Context: an optimization exercise on an open-source flow, tuned for small area. The choices shown serve that exercise and are no tape-out recipe.
The RTL was checked by simulation tests, not by an equivalence proof against the original design.
Some runs may be left out. An edit can pass the tests and still lose a function that they never use.
Power and IR drop assume default switching activity.

### flow/design.v
`timescale 1ns / 100ps
module tick_gen #(
    parameter CLK_IN_RATE_HZ = 1_000_000
    )(
    input wire clk_in,
    input wire reset,
    output reg clk_out_1Hz,
    output reg clk_out_5Hz,
    output wire tick_1Hz,
    output wire tick_5Hz
);
    localparam SRC_CYCLES_PER_5HZ_CYCLE = CLK_IN_RATE_HZ / 5;
    parameter COUNTER_WIDTH = $clog2(SRC_CYCLES_PER_5HZ_CYCLE) + 1;
    reg[COUNTER_WIDTH-1:0] counter;
    reg[2:0] counter_1Hz;
    wire half_period_done = counter == SRC_CYCLES_PER_5HZ_CYCLE / 2 - 1;
    assign tick_5Hz = !reset && half_period_done && !clk_out_5Hz;
    assign tick_1Hz = !reset && half_period_done && counter_1Hz == 3'd4 && !clk_out_1Hz;
    always @(posedge clk_in) begin
        if (reset) begin
            counter <= 1'b0;
            counter_1Hz <= 1'b0;
            clk_out_1Hz <= 1'b0;
            clk_out_5Hz <= 1'b0;
        end else begin
            if (half_period_done) begin
                counter <= 1'b0;
                clk_out_5Hz <= ~clk_out_5Hz;
                if (counter_1Hz == 3'd4) begin
                    counter_1Hz <= 1'b0;
                    clk_out_1Hz <= ~clk_out_1Hz;
                end else begin
                    counter_1Hz <= counter_1Hz + 1'b1;
                end
            end else begin
                counter <= counter + 1'b1;
            end
        end
    end
endmodule
`timescale 1ns / 100ps
module time_register #(
    parameter HOURS_STYLE_AMERICAN = 1
    )(
    output wire[23:0] time_bcd,
    input wire[23:0] time_to_load_bcd,
    input wire clk,
    input wire reset,
    input wire enable,
    input wire load_new,
    input wire increment_hours,
    input wire increment_minutes,
    input wire increment_seconds,
    output wire will_wraparound_hours,
    output wire will_wraparound_minutes,
    output wire will_wraparound_seconds
);
    reg[7:0] hours;
    reg[7:0] minutes;
    reg[7:0] seconds;
    function [7:0] inc_bcd;
        input[7:0] bcd_value;
        begin
            inc_bcd = bcd_value[3:0] >= 4'd9
                        ? {bcd_value[7:4] + 4'b1, 4'b0}
                        : bcd_value + 8'b1;
        end
    endfunction
    function should_wrap;
        input[7:0] bcd_value;
        input[7:0] threshold;
        begin
            should_wrap = bcd_value[7:4] > threshold[7:4]
                            || (bcd_value[7:4] == threshold[7:4] && bcd_value[3:0] >= threshold[3:0]); 
        end
    endfunction
    assign time_bcd = {hours, minutes, seconds};
    assign will_wraparound_hours = should_wrap(hours, (HOURS_STYLE_AMERICAN ? 8'h12 : 8'h23));
    assign will_wraparound_minutes = should_wrap(minutes, 8'h59);
    assign will_wraparound_seconds = should_wrap(seconds, 8'h59);
    always @(posedge clk) begin
        if (reset) begin
            {hours, minutes, seconds} <= 24'h0;
        end else if (enable) begin
            if (load_new) begin
                {hours, minutes, seconds} <= time_to_load_bcd;
            end else begin
                if (increment_hours) begin
                    hours <= will_wraparound_hours ? (HOURS_STYLE_AMERICAN ? 8'h1 : 8'h0) : inc_bcd(hours);
                end
                if (increment_minutes) begin
                    minutes <= will_wraparound_minutes ? 8'h0 : inc_bcd(minutes);
                end
                if (increment_seconds) begin
                    seconds <= will_wraparound_seconds ? 8'h0 : inc_bcd(seconds);
                end
            end
        end
    end
endmodule
`timescale 1ns / 100ps
module mode_control(
    input wire next_mode,
    input wire reset,
    input wire timer_clk,
    input wire adjuster_clk,
    input wire clk,
    output reg timer_load,
    output reg adjuster_load,
    output wire reg_select,
    output reg[2:0] adjust_mode
);
    assign reg_select = |adjust_mode;
    reg prev_next_mode;
    reg prev_timer_clk;
    reg prev_adjuster_clk;
    always @(posedge clk) begin
        if (reset) begin
            timer_load <= 1'b0;
            adjuster_load <= 1'b0;
            adjust_mode <= 3'b000;
            prev_next_mode <= 1'b0;
            prev_timer_clk <= 1'b0;
            prev_adjuster_clk <= 1'b0;
        end else begin
            prev_next_mode <= next_mode;
            if (!prev_next_mode && next_mode && !adjuster_load && !timer_load) begin
                case (adjust_mode)
                    3'b000: adjuster_load <= 1'b1;
                    3'b100: adjust_mode <= 3'b010;
                    3'b010: adjust_mode <= 3'b001;
                    3'b001: timer_load <= 1'b1;
                endcase
            end
            prev_timer_clk <= timer_clk;
            if (!prev_timer_clk && timer_clk && timer_load) begin
                timer_load <= 1'b0;
                adjust_mode <= 3'b000;
            end
            prev_adjuster_clk <= adjuster_clk;
            if (!prev_adjuster_clk && adjuster_clk && adjuster_load) begin
                adjuster_load <= 1'b0;
                adjust_mode <= 3'b100;
            end
        end
    end
endmodule
`timescale 1ns / 100ps
module adjust_inc_control #(
    parameter SINGLE_TO_CONTINUOUS_DELAY_TICKS = 5
    )(
    input wire adjust_increment,
    input wire[2:0] adjust_mode,
    input wire clk,
    input wire reset,
    input wire enable,
    output wire increment_hours,
    output wire increment_minutes,
    output wire increment_seconds
);
    parameter TICKS_VAL_WIDTH = $clog2(SINGLE_TO_CONTINUOUS_DELAY_TICKS) + 1;
    reg[TICKS_VAL_WIDTH - 1:0] ticks_to_cont;
    reg[2:0] mode_latch;
    wire do_inc;
    assign {increment_hours, increment_minutes, increment_seconds} =
                mode_latch & {3{do_inc}};
    assign do_inc = adjust_increment
                    && (ticks_to_cont == SINGLE_TO_CONTINUOUS_DELAY_TICKS 
                        || ticks_to_cont == 1'b0);
    always @(posedge clk) begin
        if (reset) begin
            mode_latch <= 3'b000;
            ticks_to_cont <= SINGLE_TO_CONTINUOUS_DELAY_TICKS;
        end else if (enable) begin
            mode_latch <= adjust_mode;
            if (!adjust_increment) begin
                ticks_to_cont <= SINGLE_TO_CONTINUOUS_DELAY_TICKS;
            end else begin
                if (mode_latch != adjust_mode) begin
                    ticks_to_cont <= SINGLE_TO_CONTINUOUS_DELAY_TICKS + 1'b1;
                end else if (ticks_to_cont) begin
                    ticks_to_cont <= ticks_to_cont - {{TICKS_VAL_WIDTH-1{1'b0}}, 1'b1};
                end
            end
        end
    end
endmodule
`timescale 1ns / 100ps
module blinker(
    input wire blink_pulse,
    input wire[2:0] blink_control,
    output wire[5:0] blink_out
);
    assign blink_out = {
        blink_control[2] ? {2{blink_pulse}} : 2'b11,
        blink_control[1] ? {2{blink_pulse}} : 2'b11,
        blink_control[0] ? {2{blink_pulse}} : 2'b11
    };
endmodule
`timescale 1ns/100ps
module led_display_driver #(
    parameter CLK_RATE_HZ = 390625
    )(
    input wire[23:0] data,
    input wire[5:0] digit_enable_mask,
     input wire[5:0] decimal_point_enable_mask, 
    output reg[7:0] display_led_segments,
    output wire[5:0] display_led_enable_mask,
    input wire reset,
    input wire clk
);
    localparam DISPLAY_REFRESH_RATE_HZ = 80;
    localparam DIGIT_REFRESH_RATE_HZ = DISPLAY_REFRESH_RATE_HZ * 6;
    parameter CLK_DIVIDER_STAGES = $clog2(CLK_RATE_HZ / DIGIT_REFRESH_RATE_HZ) - 1;
    reg[CLK_DIVIDER_STAGES-1:0] div_stages;
    always @(posedge clk) begin
        if (reset) begin
            div_stages <= {CLK_DIVIDER_STAGES{1'b0}};
        end else begin
            div_stages <= div_stages + 1'b1;
        end
    end
    wire digit_refresh_tick = !reset
            && div_stages == {1'b0, {CLK_DIVIDER_STAGES-1{1'b1}}};
    function[7:0] bcd_to_7seg;
        input[3:0] bcd;
        begin
            bcd_to_7seg = bcd == 4'h0 ? 8'b11111100 :
                          bcd == 4'h1 ? 8'b01100000 :
                          bcd == 4'h2 ? 8'b11011010 :
                          bcd == 4'h3 ? 8'b11110010 :
                          bcd == 4'h4 ? 8'b01100110 :
                          bcd == 4'h5 ? 8'b10110110 :
                          bcd == 4'h6 ? 8'b10111110 :
                          bcd == 4'h7 ? 8'b11100000 :
                          bcd == 4'h8 ? 8'b11111110 :
                          bcd == 4'h9 ? 8'b11110110 :
                                        8'b00000000;
        end
    endfunction
    reg[5:0] current_active;
    assign display_led_enable_mask = current_active & digit_enable_mask;
    always @(posedge clk) begin
        if (reset) begin
            current_active <= 6'b0;
            display_led_segments <= 8'b0;
        end else if (digit_refresh_tick) begin
        case (current_active)
            6'b1 << 0 : begin
                current_active <= 6'b1 << 1;
                display_led_segments <= bcd_to_7seg(data[7:4])
                                        | decimal_point_enable_mask[1];
            end
            6'b1 << 1 : begin
                current_active <= 6'b1 << 2;
                display_led_segments <= bcd_to_7seg(data[11:8])
                                        | decimal_point_enable_mask[2];
            end
            6'b1 << 2 : begin
                current_active <= 6'b1 << 3;
                display_led_segments <= bcd_to_7seg(data[15:12])
                                        | decimal_point_enable_mask[3];
            end
            6'b1 << 3 : begin
                current_active <= 6'b1 << 4;
                display_led_segments <= bcd_to_7seg(data[19:16])
                                        | decimal_point_enable_mask[4];
            end
            6'b1 << 4 : begin
                current_active <= 6'b1 << 5;
                display_led_segments <= bcd_to_7seg(data[23:20])
                                        | decimal_point_enable_mask[5];
            end
            default : begin
                current_active <= 6'b1 << 0;
                display_led_segments <= bcd_to_7seg(data[3:0])
                                        | decimal_point_enable_mask[0];
            end
        endcase
        end
    end
endmodule
`timescale 1ns / 100ps
module watchdog #(
    parameter NUM_SENSE_INPUTS = 4,
    parameter TICK_TO_BARK = 10
    )(
    input wire[NUM_SENSE_INPUTS-1:0] sense_inputs,
    input clk,
    input wire reset,
    input wire enable,
    output wire bark
);
    parameter COUNTER_WIDTH = $clog2(TICK_TO_BARK) + 1;
    reg[COUNTER_WIDTH-1:0] counter;
    reg out_enable;
    assign bark = out_enable && counter == TICK_TO_BARK;
    always @(posedge clk) begin
        if (reset) begin
            counter <= 1'b1;
            out_enable <= 1'b1;
        end else if (enable) begin
            if (sense_inputs) begin
                counter <= 1'b1;
                out_enable <= 1'b1;
            end else if (counter != TICK_TO_BARK) begin
                counter <= counter + 1'b1;
            end else begin
                out_enable <= 1'b0;
            end
        end
    end
endmodule
`timescale 1ns/100ps
module wall_clock #(
    parameter CLK_RATE_HZ = 32_768,
    parameter HOURS_STYLE_AMERICAN = 0
    )(
    output wire[7:0] display_led_segments,
    output wire[5:0] display_led_enable_mask,
    input wire adjustment_next,
    input wire adjustment_increment,
    input wire clk,
     input wire reset
);
    wire clk_1Hz;
    wire clk_adjust_reg;
    wire tick_1Hz;
    wire tick_adjust_reg;
     wire[5:0] decimal_point_enable_mask;
    tick_gen #(
        .CLK_IN_RATE_HZ(CLK_RATE_HZ)
        ) tick_generator (
        .clk_in(clk), 
        .reset(reset), 
        .clk_out_1Hz(clk_1Hz), 
        .clk_out_5Hz(clk_adjust_reg),
        .tick_1Hz(tick_1Hz),
        .tick_5Hz(tick_adjust_reg)
        );
    wire[23:0] timer_out;
    wire timer_load;
    wire timer_will_wraparound_minutes;
    wire timer_will_wraparound_seconds;
    wire[23:0] adjust_out;
    wire adjust_load;
    wire adjust_increment_hours;
    wire adjust_increment_minutes;
    wire adjust_increment_seconds;
    wire select_reg;
    wire[2:0] adjust_mode;
    wire[5:0] blink_out;
    wire mode_ctrl_reset;
    time_register #(.HOURS_STYLE_AMERICAN(HOURS_STYLE_AMERICAN)) timer_reg (
        .time_bcd(timer_out), 
        .time_to_load_bcd(adjust_out), 
        .clk(clk), 
        .reset(reset), 
        .enable(tick_1Hz), 
        .load_new(timer_load), 
        .increment_hours(timer_will_wraparound_minutes && timer_will_wraparound_seconds), 
        .increment_minutes(timer_will_wraparound_seconds), 
        .increment_seconds(1'b1), 
        .will_wraparound_hours(), 
        .will_wraparound_minutes(timer_will_wraparound_minutes), 
        .will_wraparound_seconds(timer_will_wraparound_seconds)
        );
    time_register #(.HOURS_STYLE_AMERICAN(HOURS_STYLE_AMERICAN)) adjust_reg (
        .time_bcd(adjust_out), 
        .time_to_load_bcd(timer_out), 
        .clk(clk), 
        .reset(reset), 
        .enable(tick_adjust_reg), 
        .load_new(adjust_load), 
        .increment_hours(adjust_increment_hours), 
        .increment_minutes(adjust_increment_minutes), 
        .increment_seconds(adjust_increment_seconds), 
        .will_wraparound_hours(), 
        .will_wraparound_minutes(), 
        .will_wraparound_seconds()
        );
    blinker led_blinker (
        .blink_pulse(clk_1Hz), 
        .blink_control(adjust_mode), 
        .blink_out(blink_out)
        );
     assign decimal_point_enable_mask = {
        1'b0, clk_1Hz, 1'b0, clk_1Hz, 1'b0, 1'b0
    };
    led_display_driver #(.CLK_RATE_HZ(CLK_RATE_HZ)) leds (
        .data(select_reg ? adjust_out : timer_out), 
        .digit_enable_mask(blink_out),
        .decimal_point_enable_mask(decimal_point_enable_mask),
        .display_led_segments(display_led_segments), 
        .display_led_enable_mask(display_led_enable_mask), 
        .reset(reset), 
        .clk(clk)
        );
    adjust_inc_control #(.SINGLE_TO_CONTINUOUS_DELAY_TICKS(5)) adjust_pulse_gen (
        .adjust_increment(adjustment_increment), 
        .adjust_mode(adjust_mode), 
        .clk(clk), 
        .reset(reset), 
        .enable(tick_adjust_reg), 
        .increment_hours(adjust_increment_hours), 
        .increment_minutes(adjust_increment_minutes), 
        .increment_seconds(adjust_increment_seconds)
        );
    mode_control mode_ctrl (
        .next_mode(adjustment_next), 
        .reset(reset || mode_ctrl_reset), 
        .timer_clk(clk_1Hz), 
        .adjuster_clk(clk_adjust_reg), 
        .clk(clk), 
        .timer_load(timer_load), 
        .adjuster_load(adjust_load), 
        .reg_select(select_reg), 
        .adjust_mode(adjust_mode)
        );
    watchdog #(
        .NUM_SENSE_INPUTS(2),
        .TICK_TO_BARK(10)
        ) mode_watchdog (
        .sense_inputs({adjustment_next, adjustment_increment}), 
        .clk(clk), 
        .reset(reset), 
        .enable(tick_1Hz), 
        .bark(mode_ctrl_reset)
        );
endmodule
### flow/run.sh
#!/bin/bash
# synth_recipe.tcl (not shown) runs the flow's synth.tcl, then flattens the netlist and writes it again
# the make line also repeats each setting of config.mk as NAME=value (left out here)
make -C /OpenROAD-flow-scripts/flow DESIGN_CONFIG=/design/flow/config.mk WORK_HOME=/design/flow/orfs CLKGATE_MAP_FILE= SYNTH_SCRIPT=/design/flow/synth_recipe.tcl finish
### flow/config.mk
export PLATFORM = sky130hd
export DESIGN_NAME = wall_clock
export DESIGN_NICKNAME = wall_clock
export VERILOG_FILES = /design/flow/design.v
export SDC_FILE = /design/flow/constraint.sdc
export NUM_CORES = 4
export LEC_CHECK = 0
export CAP_MARGIN = 20
export CORE_MARGIN = 2
export CORE_UTILIZATION = 40
export SLEW_MARGIN = 20
### flow/constraint.sdc
create_clock -name core_clock -period 10.0 [get_ports {clk}]
set_input_delay 2.0000 -clock core_clock [delete_from_list [all_inputs] [get_ports {clk}]]
set_output_delay 2.0000 -clock core_clock [all_outputs]
set_load 0.01 [all_outputs]
==> run_1/pins.png <==
Scale bar: 50 um. Pins as bars across the die edge, other pins in grey.
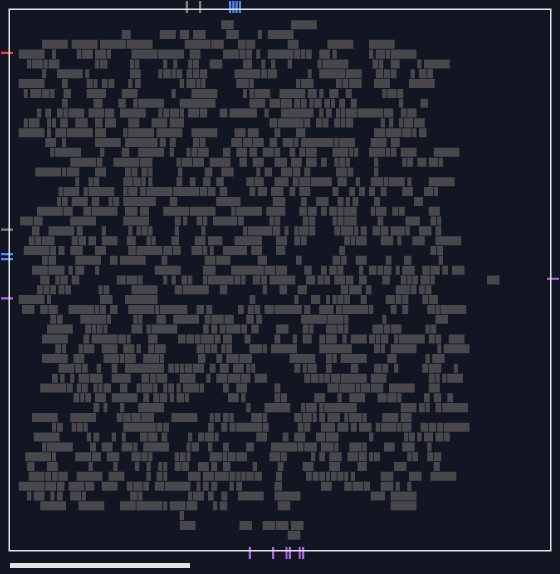
| port | colour | pins | direction | edge |
|---|---|---|---|---|
| `display_led_enable_mask` | blue | 6 | output | 4 top, 2 left |
| `display_led_segments` | purple | 8 | output | 6 bottom, 1 left, 1 right |
| `clk` | red | 1 | input | left |
all pins by edge: 6 top, 6 bottom, 5 left, 1 right
die height: 150 um
port bufs: 17
Die W: 150 um

==> run_1/final_clocks.png <==
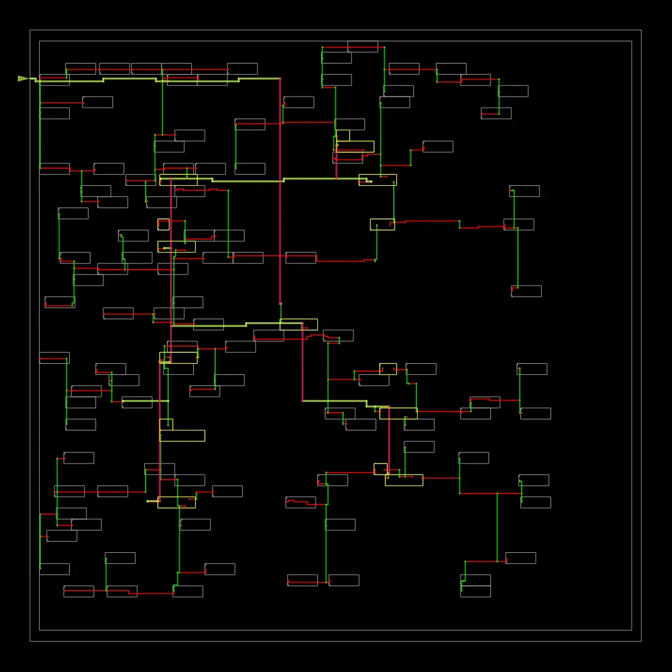
CTS Buf Count: 9
clk sinks: 108
P_clk: 0.392 mW

==> metrics.cfg, run 1 <==
[status]
status = finished clean

[placed_design]
placed_cell_area_um2 = 8600
dp_slack_ns = 5.63
hpwl_um = 15900

[sta]
fin_crit_sh_pct = 40.0
period_minus_slack_ns = 4.00
final_max_slew_viol_count = 0
max_slew.worst_pin.slew_ns = 0.927
setup_viol = 0

[synth]
ys_types = 79
syn_area_per_cell_um2 = 7.44
synth.most_common_cell = nand2_1
synth.top_cell.area_share_pct = 25.5
synth_cells = 1140
synthTopCellsByArea = dfxtp_1, ha_1, a21oi_1
ys_top_cells_by_count = nand2_1, dfxtp_1, nor2_1
synth_seq_cells = 108

[clock_tree]
h-tree-depth = 3
cts_tree = built
root_buffer = clkbuf_16
path_clk_slew_ns = 0.08

[die]
dieArea_um2 = 22400
io_pins = 18

[setup_path]
worstSetupPathType = in2reg
start_kind = input port
crit_required_ns = 10.23
cp_slowest_stage_delay_ns = 0.60
crit_chain = clkdlybuf4s50_1, nor2b_1, a31oi_1, nor4_4, o21ai_0, a22oi_1, nor2_1

[drt]
met3_length_um = 944
drt-wirelength-per-cell_um = 17.2
firstDrtPassIters = 5
drtAntennaViolNets = 0

[power]
p_per_area_nw_per_um2 = 96.1
power.leakage_nw = 3.19

[grt]
overflow = 0
grt_max_degree = 84

[hold_path]
hold_path.class = reg2reg

[finish]
final_core_util_pct = 42.7
antenna_cells = 0

==> run_1/wire_density.png <==
The die is cut into 30 by 30 equal tiles; white is low, dark blue is high, scaled to the fullest tile. Values are wire area over tile area, all layers added.
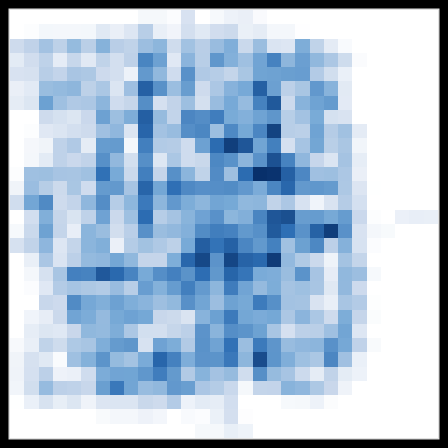
tiles over half the peak: 22%
nearly empty tiles: 26%
mean over tiles: 0.16
densest ninth of the die: middle
fullest tile: 0.58

-- run 1: through the flow --
stage	hold WS [ns]	instances	power [mW]
final	0.468	1355	0.856
after detailed placement	0.455	1339	0.474
after global routing	0.489	1355	0.885
after floorplan	0.430	1140	0.465
after global placement	0.442	1339	0.474
after CTS	0.476	1355	0.866
-- run 1: state kept, by name (all words and copies together) (netlist names), 6 cells and up --
register and count:
leds.div_stages 6, timer_reg.hours 8, tick_generator.counter 14, adjust_reg.hours 8
timer_reg.minutes 8, timer_reg.seconds 8, leds.current_active 6, adjust_reg.seconds 8
leds.display_led_segments 8, adjust_reg.minutes 8
-- run 1: where the power goes --
group | internal, mW | total, mW | switching (mW)
logic | 0.00762 | 0.0296 | 0.0220
clock network | 0.201 | 0.392 | 0.191
registers | 0.432 | 0.435 | 0.00243
total | 0.641 | 0.856 | 0.215
-- run 1: final cells by class --
class                      instances  area [um^2]
clock buffer                       9          225
timing repair buffer              24          220
clock inverter                     7         91.3
sequential                       108         2160
multi-input combinational        888         5710
inverter                          44          165
tap                              275          344
fill                            2193        12000
-- run 1: cell usage in the layout (no fill, tap or decap), drive strengths merged, types with 14 or more instances in the layout --
master | Yosys | routed
nand2 | 120 | 120
dfxtp | 108 | 108
nor2 | 106 | 106
a21oi | 92 | 92
o21ai | 73 | 73
nand3 | 51 | 51
inv | 44 | 48
nor3 | 47 | 47
ha | 42 | 42
mux2i | 36 | 36
nand2b | 22 | 22
xor2 | 20 | 20
a211oi | 19 | 19
xnor2 | 17 | 17
o211ai | 17 | 17
and2 | 16 | 16
clkdlybuf4s50 | 0 | 16
or3 | 14 | 14
-- run 1: metal layers --
metal / GRT usage, % / vias up
li1: - / 3967
met1: 28.7 / 3776
met2: 35.4 / 175
met3: 2.90 / 28
met4: 6.38 / 0
met5: 0 / -
-- run 1: worst register-to-register path, stage by stage, from the launching register on --
cell and delay [ns]:
dfxtp_1 0.58, or3_1 0.79, buf_4 0.43, nor3_1 0.09
o311ai_0 0.68, o211ai_1 0.19, nor4_1 0.52, nor3_1 0.10
-- run 1: worst paths after layout --
path	start	end	slack [ns]	cells past startpoint
setup / recovery	adjustment_increment	adjust_reg.minutes[2]$_SDFFE_PP0P_	6.00	7
hold / removal	leds.div_stages[0]$_SDFF_PP0_	leds.div_stages[0]$_SDFF_PP0_	0.47	1
setup reg to reg	mode_ctrl.adjust_mode[1]$_SDFFE_PP0P_	leds.display_led_segments[2]$_SDFFE_PP0P_	6.45	7
hold reg to reg	leds.div_stages[0]$_SDFF_PP0_	leds.div_stages[0]$_SDFF_PP0_	0.47	1
-- run 1: kinds of logic (layout without fill, tap and decap cells) --
family / count (synthesis) / count (layout) / synth area share [%]
and+or+nand+nor: 456 / 456 / 28.1
AOI/OAI and AO/OA: 308 / 308 / 23.7
buffers and inverters: 144 / 84 / 7.25
DFF: 108 / 108 / 25.5
muxes: 45 / 45 / 5.45
adders and majority gates: 42 / 42 / 6.20
xor gates and xnor gates: 37 / 37 / 3.82
==> run 2: a larger rewrite; changed files in full <==
==> flow/design.v <==
`timescale 1ns/100ps
module wall_clock #(
    parameter CLK_RATE_HZ = 32_768,
    parameter HOURS_STYLE_AMERICAN = 0
    )(
    output wire[7:0] display_led_segments,
    output wire[5:0] display_led_enable_mask,
    input wire adjustment_next,
    input wire adjustment_increment,
    input wire clk,
    input wire reset
);
    reg[1:0] lo;
    reg[9:0] hp;
    reg[2:0] c1;
    reg clk1;
    reg hd_d;                        
    wire lo_full = &lo;
    wire half_done = lo_full && hp == 10'd818;
    wire clk5 = c1[0] ^ clk1;
    wire c1_last = c1[2];            
    wire tick5 = half_done && !clk5;
    wire tick1 = half_done && c1_last && !clk1;
    wire e5 = hd_d && clk5;
    wire e1 = hd_d && clk1 && c1 == 3'd0;
    always @(posedge clk) begin
        hd_d <= half_done;
        if (reset) begin
            lo <= 2'd0;
            hp <= 10'd0;
            c1 <= 3'd0;
            clk1 <= 1'b0;
        end else begin
            lo <= lo + 2'd1;
            if (half_done) begin
                hp <= 10'd0;
                c1 <= c1_last ? 3'd0 : c1 + 3'd1;
                clk1 <= clk1 ^ c1_last;
            end else if (lo_full) begin
                hp <= hp + 10'd1;
            end
        end
    end
    reg[3:0] wd;
    wire bark = wd == 4'd14;
    always @(posedge clk) begin
        if (reset) begin
            wd <= 4'd5;
        end else if (tick1) begin
            if (adjustment_next || adjustment_increment)
                wd <= 4'd5;
            else if (wd != 4'd15)
                wd <= wd + 4'd1;
        end
    end
    wire mc_reset = reset || bark;
    reg timer_load;
    reg adjuster_load;
    reg[2:0] mode;
    reg prev_next;
    wire select = |mode;
    wire rise = !prev_next && adjustment_next && !adjuster_load && !timer_load;
    wire e5_al = e5 && adjuster_load;
    wire e1_tl = e1 && timer_load;
    always @(posedge clk) begin
        if (mc_reset) begin
            timer_load <= 1'b0;
            adjuster_load <= 1'b0;
            mode <= 3'b000;
            prev_next <= 1'b0;
        end else begin
            prev_next <= adjustment_next;
            if (rise) begin
                case (mode)
                    3'b000: adjuster_load <= 1'b1;
                    3'b100: mode <= 3'b010;
                    3'b010: mode <= 3'b001;
                    3'b001: timer_load <= 1'b1;
                    default: ;
                endcase
            end
            if (e1_tl) begin
                timer_load <= 1'b0;
                mode <= 3'b000;
            end
            if (e5_al) begin
                adjuster_load <= 1'b0;
                mode <= 3'b100;
            end
        end
    end
    reg[2:0] mode_latch;
    reg[2:0] ttc;
    wire do_inc = adjustment_increment && (ttc == 3'd5 || ttc == 3'd0);
    wire[2:0] inc_f = mode_latch & {3{do_inc && tick5}};
    always @(posedge clk) begin
        if (reset) begin
            mode_latch <= 3'b000;
        end else if (tick5) begin
            mode_latch <= mode;
        end
        if (tick5) begin
            if (!adjustment_increment)
                ttc <= 3'd5;
            else if (mode_latch != mode)
                ttc <= 3'd6;
            else if (ttc != 3'd0)
                ttc <= ttc - 3'd1;
        end
    end
    reg[3:0] tm_su, tm_mu, tm_hu;
    reg[2:0] tm_st, tm_mt;
    reg[1:0] tm_ht;
    reg[3:0] ad_su, ad_mu, ad_hu;
    reg[2:0] ad_st, ad_mt;
    reg[1:0] ad_ht;
    wire tm_s59 = tm_su[3] && tm_su[0] && tm_st[2] && tm_st[0];
    wire tm_m59 = tm_mu[3] && tm_mu[0] && tm_mt[2] && tm_mt[0];
    always @(posedge clk) begin
        if (reset) begin
            {tm_ht, tm_hu, tm_mt, tm_mu, tm_st, tm_su} <= 20'd0;
        end else if (tick1) begin
            if (timer_load) begin
                {tm_ht, tm_hu, tm_mt, tm_mu, tm_st, tm_su} <=
                    {ad_ht, ad_hu, ad_mt, ad_mu, ad_st, ad_su};
            end else begin
                if (tm_su[3] && tm_su[0]) begin
                    tm_su <= 4'd0;
                    tm_st <= tm_st[2] && tm_st[0] ? 3'd0 : tm_st + 3'd1;
                end else begin
                    tm_su <= tm_su + 4'd1;
                end
                if (tm_s59) begin
                    if (tm_mu[3] && tm_mu[0]) begin
                        tm_mu <= 4'd0;
                        tm_mt <= tm_mt[2] && tm_mt[0] ? 3'd0 : tm_mt + 3'd1;
                    end else begin
                        tm_mu <= tm_mu + 4'd1;
                    end
                end
                if (tm_s59 && tm_m59) begin
                    if (tm_ht[1] && tm_hu[1] && tm_hu[0]) begin
                        tm_hu <= 4'd0;
                        tm_ht <= 2'd0;
                    end else if (tm_hu[3] && tm_hu[0]) begin
                        tm_hu <= 4'd0;
                        tm_ht <= tm_ht + 2'd1;
                    end else begin
                        tm_hu <= tm_hu + 4'd1;
                    end
                end
            end
        end
    end
    always @(posedge clk) begin
        if (reset) begin
            {ad_ht, ad_hu, ad_mt, ad_mu, ad_st, ad_su} <= 20'd0;
        end else if (tick5 && adjuster_load) begin
            {ad_ht, ad_hu, ad_mt, ad_mu, ad_st, ad_su} <=
                {tm_ht, tm_hu, tm_mt, tm_mu, tm_st, tm_su};
        end else begin
            if (inc_f[0]) begin
                if (ad_su[3] && ad_su[0]) begin
                    ad_su <= 4'd0;
                    ad_st <= ad_st[2] && ad_st[0] ? 3'd0 : ad_st + 3'd1;
                end else begin
                    ad_su <= ad_su + 4'd1;
                end
            end
            if (inc_f[1]) begin
                if (ad_mu[3] && ad_mu[0]) begin
                    ad_mu <= 4'd0;
                    ad_mt <= ad_mt[2] && ad_mt[0] ? 3'd0 : ad_mt + 3'd1;
                end else begin
                    ad_mu <= ad_mu + 4'd1;
                end
            end
            if (inc_f[2]) begin
                if (ad_ht[1] && ad_hu[1] && ad_hu[0]) begin
                    ad_hu <= 4'd0;
                    ad_ht <= 2'd0;
                end else if (ad_hu[3] && ad_hu[0]) begin
                    ad_hu <= 4'd0;
                    ad_ht <= ad_ht + 2'd1;
                end else begin
                    ad_hu <= ad_hu + 4'd1;
                end
            end
        end
    end
    reg[6:0] dq;
    reg[3:0] dig;
    reg dp;
    wire[3:0] d_su = select ? ad_su : tm_su;
    wire[2:0] d_st = select ? ad_st : tm_st;
    wire[3:0] d_mu = select ? ad_mu : tm_mu;
    wire[2:0] d_mt = select ? ad_mt : tm_mt;
    wire[3:0] d_hu = select ? ad_hu : tm_hu;
    wire[1:0] d_ht = select ? ad_ht : tm_ht;
    wire refresh = lo_full && &dq[3:0];
    wire[2:0] slot = dq[6:4];
    always @(posedge clk) begin
        if (reset) begin
            dq <= 7'd120;
        end else if (lo_full) begin
            dq <= dq == 7'd95 ? 7'd0 : dq + 7'd1;
        end
    end
    always @(posedge clk) begin
        if (reset) begin
            dig <= 4'd15;
            dp <= 1'b0;
        end else if (refresh) begin
            case (slot)
                3'd0: begin dig <= {1'b0, d_st}; dp <= 1'b0; end
                3'd1: begin dig <= d_mu;         dp <= clk1; end
                3'd2: begin dig <= {1'b0, d_mt}; dp <= 1'b0; end
                3'd3: begin dig <= d_hu;         dp <= clk1; end
                3'd4: begin dig <= {2'b0, d_ht}; dp <= 1'b0; end
                default: begin dig <= d_su;      dp <= 1'b0; end
            endcase
        end
    end
    wire x3 = dig[3], x2 = dig[2], x1 = dig[1], x0 = dig[0];
    wire[6:0] seg = {
        !x2&!x0 | x2&!x1&x0 | x3&!x2 | !x3&x1,
        !x1&!x0 | !x3&x1&x0 | !x2,
        x2&!x0 | !x3&x0 | !x1,
        !x2&x1 | x3&!x2 | !x2&!x0 | x1&!x0 | x2&!x1&x0,
        !x2&!x0 | x1&!x0,
        !x1&!x0 | x2&!x0 | x3&!x2 | x2&!x1,
        x2&!x0 | !x2&x1 | x3&!x2 | x2&!x1
    };
    assign display_led_segments = {seg, dp};
    wire[5:0] active = {slot == 3'd5, slot == 3'd4, slot == 3'd3,
                        slot == 3'd2, slot == 3'd1, slot == 3'd0};
    wire[5:0] blink = {{2{!mode[2] || clk1}}, {2{!mode[1] || clk1}},
                       {2{!mode[0] || clk1}}};
    assign display_led_enable_mask = active & blink;
endmodule
==> run_2/drive_strength.png <==
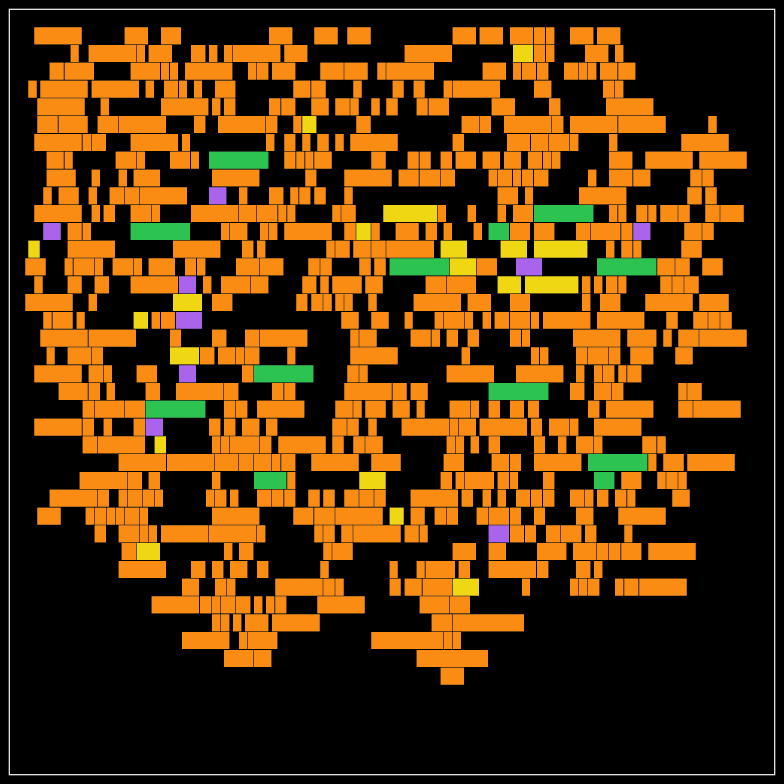
| size | colour | cells |
|---|---|---|
| drive 1 or less | orange | 607 |
| drive 3 to 4 | purple | 9 |
| drive 2 | yellow | 19 |
| drive 6 and up | green | 12 |

==> run_2/port_nets.png <==
Scale bar: 20 um.
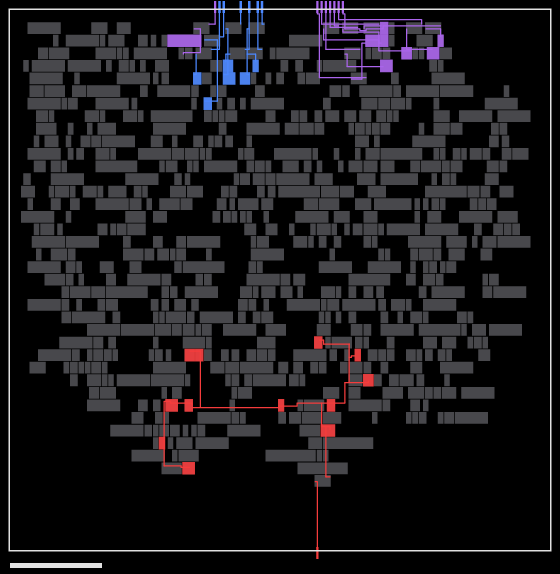
| port | colour | direction | edge | end cells | buffers | wire |
|---|---|---|---|---|---|---|
| `display_led_enable_mask` | blue | output | top | 6 | 6 | 93.3 um |
| `adjustment_increment` | red | input | bottom | 12 | 1 | 137 um |
| `display_led_segments` | purple | output | top | 8 | 8 | 208 um |
Ports: 18

==> run_2/final_clocks.png <==
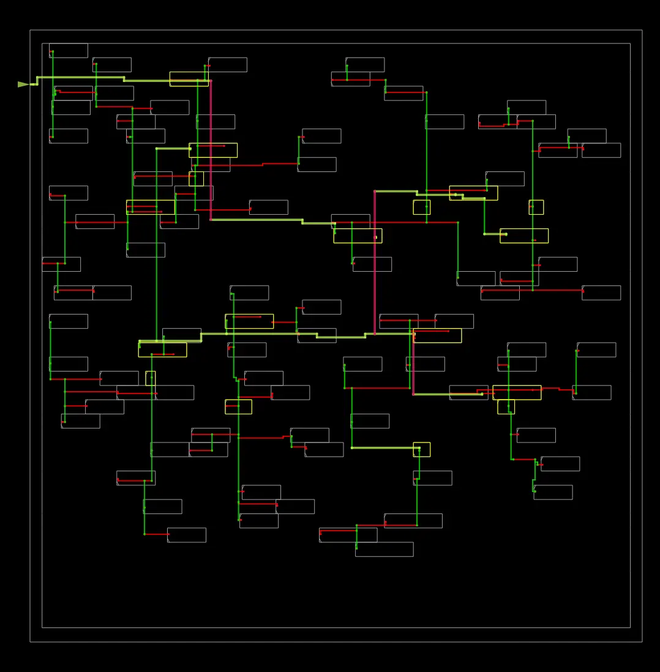
clk sinks: 85
skew final: 0.00665 ns
P_clk: 0.320 mW
CLK BUF: 10

==> metrics.cfg, run 2 <==
[sta]
max_slew.worst_pin.slew_ns = 0.909
fin_crit_sh_pct = 42.8
final_max_slew_viol_count = 0
period_minus_slack_ns = 4.28
setup_viol = 0

[setup_path]
cp_slowest_stage_delay_ns = 0.82
start_kind = register
worstSetupPathType = reg2out
crit_required_ns = 8.00
crit_chain = nor2b_1, nor3b_1, clkdlybuf4s50_1

[power]
power.leakage_nw = 1.95
p_total_mw = 0.688
internal_power_mw = 0.526
switching_power_mw = 0.161
combPwrFrac_pct = 2.9
clkPwrFrac_pct = 46.6

[synth]
synth_cells = 655
synth.most_common_cell = nand2_1
synth_seq_cells = 85
syn_area_per_cell_um2 = 7.77
synth.top_cell.area_share_pct = 32.3
synthTopCellsByArea = dfxtp_1, nand2_1, a21oi_1
ys_types = 63

[finish]
antenna_cells = 0
final_cell_mix = nand2_1, dfxtp_1, a21oi_1
num-fill-cells = 1323
reg_top3 = hp x10, dq x7
layout_commonest_cell = nand2_1
multiInputGateArea_um2 = 3080
largest_register_ffs = 10
largest_register = hp

[placed_design]
hpwl_um = 9460
io_buffers = 17
dp_slack_ns = 6.03

[drt]
drt-wirelength-per-cell_um = 16.6
drtAntennaViolNets = 0

[hold_path]
hold_path.class = reg2reg

[grt]
grt_max_degree = 64
overflow = 0

[die]
dieArea_um2 = 13600
die_h_um = 117
die_x_um = 117

[clock_tree]
root_buffer = clkbuf_16
cts_tree = built
path_clk_slew_ns = 0.06

[status]
status = finished clean

run 2: area by class of cell:
type                    instances  share of cell area, %
clock buffers                  10                   4.27
clock inverters                 6                  0.826
inverters                      26                   1.74
multi-input cells             499                   54.9
flip-flops and latches         85                   30.9
well taps                     172                   3.84
repair buffers                 21                   3.48
run 2: kinds of logic (layout without fill, tap and decap cells):
group                    after synthesis  after routing  synth area share, %
AND/OR/NAND/NOR                      271            271                 25.9
AO/OA/AOI/OAI                        168            168                 21.2
flip-flops                            85             85                 34.0
buffers and inverters                 71             63                 5.63
adder cells (fa/ha/maj)               21             21                 5.16
multiplexers                          21             21                 4.99
XOR/XNOR                              18             18                 3.10
run 2: layer usage:
metal	track usage, %	wire (um)
met5	0	0
met4	6.98	292
met3	5.25	670
met2	33.7	6330
met1	27.3	6280
run 2: path summary, 6_finish.rpt:
check	start	endpoint	slack, ns	cells after the start
min	lo[0]$_SDFF_PP0_	lo[0]$_SDFF_PP0_	0.42	1
min reg2reg	lo[0]$_SDFF_PP0_	lo[0]$_SDFF_PP0_	0.42	1
max reg2reg	lo[0]$_SDFF_PP0_	ad_st[2]$_SDFFE_PP0P_	6.54	6
max	dq[4]$_SDFFE_PP1P_	display_led_enable_mask[1]	5.72	3
run 2: power groups by stage:
stage / logic (mW) / clock network, mW / registers [mW]
after floorplan: 0.0163 / 0 / 0.352
after global placement: 0.0196 / 0 / 0.355
after detailed placement: 0.0203 / 0 / 0.355
after CTS: 0.0204 / 0.328 / 0.347
after global routing: 0.0229 / 0.341 / 0.347
final: 0.0202 / 0.320 / 0.347
run 2: stage by stage:
step                instance area, um^2  cells  hold WS, ns  util [%]
floorplan                          5090    655        0.390         -
global placement                   5320    803        0.402      42.5
detailed placement                 5320    803        0.410      42.5
CTS                                5600    819        0.421      44.8
global route                       5600    819        0.439      44.8
finish                             5600    819        0.417      44.8
--- run 3 (changed files replaced; the others as in run 2) ---
==> flow/design.v <==
`timescale 1ns/100ps
module wall_clock #(
    parameter CLK_RATE_HZ = 32_768,
    parameter HOURS_STYLE_AMERICAN = 0
    )(
    output wire[7:0] display_led_segments,
    output wire[5:0] display_led_enable_mask,
    input wire adjustment_next,
    input wire adjustment_increment,
    input wire clk,
    input wire reset
);
    reg[1:0] lo;
    reg[9:0] hp;
    reg[2:0] c1;
    reg clk1;
    reg hd_d;                        
    wire lo_full = &lo;
    wire half_done = lo_full && hp[9] && hp[8] && hp[5] && hp[4] && hp[1];
    wire clk5 = c1[0] ^ clk1;
    wire c1_last = c1[2];            
    wire tick5 = half_done && !clk5;
    wire tick1 = half_done && c1_last && !clk1;
    wire e5 = hd_d && clk5;
    wire e1 = hd_d && clk1 && c1 == 3'd0;
    always @(posedge clk) begin
        hd_d <= half_done;
        if (reset) begin
            lo <= 2'd0;
            hp <= 10'd0;
            c1 <= 3'd0;
            clk1 <= 1'b0;
        end else begin
            lo <= lo + 2'd1;
            if (half_done) begin
                hp <= 10'd0;
                c1 <= c1_last ? 3'd0 : c1 + 3'd1;
                clk1 <= clk1 ^ c1_last;
            end else begin
                hp <= hp + {9'd0, lo_full};
            end
        end
    end
    reg[3:0] wd;
    wire bark = wd == 4'd14;
    always @(posedge clk) begin
        if (reset) begin
            wd <= 4'd5;
        end else if (tick1) begin
            if (adjustment_next || adjustment_increment)
                wd <= 4'd5;
            else if (wd != 4'd15)
                wd <= wd + 4'd1;
        end
    end
    wire mc_reset = reset || bark;
    reg[2:0] ms;
    reg prev_next;
    wire adjuster_load = !ms[1] && ms[0];
    wire timer_load = ms[2] && !ms[1];
    wire[2:0] mode = {!ms[2] && ms[1], ms[2] && ms[0], ms[2] && !ms[0]};
    wire select = ms[2] || ms[1];
    wire rise = !prev_next && adjustment_next && !adjuster_load && !timer_load;
    wire e5_al = e5 && adjuster_load;
    wire e1_tl = e1 && timer_load;
    always @(posedge clk) begin
        if (mc_reset) begin
            ms <= 3'b000;
            prev_next <= 1'b0;
        end else begin
            prev_next <= adjustment_next;
            if (rise || e5_al || e1_tl)
                ms <= {ms[1], ms[0], !ms[2]};
        end
    end
    reg[2:0] mode_latch;
    reg[2:0] ttc;
    wire do_inc = adjustment_increment && (ttc == 3'd5 || ttc == 3'd0);
    wire[2:0] inc_f = mode_latch & {3{do_inc && tick5}};
    always @(posedge clk) begin
        if (reset) begin
            mode_latch <= 3'b000;
        end else if (tick5) begin
            mode_latch <= mode;
        end
        if (tick5) begin
            if (!adjustment_increment)
                ttc <= 3'd5;
            else if (mode_latch != mode)
                ttc <= 3'd6;
            else if (ttc != 3'd0)
                ttc <= ttc - 3'd1;
        end
    end
    reg[3:0] tm_su, tm_mu, tm_hu;
    reg[2:0] tm_st, tm_mt;
    reg[1:0] tm_ht;
    reg[3:0] ad_su, ad_mu, ad_hu;
    reg[2:0] ad_st, ad_mt;
    reg[1:0] ad_ht;
    function u9;                     
        input[3:0] u;
        u9 = u[3] && u[0];
    endfunction
    function t5;                     
        input[2:0] t;
        t5 = t[2] && !t[1];
    endfunction
    function h23;                    
        input[1:0] t;
        input[3:0] u;
        h23 = t[1] && u[1] && u[0];
    endfunction
    function[2:0] jinc;
        input[2:0] t;
        jinc = {t[1], t[0], !t[2]};
    endfunction
    wire tm_s59 = u9(tm_su) && t5(tm_st);
    wire tm_m59 = u9(tm_mu) && t5(tm_mt);
    always @(posedge clk) begin
        if (reset) begin
            {tm_ht, tm_hu, tm_mt, tm_mu, tm_st, tm_su} <= 20'd0;
        end else if (tick1) begin
            if (timer_load) begin
                {tm_ht, tm_hu, tm_mt, tm_mu, tm_st, tm_su} <=
                    {ad_ht, ad_hu, ad_mt, ad_mu, ad_st, ad_su};
            end else begin
                if (u9(tm_su)) begin
                    tm_su <= 4'd0;
                    tm_st <= t5(tm_st) ? 3'd0 : jinc(tm_st);
                end else begin
                    tm_su <= tm_su + 4'd1;
                end
                if (tm_s59) begin
                    if (u9(tm_mu)) begin
                        tm_mu <= 4'd0;
                        tm_mt <= t5(tm_mt) ? 3'd0 : jinc(tm_mt);
                    end else begin
                        tm_mu <= tm_mu + 4'd1;
                    end
                end
                if (tm_s59 && tm_m59) begin
                    if (h23(tm_ht, tm_hu)) begin
                        tm_hu <= 4'd0;
                        tm_ht <= 2'd0;
                    end else if (u9(tm_hu)) begin
                        tm_hu <= 4'd0;
                        tm_ht <= {tm_ht[0], !tm_ht[1] && !tm_ht[0]};
                    end else begin
                        tm_hu <= tm_hu + 4'd1;
                    end
                end
            end
        end
    end
    always @(posedge clk) begin
        if (reset) begin
            {ad_ht, ad_hu, ad_mt, ad_mu, ad_st, ad_su} <= 20'd0;
        end else if (tick5 && adjuster_load) begin
            {ad_ht, ad_hu, ad_mt, ad_mu, ad_st, ad_su} <=
                {tm_ht, tm_hu, tm_mt, tm_mu, tm_st, tm_su};
        end else begin
            if (inc_f[0]) begin
                if (u9(ad_su)) begin
                    ad_su <= 4'd0;
                    ad_st <= t5(ad_st) ? 3'd0 : jinc(ad_st);
                end else begin
                    ad_su <= ad_su + 4'd1;
                end
            end
            if (inc_f[1]) begin
                if (u9(ad_mu)) begin
                    ad_mu <= 4'd0;
                    ad_mt <= t5(ad_mt) ? 3'd0 : jinc(ad_mt);
                end else begin
                    ad_mu <= ad_mu + 4'd1;
                end
            end
            if (inc_f[2]) begin
                if (h23(ad_ht, ad_hu)) begin
                    ad_hu <= 4'd0;
                    ad_ht <= 2'd0;
                end else if (u9(ad_hu)) begin
                    ad_hu <= 4'd0;
                    ad_ht <= {ad_ht[0], !ad_ht[1] && !ad_ht[0]};
                end else begin
                    ad_hu <= ad_hu + 4'd1;
                end
            end
        end
    end
    reg[6:0] dq;
    reg[3:0] dig;
    reg dp;
    wire refresh = lo_full && &dq[3:0];
    wire[2:0] slot = dq[6:4];
    always @(posedge clk) begin
        if (reset) begin
            dq <= 7'd120;
        end else if (refresh && dq[6] && !dq[5] && dq[4]) begin
            dq <= 7'd0;              
        end else begin
            dq <= dq + {6'd0, lo_full};
        end
    end
    wire[5:0] act = {slot == 3'd5, slot == 3'd4, slot == 3'd3,
                     slot == 3'd2, slot == 3'd1, slot == 3'd0};
    wire to0 = act[5] || slot == 3'd7;
    wire[2:0] nt = {3{act[0]}} & (select ? ad_st : tm_st)
                 | {3{act[2]}} & (select ? ad_mt : tm_mt);
    wire[2:0] nt_bcd = {nt[2] && !nt[0], nt[1] && nt[0], nt[2] ^ nt[1] ^ nt[0]};
    wire[3:0] next_dig =
          {4{to0}}    & (select ? ad_su : tm_su)
        | {4{act[1]}} & (select ? ad_mu : tm_mu)
        | {4{act[3]}} & (select ? ad_hu : tm_hu)
        | {4{act[4]}} & {2'b00, select ? ad_ht : tm_ht}
        | {1'b0, nt_bcd};
    always @(posedge clk) begin
        if (reset) begin
            dig <= 4'd15;
            dp <= 1'b0;
        end else if (refresh) begin
            dig <= next_dig;
            dp <= clk1 && (act[1] || act[3]);
        end
    end
    wire x3 = dig[3], x2 = dig[2], x1 = dig[1], x0 = dig[0];
    wire[6:0] seg = {
        !x2&!x0 | x2&!x1&x0 | x3&!x2 | !x3&x1,
        !x1&!x0 | !x3&x1&x0 | !x2,
        x2&!x0 | !x3&x0 | !x1,
        !x2&x1 | x3&!x2 | !x2&!x0 | x1&!x0 | x2&!x1&x0,
        !x2&!x0 | x1&!x0,
        !x1&!x0 | x2&!x0 | x3&!x2 | x2&!x1,
        x2&!x0 | !x2&x1 | x3&!x2 | x2&!x1
    };
    assign display_led_segments = {seg, dp};
    wire[5:0] blink = {{2{!mode[2] || clk1}}, {2{!mode[1] || clk1}},
                       {2{!mode[0] || clk1}}};
    assign display_led_enable_mask = act & blink;
endmodule
==> run_3/wire_density.png <==
The die is cut into 23 by 23 equal tiles; white is low, dark blue is high, scaled to the fullest tile. Values are wire area over tile area, all layers added.
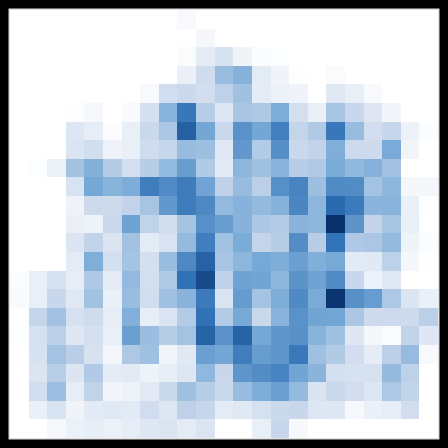
nearly empty tiles: 29%
fullest tile: 0.71
densest ninth of the die: middle
emptiest ninth of the die: top left
WL per Instance: 16.8 um
Total GRT Usage: 21.2%
Total Routed Length: 13,200 um
Via Count: 4,612

==> run_3/port_nets.png <==
Scale bar: 20 um.
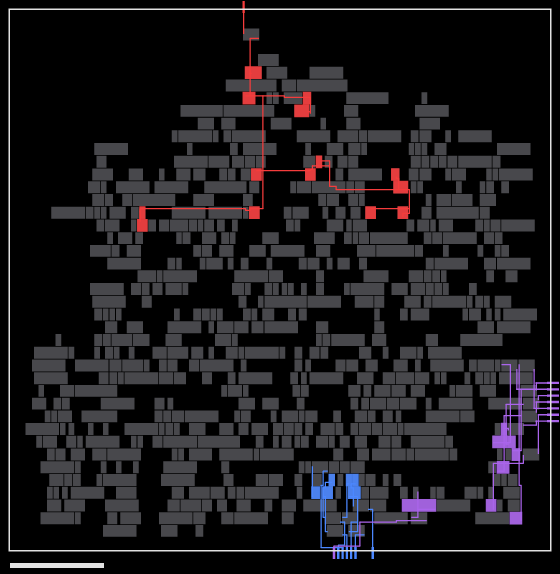
| port | colour | direction | edge | end cells | buffers | wire |
|---|---|---|---|---|---|---|
| `display_led_segments` | purple | output | 7 right, 1 bottom | 8 | 8 | 206 um |
| `adjustment_increment` | red | input | top | 14 | 1 | 151 um |
| `display_led_enable_mask` | blue | output | bottom | 6 | 6 | 106 um |

==> run_3/drive_strength.png <==
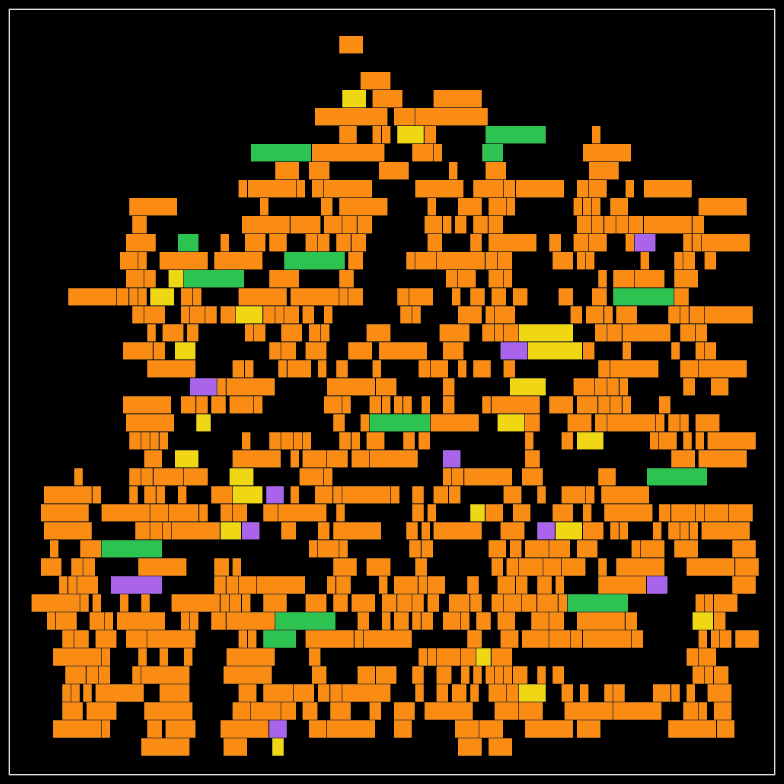
| size | colour | cells |
|---|---|---|
| drive 6 and up | green | 13 |
| drive 2 | yellow | 22 |
| drive 1 or less | orange | 576 |
| drive 3 to 4 | purple | 10 |

==> metrics.cfg, run 3 <==
[finish]
reg_top3 = hp x10, dq x7
antenna_cells = 0
final_cell_mix = dfxtp_1, nor2_1, nand2_1
num-fill-cells = 1201
largest_register_ffs = 10

[sta]
period_minus_slack_ns = 4.32
setup_viol = 0
clock_skew_ns = 0.00635
final_max_slew_viol_count = 0
hold_slack_ns = 0.435

[hold_path]
hold_path.class = reg2reg

[clock_tree]
path_clk_slew_ns = 0.06
cts_made_buffers = 9
cts_sinks = 83
h-tree-depth = 3
cts_tree = built
root_buffer = clkbuf_16

[grt]
grt_max_degree = 69
overflow = 0

[setup_path]
cp_slowest_stage_delay_ns = 0.86
worstSetupPathType = reg2out
crit_cells = 4
crit_chain = nand2b_1, nor2_1, nor4_1, clkdlybuf4s50_1
ff2ff_path_depth = 5

[placed_design]
dp_slack_ns = 6.05
dp.cells = 773
io_buffers = 17

[synth]
ys_types = 69
synth.top_cell.area_share_pct = 32.3

[die]
dieArea_um2 = 13300
die_h_um = 115
io_pins = 18

[drt]
firstDrtPassIters = 5
drtAntennaViolNets = 0

[status]
status = finished clean

[power]
p_per_area_nw_per_um2 = 128

## run 3: changes by cell type in the layout (fill, tap and decap cells not counted), moves of 5 or more
cell | before | now
a21oi_1 | 59 | 45
o21bai_1 | 0 | 5
nand2_1 | 95 | 59
xnor2_1 | 6 | 11
a32oi_1 | 5 | 0
o21ai_0 | 26 | 33
mux2i_1 | 13 | 18
nor2_1 | 56 | 74
## run 3: worst register-to-register path, delay by kind of cell (launching register included)
kind | cells | cell delay (ns)
DFF | 1 | 0.86
AOI/OAI and AO/OA | 1 | 0.84
and+or+nand+nor | 3 | 0.99
muxes | 1 | 0.24
## run 3: power by group
part	internal [mW]	switching, mW
Clock	0.193	0.148
Sequential	0.334	0.00333
Combinational	0.00812	0.0177
## run 3: final timing paths
kind	from	end	slack [ns]
max	ms[2]$_SDFFE_PP0P_	display_led_enable_mask[4]	5.68
min	lo[0]$_SDFF_PP0_	lo[0]$_SDFF_PP0_	0.43
max reg2reg	ms[2]$_SDFFE_PP0P_	tm_ht[0]$_SDFFE_PP0P_	6.91
min reg2reg	lo[0]$_SDFF_PP0_	lo[0]$_SDFF_PP0_	0.43
## run 3: kinds of logic after synthesis
logic type | after synthesis | synth area share [%]
simple gates | 253 | 26.1
flops | 83 | 34.1
mux | 26 | 5.90
fa+ha+maj | 18 | 4.54
compound gates | 160 | 21.0
xor+xnor | 19 | 3.35
buf+inv | 65 | 5.04
## run 3: through the flow
stage | instance area, um^2 | power [mW]
4_1_cts | 5520 | 0.715
3_3_place_gp | 5220 | 0.370
5_1_grt | 5520 | 0.732
3_5_place_dp | 5220 | 0.371
2_1_floorplan | 4960 | 0.363
6_report | 5520 | 0.705
## run 3: metal layers
| layer | vias up | routed length, um | GRT usage [%] |
|---|---|---|---|
| li1 | 2230 | - | - |
| met1 | 2188 | 5720 | 26.7 |
| met2 | 165 | 6320 | 34.3 |
| met3 | 29 | 781 | 4.32 |
| met4 | 0 | 405 | 10.7 |
| met5 | - | 0 | 0 |
## run 3: cell type report
| type | instances | area [um^2] | share of cell area [%] |
|---|---|---|---|
| multi-input combinational | 476 | 3030 | 54.8 |
| sequential | 83 | 1690 | 30.6 |
| clock buffer | 11 | 264 | 4.78 |
| tap | 168 | 210 | 3.81 |
| timing repair buffer | 21 | 195 | 3.53 |
| inverter | 25 | 93.8 | 1.70 |
| clock inverter | 5 | 42.5 | 0.770 |
## Run 4: what changed since run 3
==> flow/flow/run.sh (new file) <==
#!/bin/bash
set -euo pipefail
W=$(pwd)
rm -rf "$W/scripts_area"
cp -r "$FLOW_HOME/scripts" "$W/scripts_area"
cp "$W/flow/abc.script" "$W/scripts_area/abc_speed.script"
cp "$W/flow/abc.script" "$W/scripts_area/abc_area.script"
export SCRIPTS_DIR="$W/scripts_area"
bash standard.sh synth > "$W/synth.log" 2>&1
bash standard.sh finish > "$W/layout.log" 2>&1
test -f "$W/out/final.def"
==> flow/flow/abc.script (new file) <==
strash
&get -n
&deepsyn -T 90
&put
dch -f
amap
topo
==> flow/standard.sh (new file) <==
#!/bin/bash
# synth_recipe.tcl (not shown) runs the flow's synth.tcl, then flattens the netlist and writes it again
# the make line also repeats each setting of config.mk as NAME=value (left out here)
make -C /OpenROAD-flow-scripts/flow DESIGN_CONFIG=/design/flow/config.mk WORK_HOME=/design/flow/orfs CLKGATE_MAP_FILE= SYNTH_SCRIPT=/design/flow/synth_recipe.tcl "${@:-finish}"
removed: flow/run.sh
==> run_4/drive_strength.png <==
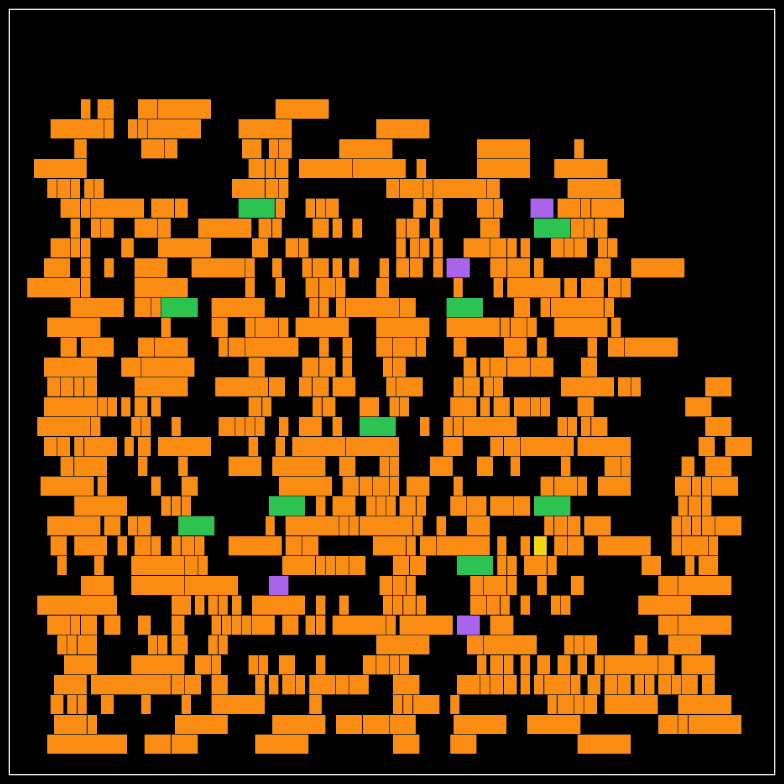
| size | colour | cells |
|---|---|---|
| drive 1 or less | orange | 551 |
| drive 2 | yellow | 1 |
| drive 3 to 4 | purple | 4 |
| drive 6 and up | green | 9 |
Non-clk bufs: 17
post-route cell area: 4550 um^2
Worst Slack Setup Final: 5.10 ns

==> run_4/final_clocks.png <==
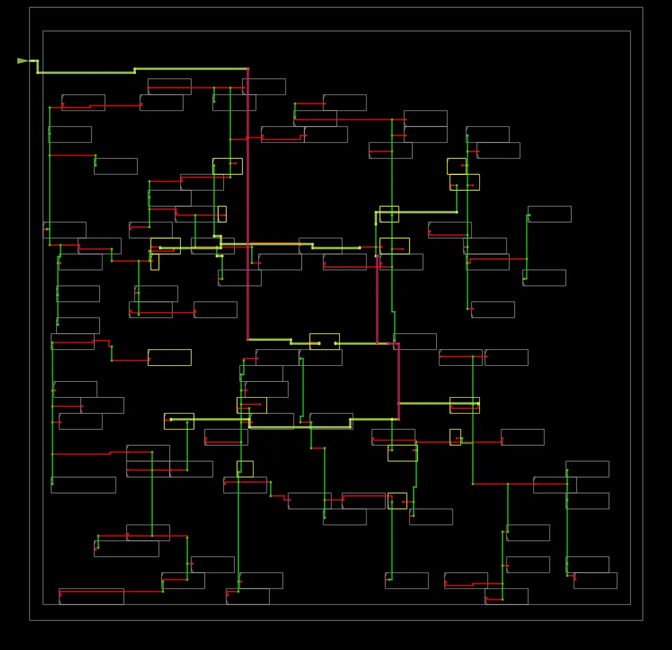
clk sinks: 83
skew final: 0.0146 ns

==> run_4/port_nets.png <==
Scale bar: 20 um.
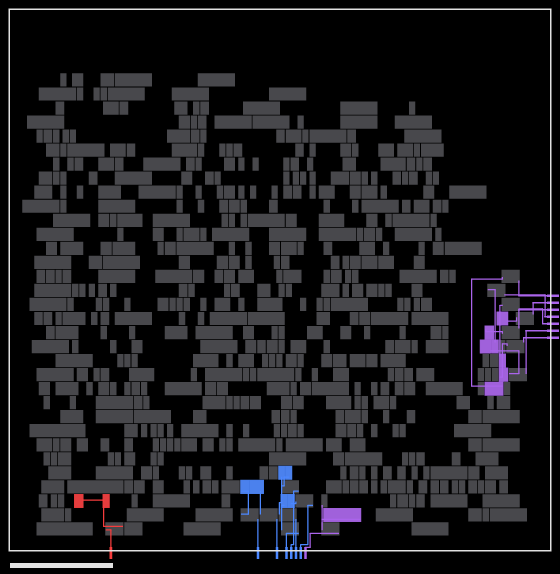
| port | colour | direction | edge | end cells | buffers | wire |
|---|---|---|---|---|---|---|
| `display_led_segments` | purple | output | 7 right, 1 bottom | 8 | 8 | 166 um |
| `display_led_enable_mask` | blue | output | bottom | 6 | 6 | 73.8 um |
| `adjustment_increment` | red | input | bottom | 2 | 1 | 16.7 um |

==> metrics.cfg, run 4 <==
[power]
combPwrFrac_pct = 5.3
switching_share_pct = 25.8
p_per_area_nw_per_um2 = 129
switching_power_mw = 0.152
pwr-share-seq_pct = 57.7

[sta]
max_slew.worst_pin.slew_ns = 0.682
final_max_slew_viol_count = 0
period_minus_slack_ns = 4.90

[die]
die_x_um = 105
dieArea_um2 = 11000
die_h_um = 105
io_pins = 18

[clock_tree]
h-tree-depth = 3
cts_tree = built
path_clk_slew_ns = 0.09

[drt]
drt-total-wl_um = 10800
drt-wirelength-per-cell_um = 15.4

[placed_design]
io_buffers = 17

[finish]
final_cell_mix = clkinv_1, nor2_1, dfxtp_1
largest_register = hp
multiInputGateArea_um2 = 2000

[synth]
synth_cells = 533
syn_area_per_cell_um2 = 7.61
ys_top_cells_by_count = clkinv_1, nor2_1, dfxtp_1
synth.top_cell.area_share_pct = 39.5
ys_types = 38

[setup_path]
crit_required_ns = 10.28
crit_chain = clkdlybuf4s50_1, clkinv_1, nand2_1, nor2_1, nor2_1, clkinv_1, o22ai_1, clkinv_1, o22ai_1

[status]
status = finished clean

[grt]
grt.total_usage_pct = 20.2
overflow = 0

[run 4: metal layers]
metal / share of wire [%] / vias to the layer above / track usage [%]
met5: 0 / - / 0
met4: 2.1 / 0 / 7.05
met3: 4.2 / 21 / 4.05
met2: 49 / 91 / 33.9
met1: 45 / 1777 / 25.8
li1: - / 1957 / -
[run 4: worst reg2reg max path, cell delays in order (launching register included)]
cell and delay, ns:
dfxtp_1 0.34, ha_1 0.36, and4_1 0.23, nand3_1 0.20
nor2_1 0.18, nand2_1 0.22, nor2_1 0.24, nand2_1 0.14
clkinv_1 0.08, nand2_1 0.10, clkinv_1 0.10, nand3_1 0.17
nor3_1 0.47, clkinv_1 0.19, o21ai_0 0.26, clkinv_1 0.15
nor2_1 0.25, clkinv_1 0.15, nor2_1 0.12, a21oi_1 0.05
[run 4: area by class of cell]
cell class / instances / share of cell area [%]
well taps: 133 / 3.65
flip-flops and latches: 83 / 37.1
inverters: 94 / 7.75
repair buffers: 17 / 3.74
clock inverters: 6 / 0.934
multi-input cells: 355 / 44.0
clock buffers: 10 / 2.80
[run 4: worst paths after layout]
check,endpoint,start,depth (start not counted)
hold / removal,lo[0]$_SDFF_PP0_,lo[0]$_SDFF_PP0_,1
setup reg to reg,tm_ht[1]$_SDFFE_PP0P_,lo[0]$_SDFF_PP0_,19
setup / recovery,ad_hu[3]$_SDFFE_PP0P_,reset,9
hold reg to reg,lo[0]$_SDFF_PP0_,lo[0]$_SDFF_PP0_,1
[run 4: power groups by stage]
stage / Combinational [mW] / Clock (mW) / Sequential (mW)
after detailed placement: 0.0305 / 0 / 0.347
after global placement: 0.0301 / 0 / 0.347
final: 0.0313 / 0.217 / 0.340
after floorplan: 0.0210 / 0 / 0.346
after CTS: 0.0306 / 0.223 / 0.340
after global routing: 0.0346 / 0.239 / 0.340
[run 4: cells by family after synthesis]
kind of cell / share of synthesized area, %
buf+inv: 8.89
compound gates: 25.5
flops: 41.7
fa+ha+maj: 5.55
simple gates: 18.4
[run 4: metrics by stage]
step                      hold WS, ns  instances  worst slack [ns]  power (mW)  cell area, um^2
after detailed placement        0.434        682              4.79       0.378             4380
final                           0.436        698              5.10       0.588             4550
after CTS                       0.447        698              5.19       0.593             4550
after global routing            0.465        698              4.82       0.614             4550
after global placement          0.407        682              4.96       0.377             4380
after floorplan                 0.395        533              6.30       0.367             4060
## Run 5: what changed since run 4
--- a/flow/flow/run.sh
+++ b/flow/flow/run.sh
@@ -5,6 +5,9 @@
 cp -r "$FLOW_HOME/scripts" "$W/scripts_area"
 cp "$W/flow/abc.script" "$W/scripts_area/abc_speed.script"
 cp "$W/flow/abc.script" "$W/scripts_area/abc_area.script"
+# Leave adders to ABC instead of pre-mapping them to half/full adder cells.
+sed -i 's/\[env_var_exists_and_non_empty ADDER_MAP_FILE\] &&/0 \&\&/' "$W/scripts_area/synth.tcl"
+grep -q '^  0 &&$' "$W/scripts_area/synth.tcl"
 export SCRIPTS_DIR="$W/scripts_area"
 bash standard.sh synth > "$W/synth.log" 2>&1
 bash standard.sh finish > "$W/layout.log" 2>&1
==> run_5/port_nets.png <==
Scale bar: 20 um.
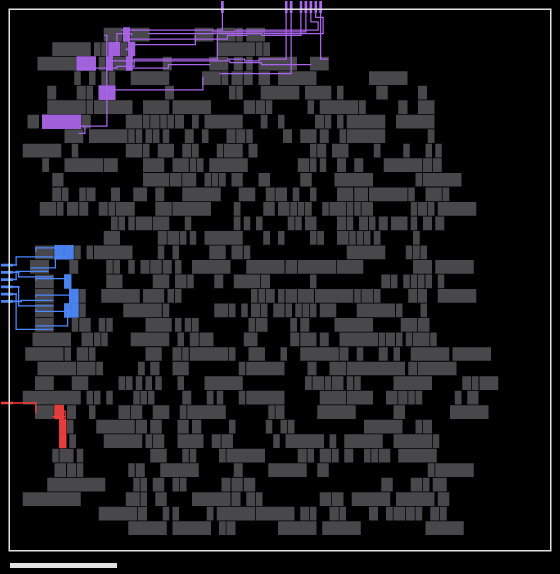
| port | colour | direction | edge | end cells | buffers | wire |
|---|---|---|---|---|---|---|
| `display_led_segments` | purple | output | top | 8 | 8 | 348 um |
| `adjustment_increment` | red | input | left | 3 | 1 | 15.7 um |
| `display_led_enable_mask` | blue | output | left | 6 | 6 | 100 um |

==> run_5/wire_density.png <==
The die is cut into 20 by 20 equal tiles; white is low, dark blue is high, scaled to the fullest tile. Values are wire area over tile area, all layers added.
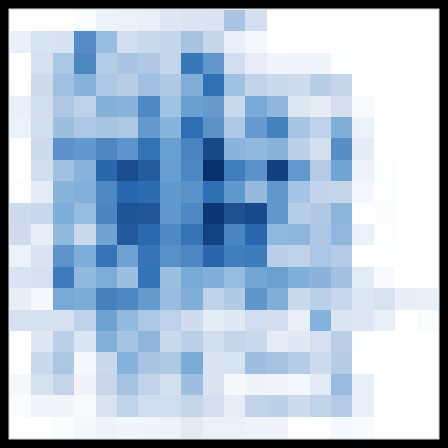
emptiest ninth of the die: top right
mean over tiles: 0.16
nearly empty tiles: 22%
densest ninth of the die: middle
tiles over half the peak: 20%
fullest tile: 0.59
Total GRT Usage: 21.3%
Via Count: 3,702
Total Routed Length: 10,500 um
WL per Instance: 16.0 um

==> run_5/final_clocks.png <==
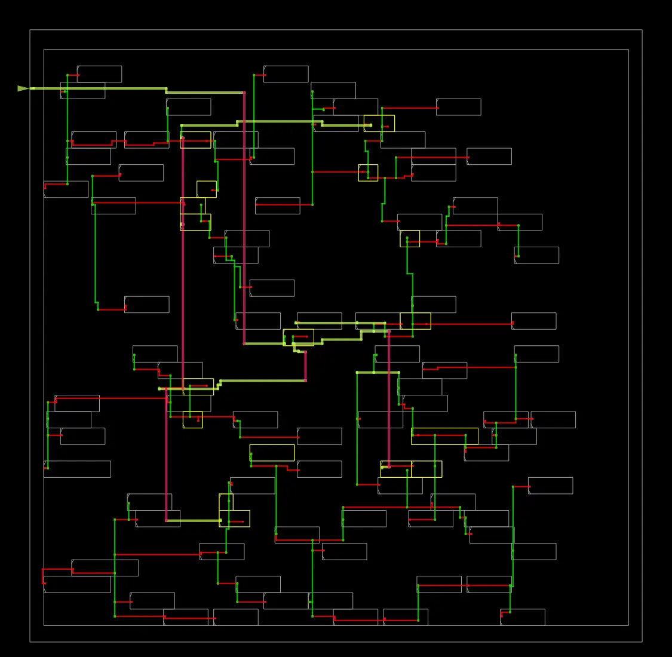
seq_cells: 83
skew final: 0.0132 ns
P_clk: 0.259 mW

==> metrics.cfg, run 5 <==
[synth]
syn_area_per_cell_um2 = 7.42
synth.most_common_cell = nor2_1
ys_types = 41
synth_cells = 509
ys_top_cells_by_count = nor2_1, dfxtp_1, clkinv_1

[placed_design]
dp_slack_ns = 4.60
hpwl_um = 7770
placed_cell_area_um2 = 4080
dp.cells = 636

[hold_path]
hold_path.class = reg2reg

[clock_tree]
cts_sinks = 83
root_buffer = clkbuf_8
cts_tree = built
h-tree-depth = 3

[finish]
fin_area_um2 = 4280
antenna_cells = 0
largest_register = hp
stdcell_count = 652
reg_top3 = hp x10, dq x7

[status]
status = finished clean

[drt]
firstDrtPassIters = 5
drtAntennaViolNets = 0

[setup_path]
start_kind = input port
crit_required_ns = 10.23

[sta]
layout_setup_ws_ns = 4.91
hold_slack_ns = 0.438
setup_viol = 0
final_max_slew_viol_count = 0
max_slew.worst_pin.slew_ns = 0.835

[grt]
overflow = 0

[die]
die_x_um = 101
io_pins = 18
die_h_um = 101

[power]
p_per_area_nw_per_um2 = 149

==> run 5: cell types whose count changed after synthesis, moves of 5 or more <==
cell / previous run / this run
nor2_1: 86 / 118
o22ai_1: 46 / 25
ha_1: 18 / 0
nor3_1: 10 / 26
clkinv_1: 94 / 79
nand2_1: 49 / 37
nand3_1: 14 / 7
o21ai_0: 40 / 33
and2_0: 1 / 7
and3_1: 4 / 10
nor4_1: 0 / 5
==> run 5: critical path, cell delays in order <==
cell             delay [ns]
clkdlybuf4s50_1        0.76
clkinv_1               0.57
nand3_1                0.79
nand2_1                0.41
nor4_1                 0.42
and3_1                 0.24
o32ai_1                0.09
==> run 5: power by group <==
part	switching, mW	total [mW]	internal [mW]
clock network	0.139	0.259	0.120
registers	0.00336	0.341	0.338
logic	0.0261	0.0379	0.0119
==> run 5: cell families (layout without fill, tap and decap cells) <==
logic type	count (synthesis)	count (layout)	synth area share, %
flops	83	83	44.8
simple gates	218	218	24.8
compound gates	128	128	22.3
buf+inv	80	112	8.05
==> run 5: worst paths after layout <==
path	start	to	slack, ns	depth (start not counted)
max	reset	ad_hu[2]$_SDFFE_PP0P_	4.91	7
min	lo[0]$_SDFF_PP0_	lo[0]$_SDFF_PP0_	0.44	1
max reg2reg	lo[0]$_SDFF_PP0_	tm_ht[1]$_SDFFE_PP0P_	5.41	21
min reg2reg	lo[0]$_SDFF_PP0_	lo[0]$_SDFF_PP0_	0.44	1
==> run 5: area by class of cell <==
class / count / area, um^2
flip-flops and latches: 83 / 1690
well taps: 111 / 139
multi-input cells: 346 / 1780
clock inverters: 7 / 82.6
fillers: 926 / 4910
clock buffers: 9 / 124
repair buffers: 17 / 170
inverters: 79 / 297
==> run 5: layer usage <==
layer | part of all wire [%] | GRT usage [%]
met1 | 50 | 31.0
met5 | 0 | 0
met4 | 2.3 | 8.42
met3 | 5.8 | 4.42
met2 | 42 | 30.8
==> run 5: stage by stage <==
| step | power, mW | util (%) |
|---|---|---|
| 6_report | 0.639 | 46.6 |
| 4_1_cts | 0.641 | 46.6 |
| 5_1_grt | 0.662 | 46.6 |
| 3_5_place_dp | 0.386 | 44.3 |
| 3_3_place_gp | 0.386 | 44.3 |
| 2_1_floorplan | 0.375 | - |
## Run 6: what changed since run 5
--- a/flow/flow/run.sh
+++ b/flow/flow/run.sh
@@ -9,6 +9,9 @@
 sed -i 's/\[env_var_exists_and_non_empty ADDER_MAP_FILE\] &&/0 \&\&/' "$W/scripts_area/synth.tcl"
 grep -q '^  0 &&$' "$W/scripts_area/synth.tcl"
 export SCRIPTS_DIR="$W/scripts_area"
+# Smallest buffer on each port; a small clock tree without dummy loads.
+export BUFFER_PORTS_ARGS="-buffer_cell sky130_fd_sc_hd__buf_1"
+export CTS_ARGS="-sink_clustering_enable -repair_clock_nets -dont_use_dummy_load -buf_list sky130_fd_sc_hd__clkbuf_4 -root_buf sky130_fd_sc_hd__clkbuf_4 -sink_clustering_size 30"
 bash standard.sh synth > "$W/synth.log" 2>&1
 bash standard.sh finish > "$W/layout.log" 2>&1
 test -f "$W/out/final.def"
==> run_6/port_nets.png <==
Scale bar: 20 um.
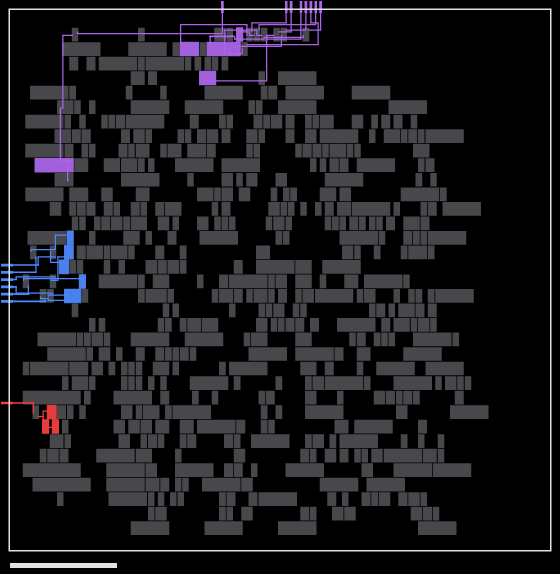
| port | colour | direction | edge | end cells | buffers | wire |
|---|---|---|---|---|---|---|
| `adjustment_increment` | red | input | left | 3 | 1 | 14.5 um |
| `display_led_enable_mask` | blue | output | left | 6 | 6 | 88.5 um |
| `display_led_segments` | purple | output | top | 8 | 8 | 230 um |

==> run_6/drive_strength.png <==
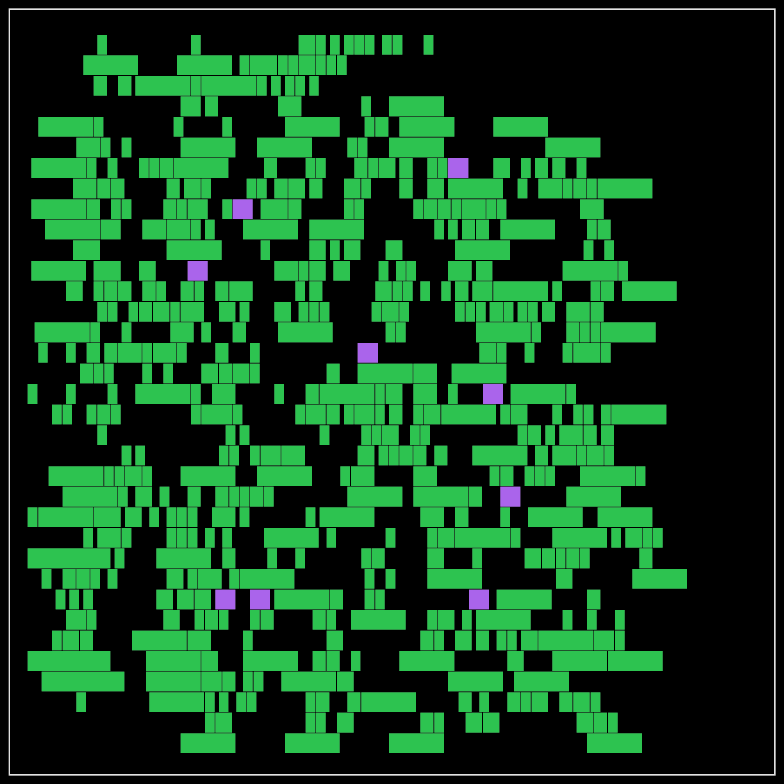
| size | colour | cells |
|---|---|---|
| drive 1 or less | green | 525 |
| drive 3 to 4 | purple | 9 |

==> run_6/wire_density.png <==
The die is cut into 20 by 20 equal tiles; white is low, dark blue is high, scaled to the fullest tile. Values are wire area over tile area, all layers added.
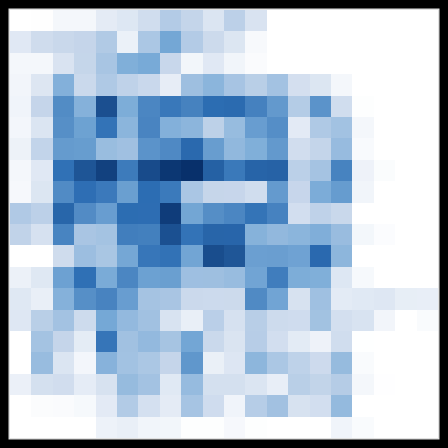
densest ninth of the die: middle
emptiest ninth of the die: top right
nearly empty tiles: 23%
tiles over half the peak: 22%
Total Routed Length: 9780 um
WL per Instance: 15.2 um
Total GRT Usage: 20.4%

==> metrics.cfg, run 6 <==
[placed_design]
hpwl_um = 7500
io_buffers = 17

[finish]
num-fill-cells = 943
antenna_cells = 0
layout_commonest_cell = nor2_1
final_cell_mix = nor2_1, dfxtp_1, clkinv_1

[grt]
gr-max-usage-layer = met1
use_met3_pct = 4.49
overflow = 0
grt_max_degree = 22

[setup_path]
cp_slowest_stage_delay_ns = 0.75
crit_chain = buf_1, clkinv_1, nand3_1, nand2_1, nor4_1, nor2_1, o32ai_1
start_kind = input port
reg2reg_from = lo[0]$_SDFF_PP0_
crit_slowest_cell = nand3_1
rrSetupSlack_ns = 5.47
worstSetupPathType = in2reg

[hold_path]
hold_end = lo[0]$_SDFF_PP0_
holdCritStartpoint = lo[0]$_SDFF_PP0_

[status]
status = finished clean

[die]
die_h_um = 101
io_pins = 18
dieArea_um2 = 10200
die_x_um = 101

[drt]
num_vias = 3661
firstDrtPassIters = 4
drtAntennaViolNets = 0

[sta]
period_minus_slack_ns = 4.65
fin_crit_sh_pct = 46.5
max_slew.worst_pin.slew_ns = 0.792

[power]
p_per_area_nw_per_um2 = 129
p_total_mw = 0.521
power.leakage_nw = 1.33

[synth]
ys_top_cells_by_count = nor2_1, dfxtp_1, clkinv_1
syn_area_per_cell_um2 = 7.42
synthTopCellsByArea = dfxtp_1, nor2_1, clkinv_1
synth.top_cell.area_share_pct = 42.4
synth.most_common_cell = nor2_1
ys_types = 41
synth_seq_cells = 83

[clock_tree]
path_clk_slew_ns = 0.12
cts_tree = built
h-tree-depth = 3
root_buffer = clkbuf_4

run 6: cell type report:
cell class	instances	area, um^2	share of cell area (%)
multi-input cells	346	1780	44.1
flip-flops and latches	83	1690	41.9
inverters	79	297	7.34
well taps	111	139	3.44
clock buffers	9	67.6	1.67
repair buffers	17	63.8	1.58
run 6: worst reg2reg max path, cell delays in order (launching register included):
cell and delay [ns]:
dfxtp_1 0.36, and2_0 0.30, nand4_1 0.31, clkinv_1 0.16, nand2_1 0.10, nor2_1 0.31, clkinv_1 0.18, nor2_1 0.32
clkinv_1 0.18, nor2_1 0.27, nand2_1 0.17, nor2_1 0.18, clkinv_1 0.14, nor2_1 0.15, clkinv_1 0.15, nor3_1 0.29
nand2_1 0.13, nand2_1 0.12, clkinv_1 0.13, nor2_1 0.28, nand2_1 0.11, o22ai_1 0.13
run 6: worst max-delay path by stage:
stage                            end  cells past startpoint              from  slack, ns
2_1_floorplan  ad_ht[0]$_SDFFE_PP0P_                      8             reset       6.23
3_3_place_gp   ad_hu[2]$_SDFFE_PP0P_                      7             reset       5.11
3_5_place_dp   ad_hu[2]$_SDFFE_PP0P_                      7             reset       4.97
4_1_cts        ad_hu[2]$_SDFFE_PP0P_                      7             reset       5.41
5_1_grt        tm_ht[0]$_SDFFE_PP0P_                     21  lo[0]$_SDFF_PP0_       4.81
6_report       ad_hu[2]$_SDFFE_PP0P_                      7             reset       5.35
run 6: through the flow:
step / instance area [um^2] / instances / worst slack, ns / utilization (%) / hold slack, ns
after floorplan: 3780 / 509 / 6.23 / - / 0.403
after global placement: 3970 / 636 / 5.11 / 43.2 / 0.419
after detailed placement: 3970 / 636 / 4.97 / 43.2 / 0.424
after CTS: 4040 / 645 / 5.41 / 43.9 / 0.441
after global routing: 4040 / 645 / 4.81 / 43.9 / 0.457
final: 4040 / 645 / 5.35 / 43.9 / 0.436
run 6: where the power goes:
group / switching, mW / internal [mW] / total [mW] / leakage, nW
sequential: 0.00315 / 0.338 / 0.341 / 0.674
combinational: 0.0255 / 0.0111 / 0.0366 / 0.617
clock: 0.101 / 0.0420 / 0.143 / 0.0414
run 6: cells by family (layout without fill, tap and decap cells):
group | after synthesis | count (layout) | synth area share [%]
flip-flops | 83 | 83 | 44.8
AND/OR/NAND/NOR | 218 | 218 | 24.8
buffers and inverters | 80 | 105 | 8.05
AO/OA/AOI/OAI | 128 | 128 | 22.3
run 6: per-layer routing:
layer | vias to the layer above | wire, um
met5 | - | 0
met4 | 0 | 157
met3 | 13 | 539
met2 | 109 | 4120
met1 | 1695 | 4970
li1 | 1844 | -
## Run 7: what changed since run 6
--- a/flow/design.v
+++ b/flow/design.v
@@ -73,20 +73,23 @@
                 ms <= {ms[1], ms[0], !ms[2]};
         end
     end
-    reg[2:0] mode_latch;
+    reg[1:0] mode_latch;
     reg[2:0] ttc;
-    wire do_inc = adjustment_increment && (ttc == 3'd5 || ttc == 3'd0);
-    wire[2:0] inc_f = mode_latch & {3{do_inc && tick5}};
-    always @(posedge clk) begin
-        if (reset) begin
-            mode_latch <= 3'b000;
+    wire[1:0] field = {ms[2], ms[1] && ms[0]};
+    wire do_inc = adjustment_increment && (ttc == 3'd5 || ttc == 3'd0) && tick5;
+    wire[2:0] inc_f = {!mode_latch[1] && mode_latch[0],
+                       mode_latch[1] && mode_latch[0],
+                       mode_latch[1] && !mode_latch[0]} & {3{do_inc}};
+    always @(posedge clk) begin
+        if (reset) begin
+            mode_latch <= 2'b00;
         end else if (tick5) begin
-            mode_latch <= mode;
+            mode_latch <= field;
         end
         if (tick5) begin
             if (!adjustment_increment)
                 ttc <= 3'd5;
-            else if (mode_latch != mode)
+            else if (mode_latch != field)
                 ttc <= 3'd6;
             else if (ttc != 3'd0)
                 ttc <= ttc - 3'd1;
--- a/flow/flow/run.sh
+++ b/flow/flow/run.sh
@@ -11,7 +11,7 @@
 export SCRIPTS_DIR="$W/scripts_area"
 # Smallest buffer on each port; a small clock tree without dummy loads.
 export BUFFER_PORTS_ARGS="-buffer_cell sky130_fd_sc_hd__buf_1"
-export CTS_ARGS="-sink_clustering_enable -repair_clock_nets -dont_use_dummy_load -buf_list sky130_fd_sc_hd__clkbuf_4 -root_buf sky130_fd_sc_hd__clkbuf_4 -sink_clustering_size 30"
+export CTS_ARGS="-sink_clustering_enable -repair_clock_nets -dont_use_dummy_load -buf_list sky130_fd_sc_hd__clkbuf_8 -root_buf sky130_fd_sc_hd__clkbuf_8 -sink_clustering_size 20 -sink_clustering_max_diameter 120"
 bash standard.sh synth > "$W/synth.log" 2>&1
 bash standard.sh finish > "$W/layout.log" 2>&1
 test -f "$W/out/final.def"
==> run_7/wire_density.png <==
The die is cut into 20 by 20 equal tiles; white is low, dark blue is high, scaled to the fullest tile. Values are wire area over tile area, all layers added.
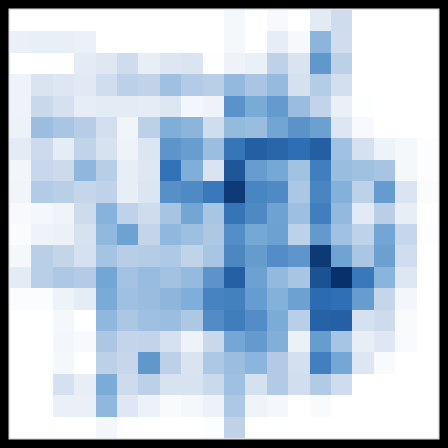
mean over tiles: 0.15
tiles over half the peak: 17%
densest ninth of the die: middle
nearly empty tiles: 25%
fullest tile: 0.61
WL per Instance: 14.9 um
Via Count: 3,661
Total Routed Length: 9610 um
Total GRT Usage: 20.2%

==> run_7/drive_strength.png <==
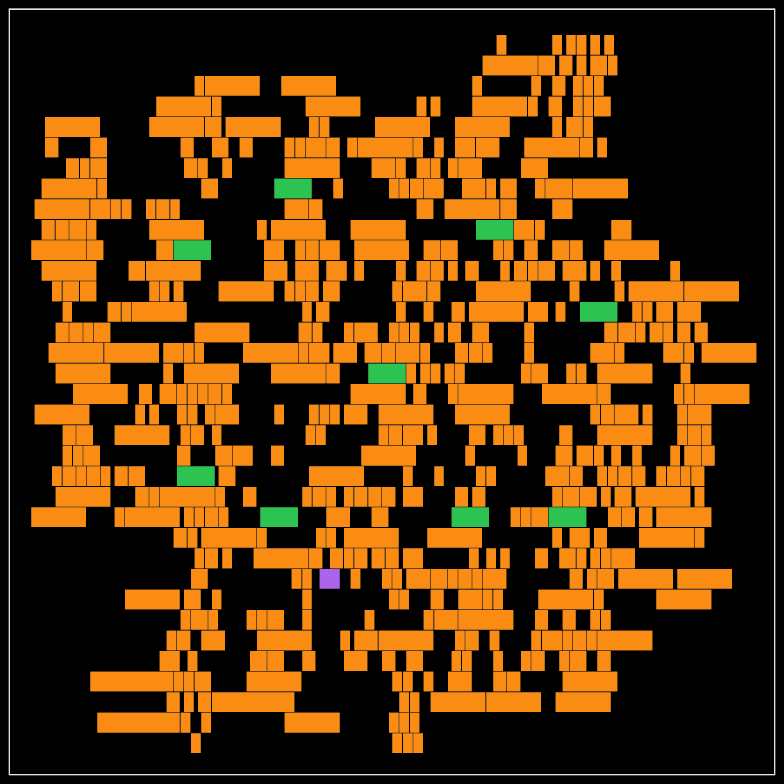
| size | colour | cells |
|---|---|---|
| drive 1 or less | orange | 525 |
| drive 6 and up | green | 9 |
| drive 3 to 4 | purple | 1 |

==> run_7/final_clocks.png <==
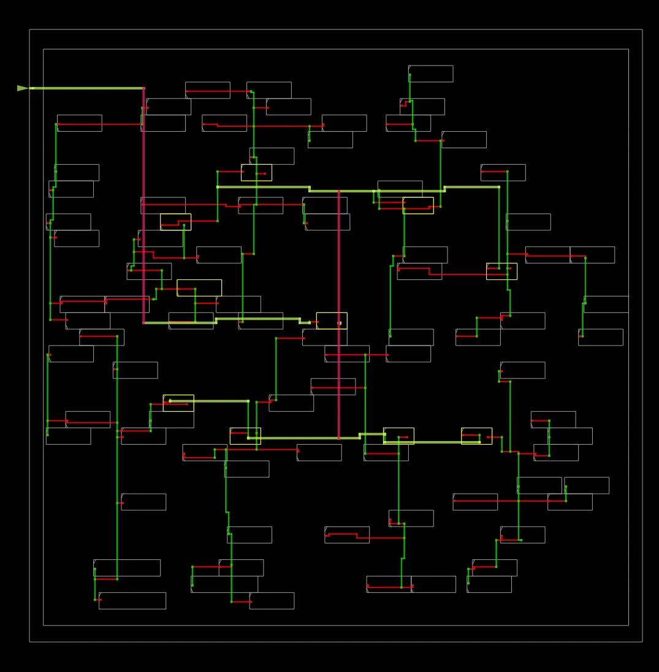
CLK BUF: 9
skew final: 0.0312 ns
P_clk: 0.186 mW
seq_cells: 82

==> metrics.cfg, run 7 <==
[finish]
antenna_cells = 0
stdcell_count = 646
num-fill-cells = 960
fin_area_um2 = 4100
layout_commonest_cell = nor2_1
reg_top3 = hp x10, dq x7

[placed_design]
io_buffers = 17
hpwl_um = 7220
dp.cells = 637
dp_slack_ns = 4.88

[clock_tree]
cts_tree = built
cts_made_buffers = 9
root_buffer = clkbuf_8
h-tree-depth = 3
path_clk_slew_ns = 0.08

[synth]
synthTopCellsByArea = dfxtp_1, nor2_1, clkinv_1
synth_seq_cells = 82
synth_cells = 509

[sta]
max_slew.worst_pin.slew_ns = 0.775
setup_viol = 0
period_minus_slack_ns = 4.72

[grt]
overflow = 0

[die]
die_h_um = 101
die_x_um = 101

[power]
p_per_area_nw_per_um2 = 132

[setup_path]
crit_required_ns = 10.25

[status]
status = finished clean

[hold_path]
hold_path.class = reg2reg

==> run 7: area by class of cell <==
cell class	count	area [um^2]	area share (%)
Clock buffer	9	124	3.02
Timing Repair Buffer	18	71.3	1.74
Sequential cell	82	1670	40.7
Inverter	79	297	7.23
Tap cell	111	139	3.38
Multi-Input combinational cell	347	1800	43.9
==> run 7: worst paths after layout <==
kind | startpoint | to | slack, ns | depth (start not counted)
setup / recovery | reset | ad_mu[2]$_SDFFE_PP0P_ | 5.28 | 7
hold / removal | lo[0]$_SDFF_PP0_ | lo[0]$_SDFF_PP0_ | 0.45 | 1
setup reg to reg | lo[0]$_SDFF_PP0_ | tm_hu[2]$_SDFFE_PP0P_ | 5.41 | 19
hold reg to reg | lo[0]$_SDFF_PP0_ | lo[0]$_SDFF_PP0_ | 0.45 | 1
==> run 7: cell families (layout without fill, tap and decap cells) <==
group | Yosys count | after routing | synth area share [%]
simple gates | 209 | 209 | 24.0
flops | 82 | 82 | 44.3
compound gates | 138 | 138 | 23.7
buf+inv | 80 | 106 | 8.05
==> run 7: stage by stage <==
step | utilization (%) | hold slack [ns] | power [mW]
after floorplan | - | 0.403 | 0.354
after global placement | 43.3 | 0.418 | 0.361
after detailed placement | 43.3 | 0.425 | 0.362
after CTS | 44.6 | 0.446 | 0.546
after global routing | 44.6 | 0.496 | 0.565
final | 44.6 | 0.447 | 0.540
==> run 7: per-layer routing <==
layer	global-route usage (%)	wire length, um	vias to the layer above	part of all wire, %
li1	-	-	1850	-
met1	25.3	4320	1692	45
met2	33.9	4600	100	48
met3	4.97	460	19	4.8
met4	6.86	218	0	2.3
met5	0	0	-	0
==> run 7: report_power, final <==
part,leakage (nW),switching [mW],internal (mW)
clock,0.0647,0.106,0.0805
combinational,0.578,0.0158,0.00565
sequential,0.665,0.00187,0.331
==> run 7: worst max-delay path: stages <==
cell and delay (ns):
buf_1 0.51, clkinv_1 0.65, nand3_1 0.76, nand2_1 0.35, nor2_1 0.27, clkinv_1 0.14, o32ai_1 0.27
## Run 8: what changed since run 7
==> flow/flow/run.sh (replaced) <==
#!/bin/bash
# The standard layout (standard.sh), except for how synthesis maps the
# logic: ABC runs an area-oriented script (deepsyn, then area mapping) in
# place of ORFS's speed script, adders are left to ABC, and the synthesis is
# run with four deepsyn seeds, keeping the smallest netlist. Registers come
# from the standard synthesis passes unchanged. Port buffers use the smallest
# buffer and the clock tree uses no dummy loads.
set -euo pipefail
W=$(pwd)
SEEDS="1 2 3 4"
rm -rf "$W/scripts_base"
cp -r "$FLOW_HOME/scripts" "$W/scripts_base"
sed -i 's/\[env_var_exists_and_non_empty ADDER_MAP_FILE\] &&/0 \&\&/' "$W/scripts_base/synth.tcl"
grep -q '^  0 &&$' "$W/scripts_base/synth.tcl"
export BUFFER_PORTS_ARGS="-buffer_cell sky130_fd_sc_hd__buf_1"
export CTS_ARGS="-sink_clustering_enable -repair_clock_nets -dont_use_dummy_load -buf_list sky130_fd_sc_hd__clkbuf_4 -root_buf sky130_fd_sc_hd__clkbuf_8 -sink_clustering_size 10 -sink_clustering_max_diameter 60"

for s in $SEEDS; do
  rm -rf "$W/scripts_$s" "$W/try_$s"
  cp -r "$W/scripts_base" "$W/scripts_$s"
  sed "s/@SEED@/$s/" "$W/flow/abc.script" > "$W/scripts_$s/abc_speed.script"
  cp "$W/scripts_$s/abc_speed.script" "$W/scripts_$s/abc_area.script"
  sed "s|$W/orfs|$W/try_$s|g" "$W/standard.sh" > "$W/standard_$s.sh"
  (SCRIPTS_DIR="$W/scripts_$s" bash "$W/standard_$s.sh" synth > "$W/synth_$s.log" 2>&1 || true) &
done
wait

best=""; best_area=""
for s in $SEEDS; do
  f="$W/try_$s/reports/sky130hd/wall_clock/base/synth_stat.txt"
  [[ -f "$f" && -f "$W/try_$s/results/sky130hd/wall_clock/base/1_synth.odb" ]] || continue
  a=$(awk '/Chip area for module/ {print $NF}' "$f" | tail -1)
  echo "seed $s: synthesis area $a" | tee -a "$W/seeds.log"
  if [[ -z "$best" ]] || awk -v a="$a" -v b="$best_area" 'BEGIN {exit !(a < b)}'; then
    best=$s; best_area=$a
  fi
done
[[ -n "$best" ]]
echo "using seed $best" | tee -a "$W/seeds.log"
rm -rf "$W/orfs"
mv "$W/try_$best" "$W/orfs"
export SCRIPTS_DIR="$W/scripts_$best"
bash standard.sh finish > "$W/layout.log" 2>&1
test -f "$W/out/final.def"
==> flow/flow/abc.script (replaced) <==
strash
&get -n
&deepsyn -T 90 -S @SEED@
&put
dch -f
amap
topo
==> run_8/drive_strength.png <==
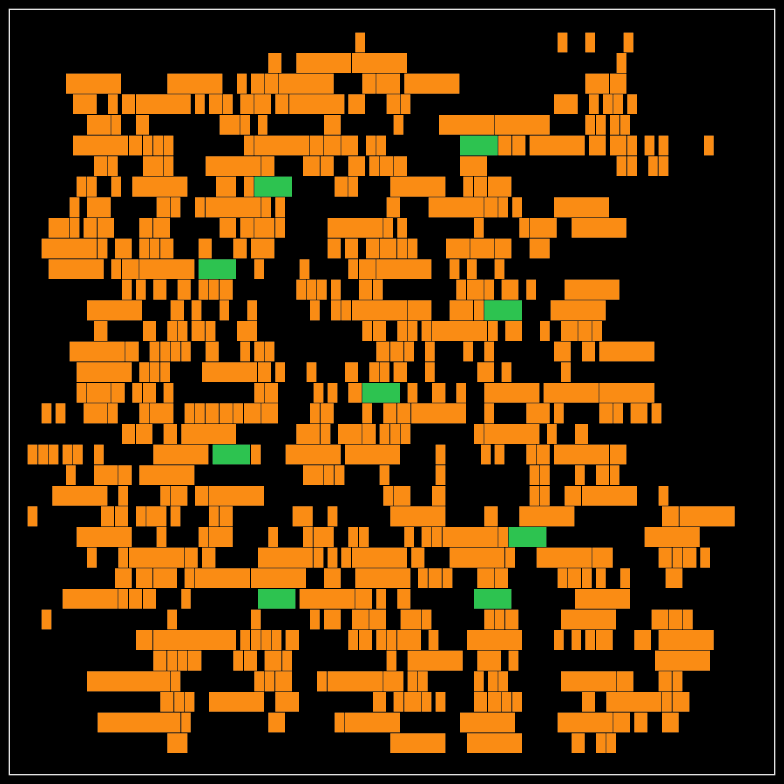
| size | colour | cells |
|---|---|---|
| drive 1 or less | orange | 531 |
| drive 6 and up | green | 9 |

==> run_8/port_nets.png <==
Scale bar: 20 um.
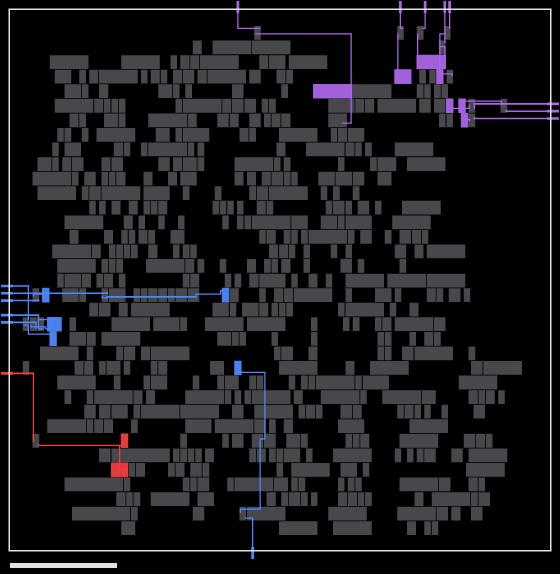
| port | colour | direction | edge | end cells | buffers | wire |
|---|---|---|---|---|---|---|
| `display_led_segments` | purple | output | 5 top, 3 right | 8 | 8 | 137 um |
| `display_led_enable_mask` | blue | output | 5 left, 1 bottom | 6 | 6 | 132 um |
| `adjustment_increment` | red | input | left | 3 | 1 | 38.4 um |

==> run_8/final_clocks.png <==
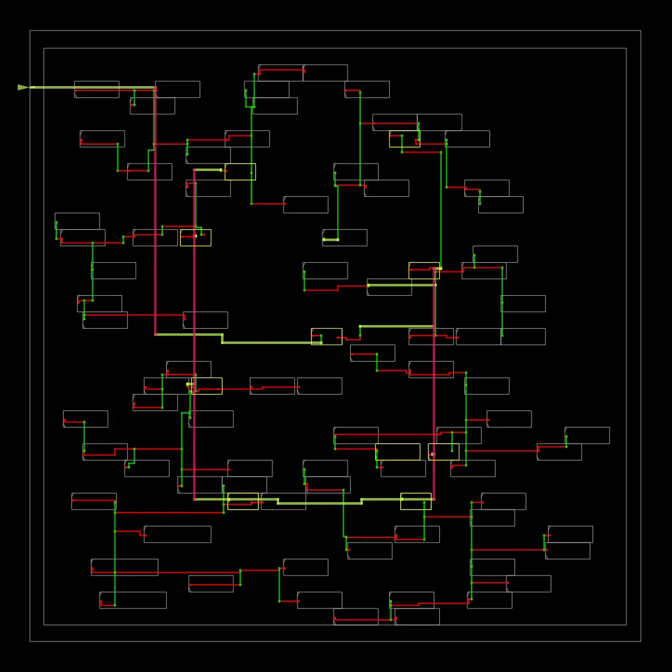
skew final: 0.0224 ns
clk sinks: 82

==> metrics.cfg, run 8 <==
[power]
power.leakage_nw = 1.33
p_per_area_nw_per_um2 = 135

[clock_tree]
path_clk_slew_ns = 0.06
cts_tree = built
h-tree-depth = 3
cts_made_buffers = 9
root_buffer = clkbuf_8

[grt]
grt.total_usage_pct = 21.6
grt_pass1_wl_um = 17000
overflow = 0
grt_max_degree = 19
antenna_found_initial = 0

[hold_path]
holdCritStartpoint = lo[0]$_SDFF_PP0_
hold_path.class = reg2reg
hold_end = lo[0]$_SDFF_PP0_
hold_path_depth = 1

[drt]
drc_errors = 0
drt_iter0_markers = 262
firstDrtPassIters = 6
num_vias = 3657
drt-total-wl_um = 10200

[setup_path]
worstSetupPathType = in2reg
r2r_end = tm_hu[1]$_SDFFE_PP0P_
cp_max_fo = 18
ff2ff_path_depth = 19
start_kind = input port
crit_required_ns = 10.25

[sta]
setup_viol = 0
fin_crit_sh_pct = 50.5
tns_ns = 0
final_max_slew_viol_count = 0
period_minus_slack_ns = 5.05
max_slew.worst_pin.slew_ns = 0.702

[finish]
drive_gt1_share_pct = 1.67
final_cell_mix = nor2_1, clkinv_1, dfxtp_1
multiInputGateArea_um2 = 1760
largest_register = hp
num-fill-cells = 940
reg_top3 = hp x10, dq x7
seqCellArea_um2 = 1670
final_core_util_pct = 44.5
layout_commonest_cell = nor2_1
largest_register_ffs = 10
antenna_cells = 0

[synth]
syn_area_per_cell_um2 = 7.28
synth_cells = 515
synthTopCellsByArea = dfxtp_1, nor2_1, clkinv_1
synth_seq_cells = 82
ys_top_cells_by_count = nor2_1, clkinv_1, dfxtp_1
synth_fp_nets = 519
synth.most_common_cell = nor2_1
async_flop_share_pct = 0

[placed_design]
hpwl_um = 7820
io_buffers = 17

[die]
io_pins = 18
die_x_um = 101
dieArea_um2 = 10200
die_h_um = 101

[status]
status = finished clean

run 8: cell type report:
| class | count | share of cell area [%] |
|---|---|---|
| clock buffer | 9 | 3.04 |
| inverter | 82 | 7.56 |
| multi-input combinational | 350 | 43.3 |
| sequential | 82 | 41.1 |
| tap | 111 | 3.41 |
| timing repair buffer | 17 | 1.57 |
run 8: power breakdown:
group	leakage, nW	total (mW)	internal (mW)	switching (mW)
logic	0.603	0.0281	0.00756	0.0205
clock network	0.0647	0.188	0.0806	0.107
registers	0.666	0.335	0.332	0.00253
total	1.33	0.550	0.420	0.130
run 8: stage by stage:
stage               hold WS (ns)  area (um^2)  setup slack (ns)  cells
floorplan                  0.403         3750              6.20    515
global placement           0.422         3950              4.84    642
detailed placement         0.440         3950              4.65    642
CTS                        0.449         4070              5.00    651
global route               0.485         4070              4.62    651
finish                     0.442         4070              4.95    651
run 8: logic make-up after synthesis:
family | count (synthesis) | synth area share (%)
simple gates | 213 | 24.0
flops | 82 | 44.6
buf+inv | 83 | 8.41
compound gates | 137 | 23.0
run 8: worst max-delay path by stage:
stage | start | end | slack, ns | depth (start not counted)
floorplan | reset | ad_su[2]$_SDFFE_PP0P_ | 6.20 | 8
global placement | reset | ad_su[2]$_SDFFE_PP0P_ | 4.84 | 9
detailed placement | reset | ad_hu[3]$_SDFFE_PP0P_ | 4.65 | 9
CTS | reset | ad_hu[3]$_SDFFE_PP0P_ | 5.00 | 9
global route | reset | ad_hu[2]$_SDFFE_PP0P_ | 4.62 | 9
finish | reset | ad_hu[3]$_SDFFE_PP0P_ | 4.95 | 9
run 8: per-layer routing:
metal  vias up  wire length [um]  GRT usage (%)  part of all wire (%)
met5         -                 0              0                     0
met4         0               270           10.3                   2.6
met3        20               479           3.47                   4.7
met2       116              4680           35.2                    46
met1      1680              4770           28.0                    47
li1       1841                 -              -                     -
run 8: worst max-delay path, cell delays in order:
cell and delay, ns:
buf_1 0.43, clkinv_1 0.58, nand3_1 0.69, clkinv_1 0.30, nor2_1 0.27, clkinv_1 0.31
nor3_1 0.38, nand3_1 0.14, o221ai_1 0.17
## Run 9: what changed since run 8
--- a/flow/flow/run.sh
+++ b/flow/flow/run.sh
@@ -13,7 +13,7 @@
 sed -i 's/\[env_var_exists_and_non_empty ADDER_MAP_FILE\] &&/0 \&\&/' "$W/scripts_base/synth.tcl"
 grep -q '^  0 &&$' "$W/scripts_base/synth.tcl"
 export BUFFER_PORTS_ARGS="-buffer_cell sky130_fd_sc_hd__buf_1"
-export CTS_ARGS="-sink_clustering_enable -repair_clock_nets -dont_use_dummy_load -buf_list sky130_fd_sc_hd__clkbuf_4 -root_buf sky130_fd_sc_hd__clkbuf_8 -sink_clustering_size 10 -sink_clustering_max_diameter 60"
+export CTS_ARGS="-sink_clustering_enable -repair_clock_nets -dont_use_dummy_load -buf_list sky130_fd_sc_hd__clkbuf_4 -root_buf sky130_fd_sc_hd__clkbuf_4"
 
 for s in $SEEDS; do
   rm -rf "$W/scripts_$s" "$W/try_$s"
--- a/flow/config.mk
+++ b/flow/config.mk
@@ -7,5 +7,5 @@
 export LEC_CHECK = 0
 export CAP_MARGIN = 20
 export CORE_MARGIN = 2
-export CORE_UTILIZATION = 40
+export CORE_UTILIZATION = 70
 export SLEW_MARGIN = 20
==> run_9/drive_strength.png <==
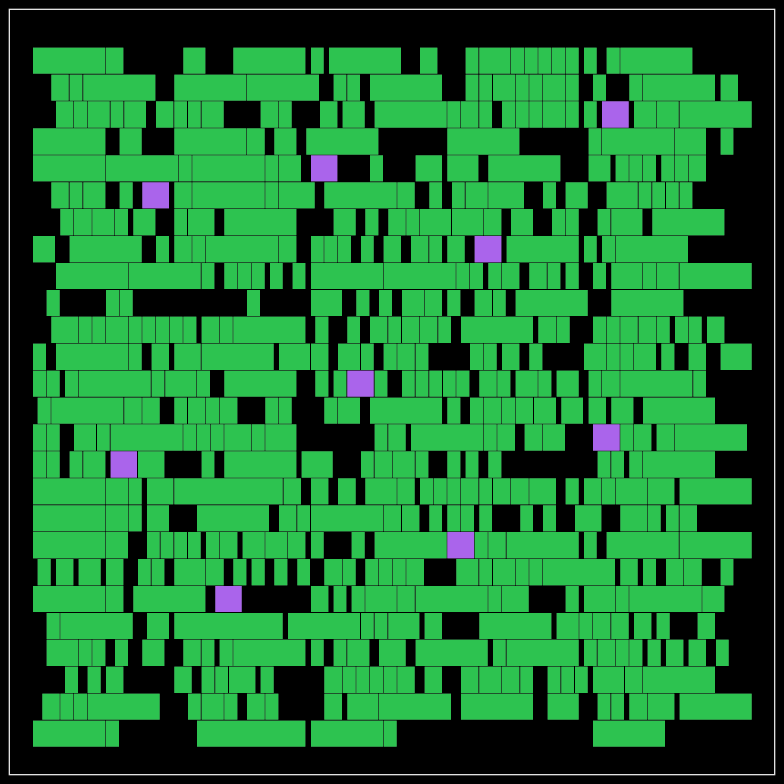
| size | colour | cells |
|---|---|---|
| drive 3 to 4 | purple | 9 |
| drive 1 or less | green | 531 |

==> run_9/port_nets.png <==
Scale bar: 20 um.
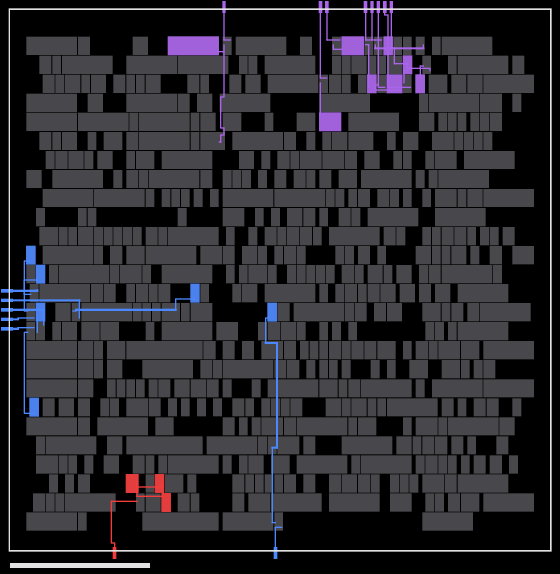
| port | colour | direction | edge | end cells | buffers | wire |
|---|---|---|---|---|---|---|
| `adjustment_increment` | red | input | bottom | 3 | 1 | 20.5 um |
| `display_led_segments` | purple | output | top | 8 | 8 | 119 um |
| `display_led_enable_mask` | blue | output | 5 left, 1 bottom | 6 | 6 | 113 um |

==> run_9/pins.png <==
Scale bar: 20 um. Pins as bars across the die edge, other pins in grey.
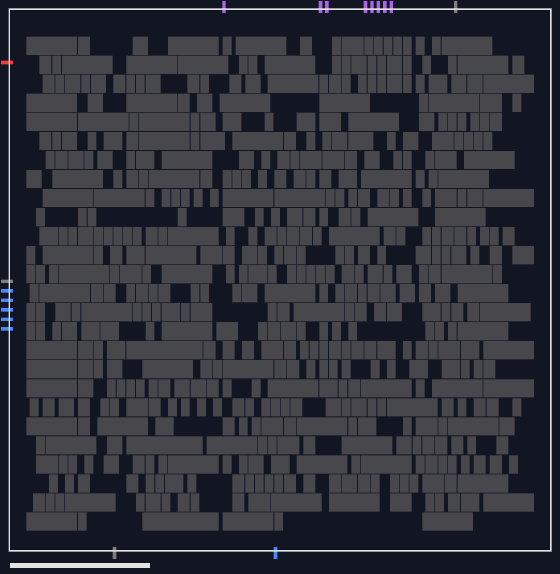
| port | colour | pins | direction | edge |
|---|---|---|---|---|
| `display_led_segments` | purple | 8 | output | top |
| `clk` | red | 1 | input | left |
| `display_led_enable_mask` | blue | 6 | output | 5 left, 1 bottom |

==> metrics.cfg, run 9 <==
[drt]
firstDrtPassIters = 7
drt_iter0_markers = 407
num_vias = 3860
drtAntennaViolNets = 0
drt-total-wl_um = 9620
drc_errors = 0

[sta]
period_minus_slack_ns = 4.88
final_max_slew_viol_count = 0
max_slew.worst_pin.slew_ns = 0.704
fin_crit_sh_pct = 48.8
clock_skew_ns = 0.0298
setup_viol = 0

[grt]
antenna_found_initial = 0
overflow = 0
grt_pass1_wl_um = 16000
grt_max_degree = 19
grt.total_usage_pct = 33.9

[synth]
synth.most_common_cell = nor2_1
synth_seq_cells = 82
synth.top_cell.area_share_pct = 42.2
syn_area_per_cell_um2 = 7.28
async_flop_share_pct = 0
ys_types = 35
synth_cells = 515
ys_top_cells_by_count = nor2_1, clkinv_1, dfxtp_1
syn_area_um2 = 3750

[die]
die_h_um = 77.2
io_pins = 18
die_x_um = 77.2
dieArea_um2 = 5960

[setup_path]
crit_slowest_cell = nand3_1
cp_max_fo = 18
crit_required_ns = 10.32
worstSetupPathType = in2reg
start_kind = input port
cp_slowest_stage_delay_ns = 0.67
crit_top_cell = clkinv_1

[finish]
fin_area_um2 = 3960
antenna_cells = 0
largest_register = hp
largest_register_ffs = 10
final_cell_mix = nor2_1, clkinv_1, dfxtp_1
drive_gt1_share_pct = 1.67
layout_commonest_cell = nor2_1

[clock_tree]
cts_sinks = 82
path_clk_slew_ns = 0.12
h-tree-depth = 3
cts_tree = built
root_buffer = clkbuf_4

[status]
status = finished clean

[placed_design]
hpwl_um = 7330
io_buffers = 17
placed_cell_area_um2 = 3890

[power]
p_total_mw = 0.506
p_per_area_nw_per_um2 = 128
power.leakage_nw = 1.31

[run 9: cell counts after synthesis]
Identical to the previous run, type by type.
[run 9: area by class of cell]
class                           count  area [um^2]
Fill cell                         402         1180
Multi-Input combinational cell    350         1760
Sequential cell                    82         1670
Clock buffer                        9         67.6
Timing Repair Buffer               17         63.8
Tap cell                           70         87.6
Inverter                           82          308
[run 9: cell families (layout without fill, tap and decap cells)]
logic type / after synthesis / in the layout / synth area share [%]
AOI/OAI and AO/OA: 137 / 137 / 23.0
DFF: 82 / 82 / 44.6
buffers and inverters: 83 / 108 / 8.41
and+or+nand+nor: 213 / 213 / 24.0
[run 9: routing by layer]
| metal | track usage [%] | share of wire, % | vias to the layer above |
|---|---|---|---|
| li1 | - | - | 1842 |
| met1 | 40.9 | 40 | 1751 |
| met2 | 56.9 | 47 | 230 |
| met3 | 9.76 | 9.4 | 37 |
| met4 | 13.4 | 3.6 | 0 |
| met5 | 0 | 0 | - |
[run 9: worst paths after layout]
kind | start | end | slack (ns) | depth (start not counted)
worst max-delay path | reset | ad_hu[2]$_SDFFE_PP0P_ | 5.12 | 9
worst min-delay path | lo[0]$_SDFF_PP0_ | lo[0]$_SDFF_PP0_ | 0.45 | 1
worst max register to register | lo[0]$_SDFF_PP0_ | tm_hu[1]$_SDFFE_PP0P_ | 5.23 | 19
worst min register to register | lo[0]$_SDFF_PP0_ | lo[0]$_SDFF_PP0_ | 0.45 | 1
[run 9: through the flow]
stage | worst slack (ns) | util, % | hold WS, ns | cells
floorplan | 6.20 | - | 0.403 | 515
global placement | 4.99 | 75.8 | 0.418 | 601
detailed placement | 4.80 | 75.8 | 0.430 | 601
CTS | 5.25 | 77.1 | 0.448 | 610
global route | 4.94 | 77.1 | 0.498 | 610
finish | 5.12 | 77.1 | 0.450 | 610
[run 9: power breakdown]
part / switching (mW) / internal (mW)
Clock: 0.101 / 0.0419
Sequential: 0.00273 / 0.332
Combinational: 0.0202 / 0.00756
[run 9: worst max-delay path: cells and delay by family]
family / cells / cell delay (ns)
AO/OA/AOI/OAI: 1 / 0.20
AND/OR/NAND/NOR: 4 / 1.36
buffers and inverters: 4 / 1.63
## Run 10: what changed since run 9
--- a/flow/flow/run.sh
+++ b/flow/flow/run.sh
@@ -13,7 +13,7 @@
 sed -i 's/\[env_var_exists_and_non_empty ADDER_MAP_FILE\] &&/0 \&\&/' "$W/scripts_base/synth.tcl"
 grep -q '^  0 &&$' "$W/scripts_base/synth.tcl"
 export BUFFER_PORTS_ARGS="-buffer_cell sky130_fd_sc_hd__buf_1"
-export CTS_ARGS="-sink_clustering_enable -repair_clock_nets -dont_use_dummy_load -buf_list sky130_fd_sc_hd__clkbuf_4 -root_buf sky130_fd_sc_hd__clkbuf_4"
+export CTS_ARGS="-sink_clustering_enable -repair_clock_nets -dont_use_dummy_load -buf_list sky130_fd_sc_hd__clkbuf_8 -root_buf sky130_fd_sc_hd__clkbuf_8 -sink_clustering_size 20 -sink_clustering_max_diameter 120"
 
 for s in $SEEDS; do
   rm -rf "$W/scripts_$s" "$W/try_$s"
--- a/flow/config.mk
+++ b/flow/config.mk
@@ -7,5 +7,5 @@
 export LEC_CHECK = 0
 export CAP_MARGIN = 20
 export CORE_MARGIN = 2
-export CORE_UTILIZATION = 70
+export CORE_UTILIZATION = 40
 export SLEW_MARGIN = 20
==> run_10/pins.png <==
Scale bar: 20 um. Pins as bars across the die edge, other pins in grey.
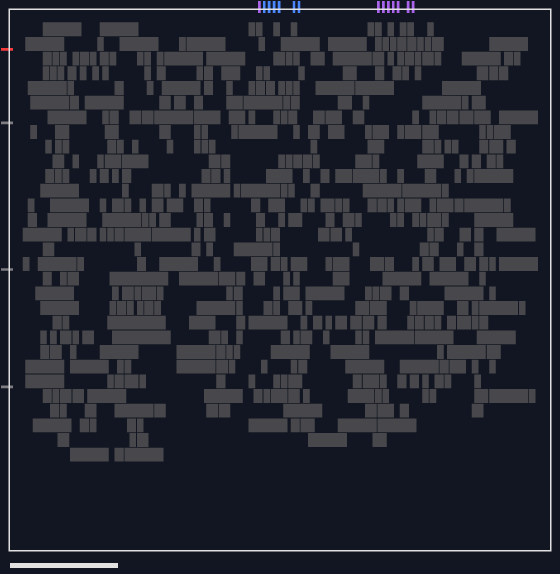
| port | colour | pins | direction | edge |
|---|---|---|---|---|
| `clk` | red | 1 | input | left |
| `display_led_enable_mask` | blue | 6 | output | top |
| `display_led_segments` | purple | 8 | output | top |
all pins by edge: 14 top, 4 left

==> run_10/wire_density.png <==
The die is cut into 20 by 20 equal tiles; white is low, dark blue is high, scaled to the fullest tile. Values are wire area over tile area, all layers added.
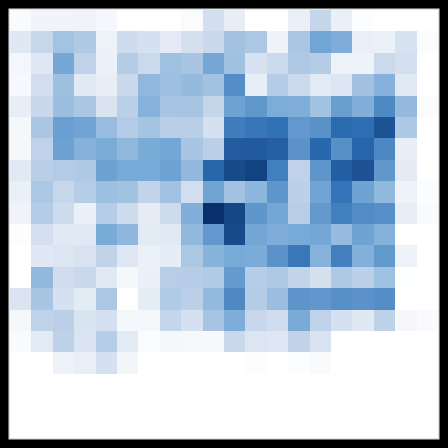
fullest tile: 0.61
mean over tiles: 0.15
nearly empty tiles: 26%
densest ninth of the die: middle
Via Count: 3,544
WL per Instance: 15.2 um

==> run_10/drive_strength.png <==
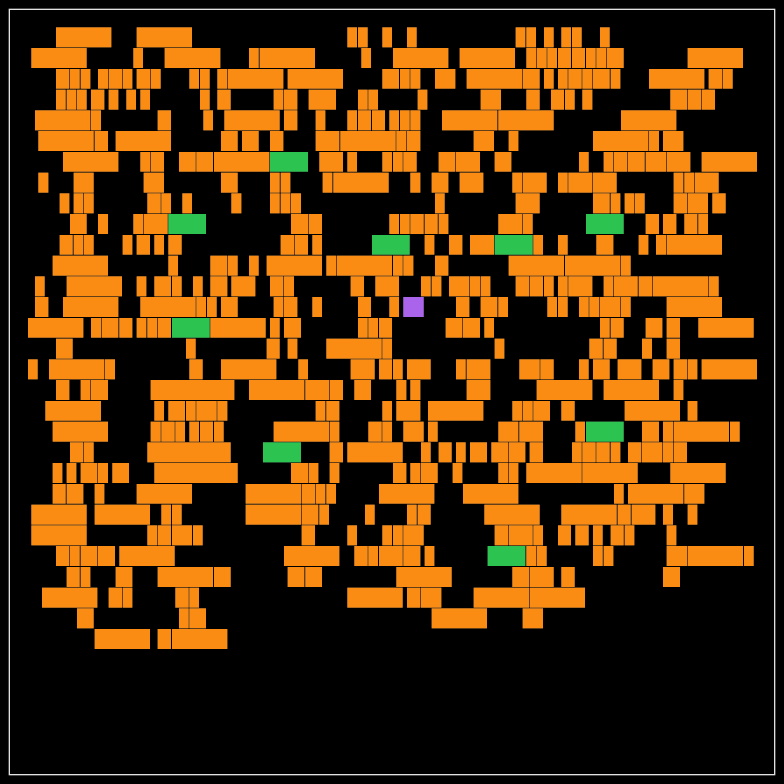
| size | colour | cells |
|---|---|---|
| drive 3 to 4 | purple | 1 |
| drive 6 and up | green | 9 |
| drive 1 or less | orange | 506 |
Non-clk bufs: 18
Worst Slack Setup Final: 4.95 ns
post-route cell area: 4020 um^2
Area growth syn-to-layout: 8.83%

==> metrics.cfg, run 10 <==
[drt]
met3_length_um = 468
firstDrtPassIters = 5
drc_errors = 0
drt-total-wl_um = 9520
top_layer_used = met4
drt_iter0_markers = 165

[finish]
final_core_util_pct = 44.2
drive_gt1_share_pct = 1.94
seqCellArea_um2 = 1670
largest_register_ffs = 10
final_cell_mix = nor2_1, dfxtp_1, clkinv_1
multiInputGateArea_um2 = 1730
stdcell_count = 627
layout_commonest_cell = nor2_1
largest_register = hp

[synth]
ys_top_cells_by_count = nor2_1, dfxtp_1, clkinv_1
synth.top_cell.area_share_pct = 42.8
synth_seq_cells = 82
async_flop_share_pct = 0
synth_cells = 490
syn_area_um2 = 3700
synth_fp_nets = 494
syn_area_per_cell_um2 = 7.55
synthTopCellsByArea = dfxtp_1, nor2_1, clkinv_1

[setup_path]
path_buf_inv = 4
start_kind = register
crit_chain = and2_0, nand4_1, nor3_1, clkinv_1, nor2_1, clkinv_1, nor2_1, clkinv_1, nor3_1, nand2_1, nor2_1, clkinv_1, nor3_1, nand2_1, nor2_1, a21o_1, o221ai_1
crit_slowest_cell = nor3_1
cp_slowest_stage_delay_ns = 0.52

[placed_design]
hpwl_um = 7280
io_buffers = 17
placed_cell_area_um2 = 3900
dp.cells = 618

[die]
die_x_um = 100
dieArea_um2 = 10000
io_pins = 18
die_h_um = 100

[grt]
grt_max_degree = 17
grt_pass1_wl_um = 15800
overflow = 0
antenna_found_initial = 0

[status]
status = finished clean

[clock_tree]
cts_sinks = 82
path_clk_slew_ns = 0.09
root_buffer = clkbuf_8

[sta]
period_minus_slack_ns = 5.05
max_slew.worst_pin.slew_ns = 0.773
tns_ns = 0
hold_slack_ns = 0.439
final_max_slew_viol_count = 0
clock_skew_ns = 0.0266

[power]
power.leakage_nw = 1.30
p_per_area_nw_per_um2 = 135

==> run 10: cell count changes in the layout (fill, tap and decap cells not counted), sizes merged, moves of 4 or more <==
cell    change
a22oi       +5
o21ai      -10
clkinv      -5
nand3       -4
o221ai      +6
nor3        +5
a21oi       +4
nor2       -22
nand2       -5
==> run 10: final timing paths <==
| kind | start | endpoint | slack (ns) | depth (start not counted) |
|---|---|---|---|---|
| hold reg to reg | lo[0]$_SDFF_PP0_ | lo[0]$_SDFF_PP0_ | 0.44 | 1 |
| setup / recovery | lo[0]$_SDFF_PP0_ | tm_ht[1]$_SDFFE_PP0P_ | 4.95 | 17 |
| setup reg to reg | lo[0]$_SDFF_PP0_ | tm_ht[1]$_SDFFE_PP0P_ | 4.95 | 17 |
| hold / removal | lo[0]$_SDFF_PP0_ | lo[0]$_SDFF_PP0_ | 0.44 | 1 |
==> run 10: cell type report <==
| cell class | instances | area share [%] |
|---|---|---|
| Tap cell | 111 | 3.45 |
| Sequential cell | 82 | 41.5 |
| Clock buffer | 9 | 3.08 |
| Inverter | 77 | 7.18 |
| Timing Repair Buffer | 18 | 1.77 |
| Multi-Input combinational cell | 330 | 43.0 |
==> run 10: worst register-to-register path, delay by kind of cell, from the launching register on <==
| kind | cells | cell delay, ns |
|---|---|---|
| compound gates | 2 | 0.33 |
| buf+inv | 4 | 0.78 |
| flops | 1 | 0.35 |
| simple gates | 11 | 3.45 |
==> run 10: routing by layer <==
metal	track usage, %	vias up
met5	0	-
met4	8.54	0
met3	4.74	30
met2	32.1	85
met1	25.2	1632
li1	-	1797
==> run 10: report_power, final <==
| group | switching [mW] | internal, mW |
|---|---|---|
| Sequential | 0.00221 | 0.332 |
| Combinational | 0.0181 | 0.00787 |
| Clock | 0.103 | 0.0804 |
==> run 10: kinds of logic after synthesis <==
kind of cell | synth area share (%)
simple gates | 22.0
flops | 45.2
compound gates | 24.8
buf+inv | 8.02

==> layout pictures side by side <==
Clock nets.
(a)
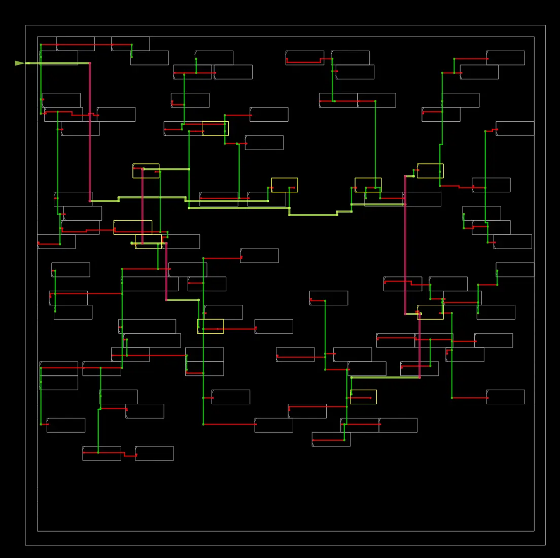
(b)
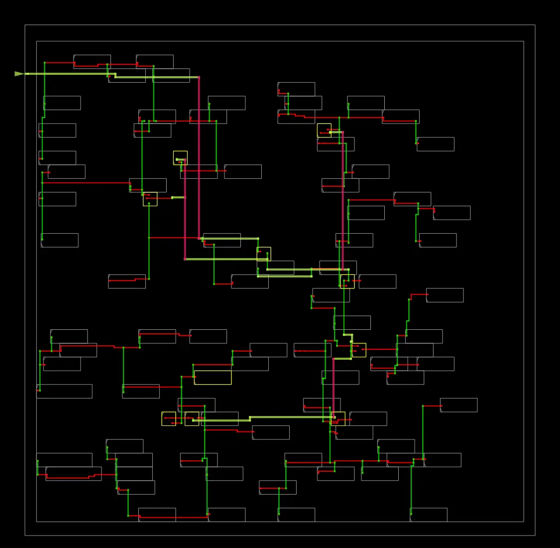
(c)
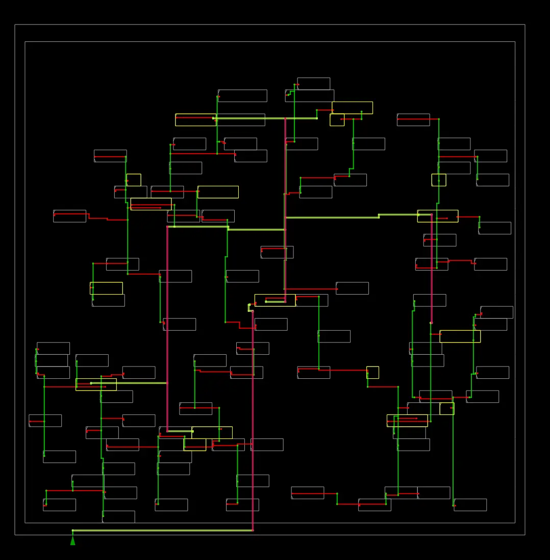
(d)
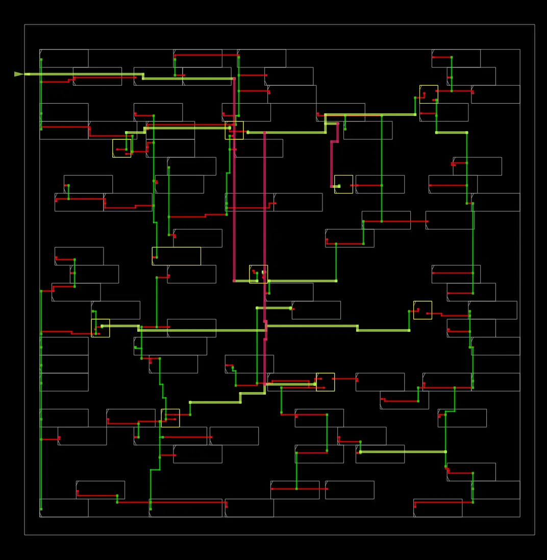
Run 6 is (b).
Run 9 is (d).
Run 10 is (a).
Run 3 is (c).


==> layout pictures side by side <==
Wiring heat map.
image #1
The die is cut into 21 by 21 equal tiles; white is low, dark blue is high, scaled to the fullest tile. Values are wire area over tile area, all layers added.
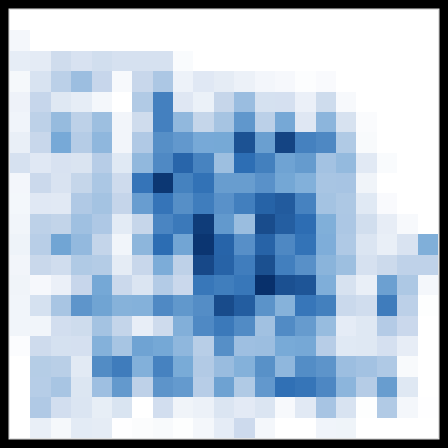
image #2
The die is cut into 20 by 20 equal tiles; white is low, dark blue is high, scaled to the fullest tile. Values are wire area over tile area, all layers added.
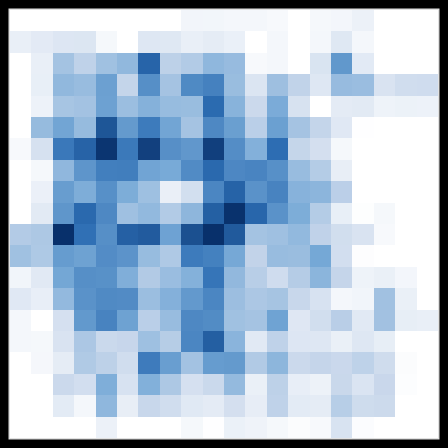
image #3
The die is cut into 15 by 15 equal tiles; white is low, dark blue is high, scaled to the fullest tile. Values are wire area over tile area, all layers added.
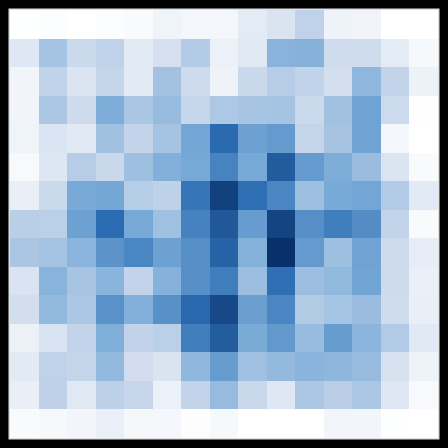
image #4
The die is cut into 23 by 23 equal tiles; white is low, dark blue is high, scaled to the fullest tile. Values are wire area over tile area, all layers added.
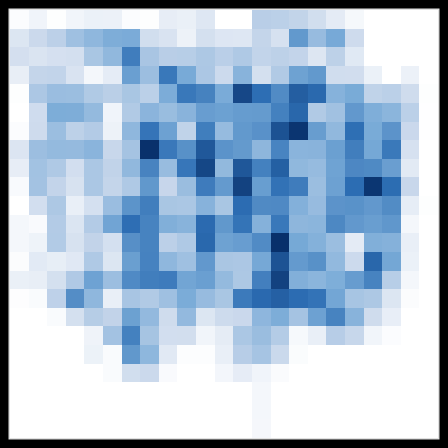
image #4 -> run 2
image #2 -> run 8
image #1 -> run 4
image #3 -> run 9

Key to image #4:
tiles over half the peak: 23%
nearly empty tiles: 27%
mean over tiles: 0.16
densest ninth of the die: middle
fullest tile: 0.55

==> port drivers added, routing unchanged <==
In the flow no input, the clock included, has a driving cell. The finished layouts below were timed again as built, in two steps. Step 1 assumes that a clkbuf_16 drives the clock port and a buf_2 every other input. Step 2, shift: input delay + t, output delay - t, t = (earliest + latest rising clock arrival at the registers) / 2. This alone moves slack from input paths to output paths. a / b / c = no drivers / after step 1 / after step 2; a / b = the first two.
| run | t (ns) | setup slack, ns | worst hold slack (ns) | latest minus earliest clock arrival (ns) |
|---|---|---|---|---|
| run 1 | 0.411 | 6.004 / 6.026 / 5.614 | 0.468 / 0.468 / 0.468 | 0.017 / 0.017 |
| run 2 | 0.375 | 5.715 / 5.678 / 6.024 | 0.417 / 0.417 / 0.417 | 0.007 / 0.006 |
| run 3 | 0.388 | 5.675 / 5.640 / 6.028 | 0.435 / 0.435 / 0.435 | 0.006 / 0.006 |
| run 4 | 0.394 | 5.098 / 5.111 / 4.717 | 0.436 / 0.436 / 0.436 | 0.015 / 0.015 |
| run 5 | 0.404 | 4.915 / 4.919 / 4.515 | 0.438 / 0.438 / 0.438 | 0.013 / 0.013 |
| run 6 | 0.437 | 5.353 / 5.350 / 4.913 | 0.436 / 0.436 / 0.436 | 0.025 / 0.024 |
| run 7 | 0.381 | 5.276 / 5.278 / 4.897 | 0.447 / 0.447 / 0.447 | 0.031 / 0.032 |
| run 8 | 0.383 | 4.951 / 4.958 / 4.575 | 0.442 / 0.442 / 0.442 | 0.022 / 0.022 |
| run 9 | 0.452 | 5.119 / 5.118 / 4.666 | 0.450 / 0.450 / 0.450 | 0.030 / 0.030 |
| run 10 | 0.379 | 4.950 / 4.950 / 4.652 | 0.439 / 0.439 / 0.439 | 0.027 / 0.027 |
After both steps every run listed still meets setup and hold. The setup slack of run 9, which loses most, moves by -0.001 ns with the drivers and by -0.453 ns with both steps.
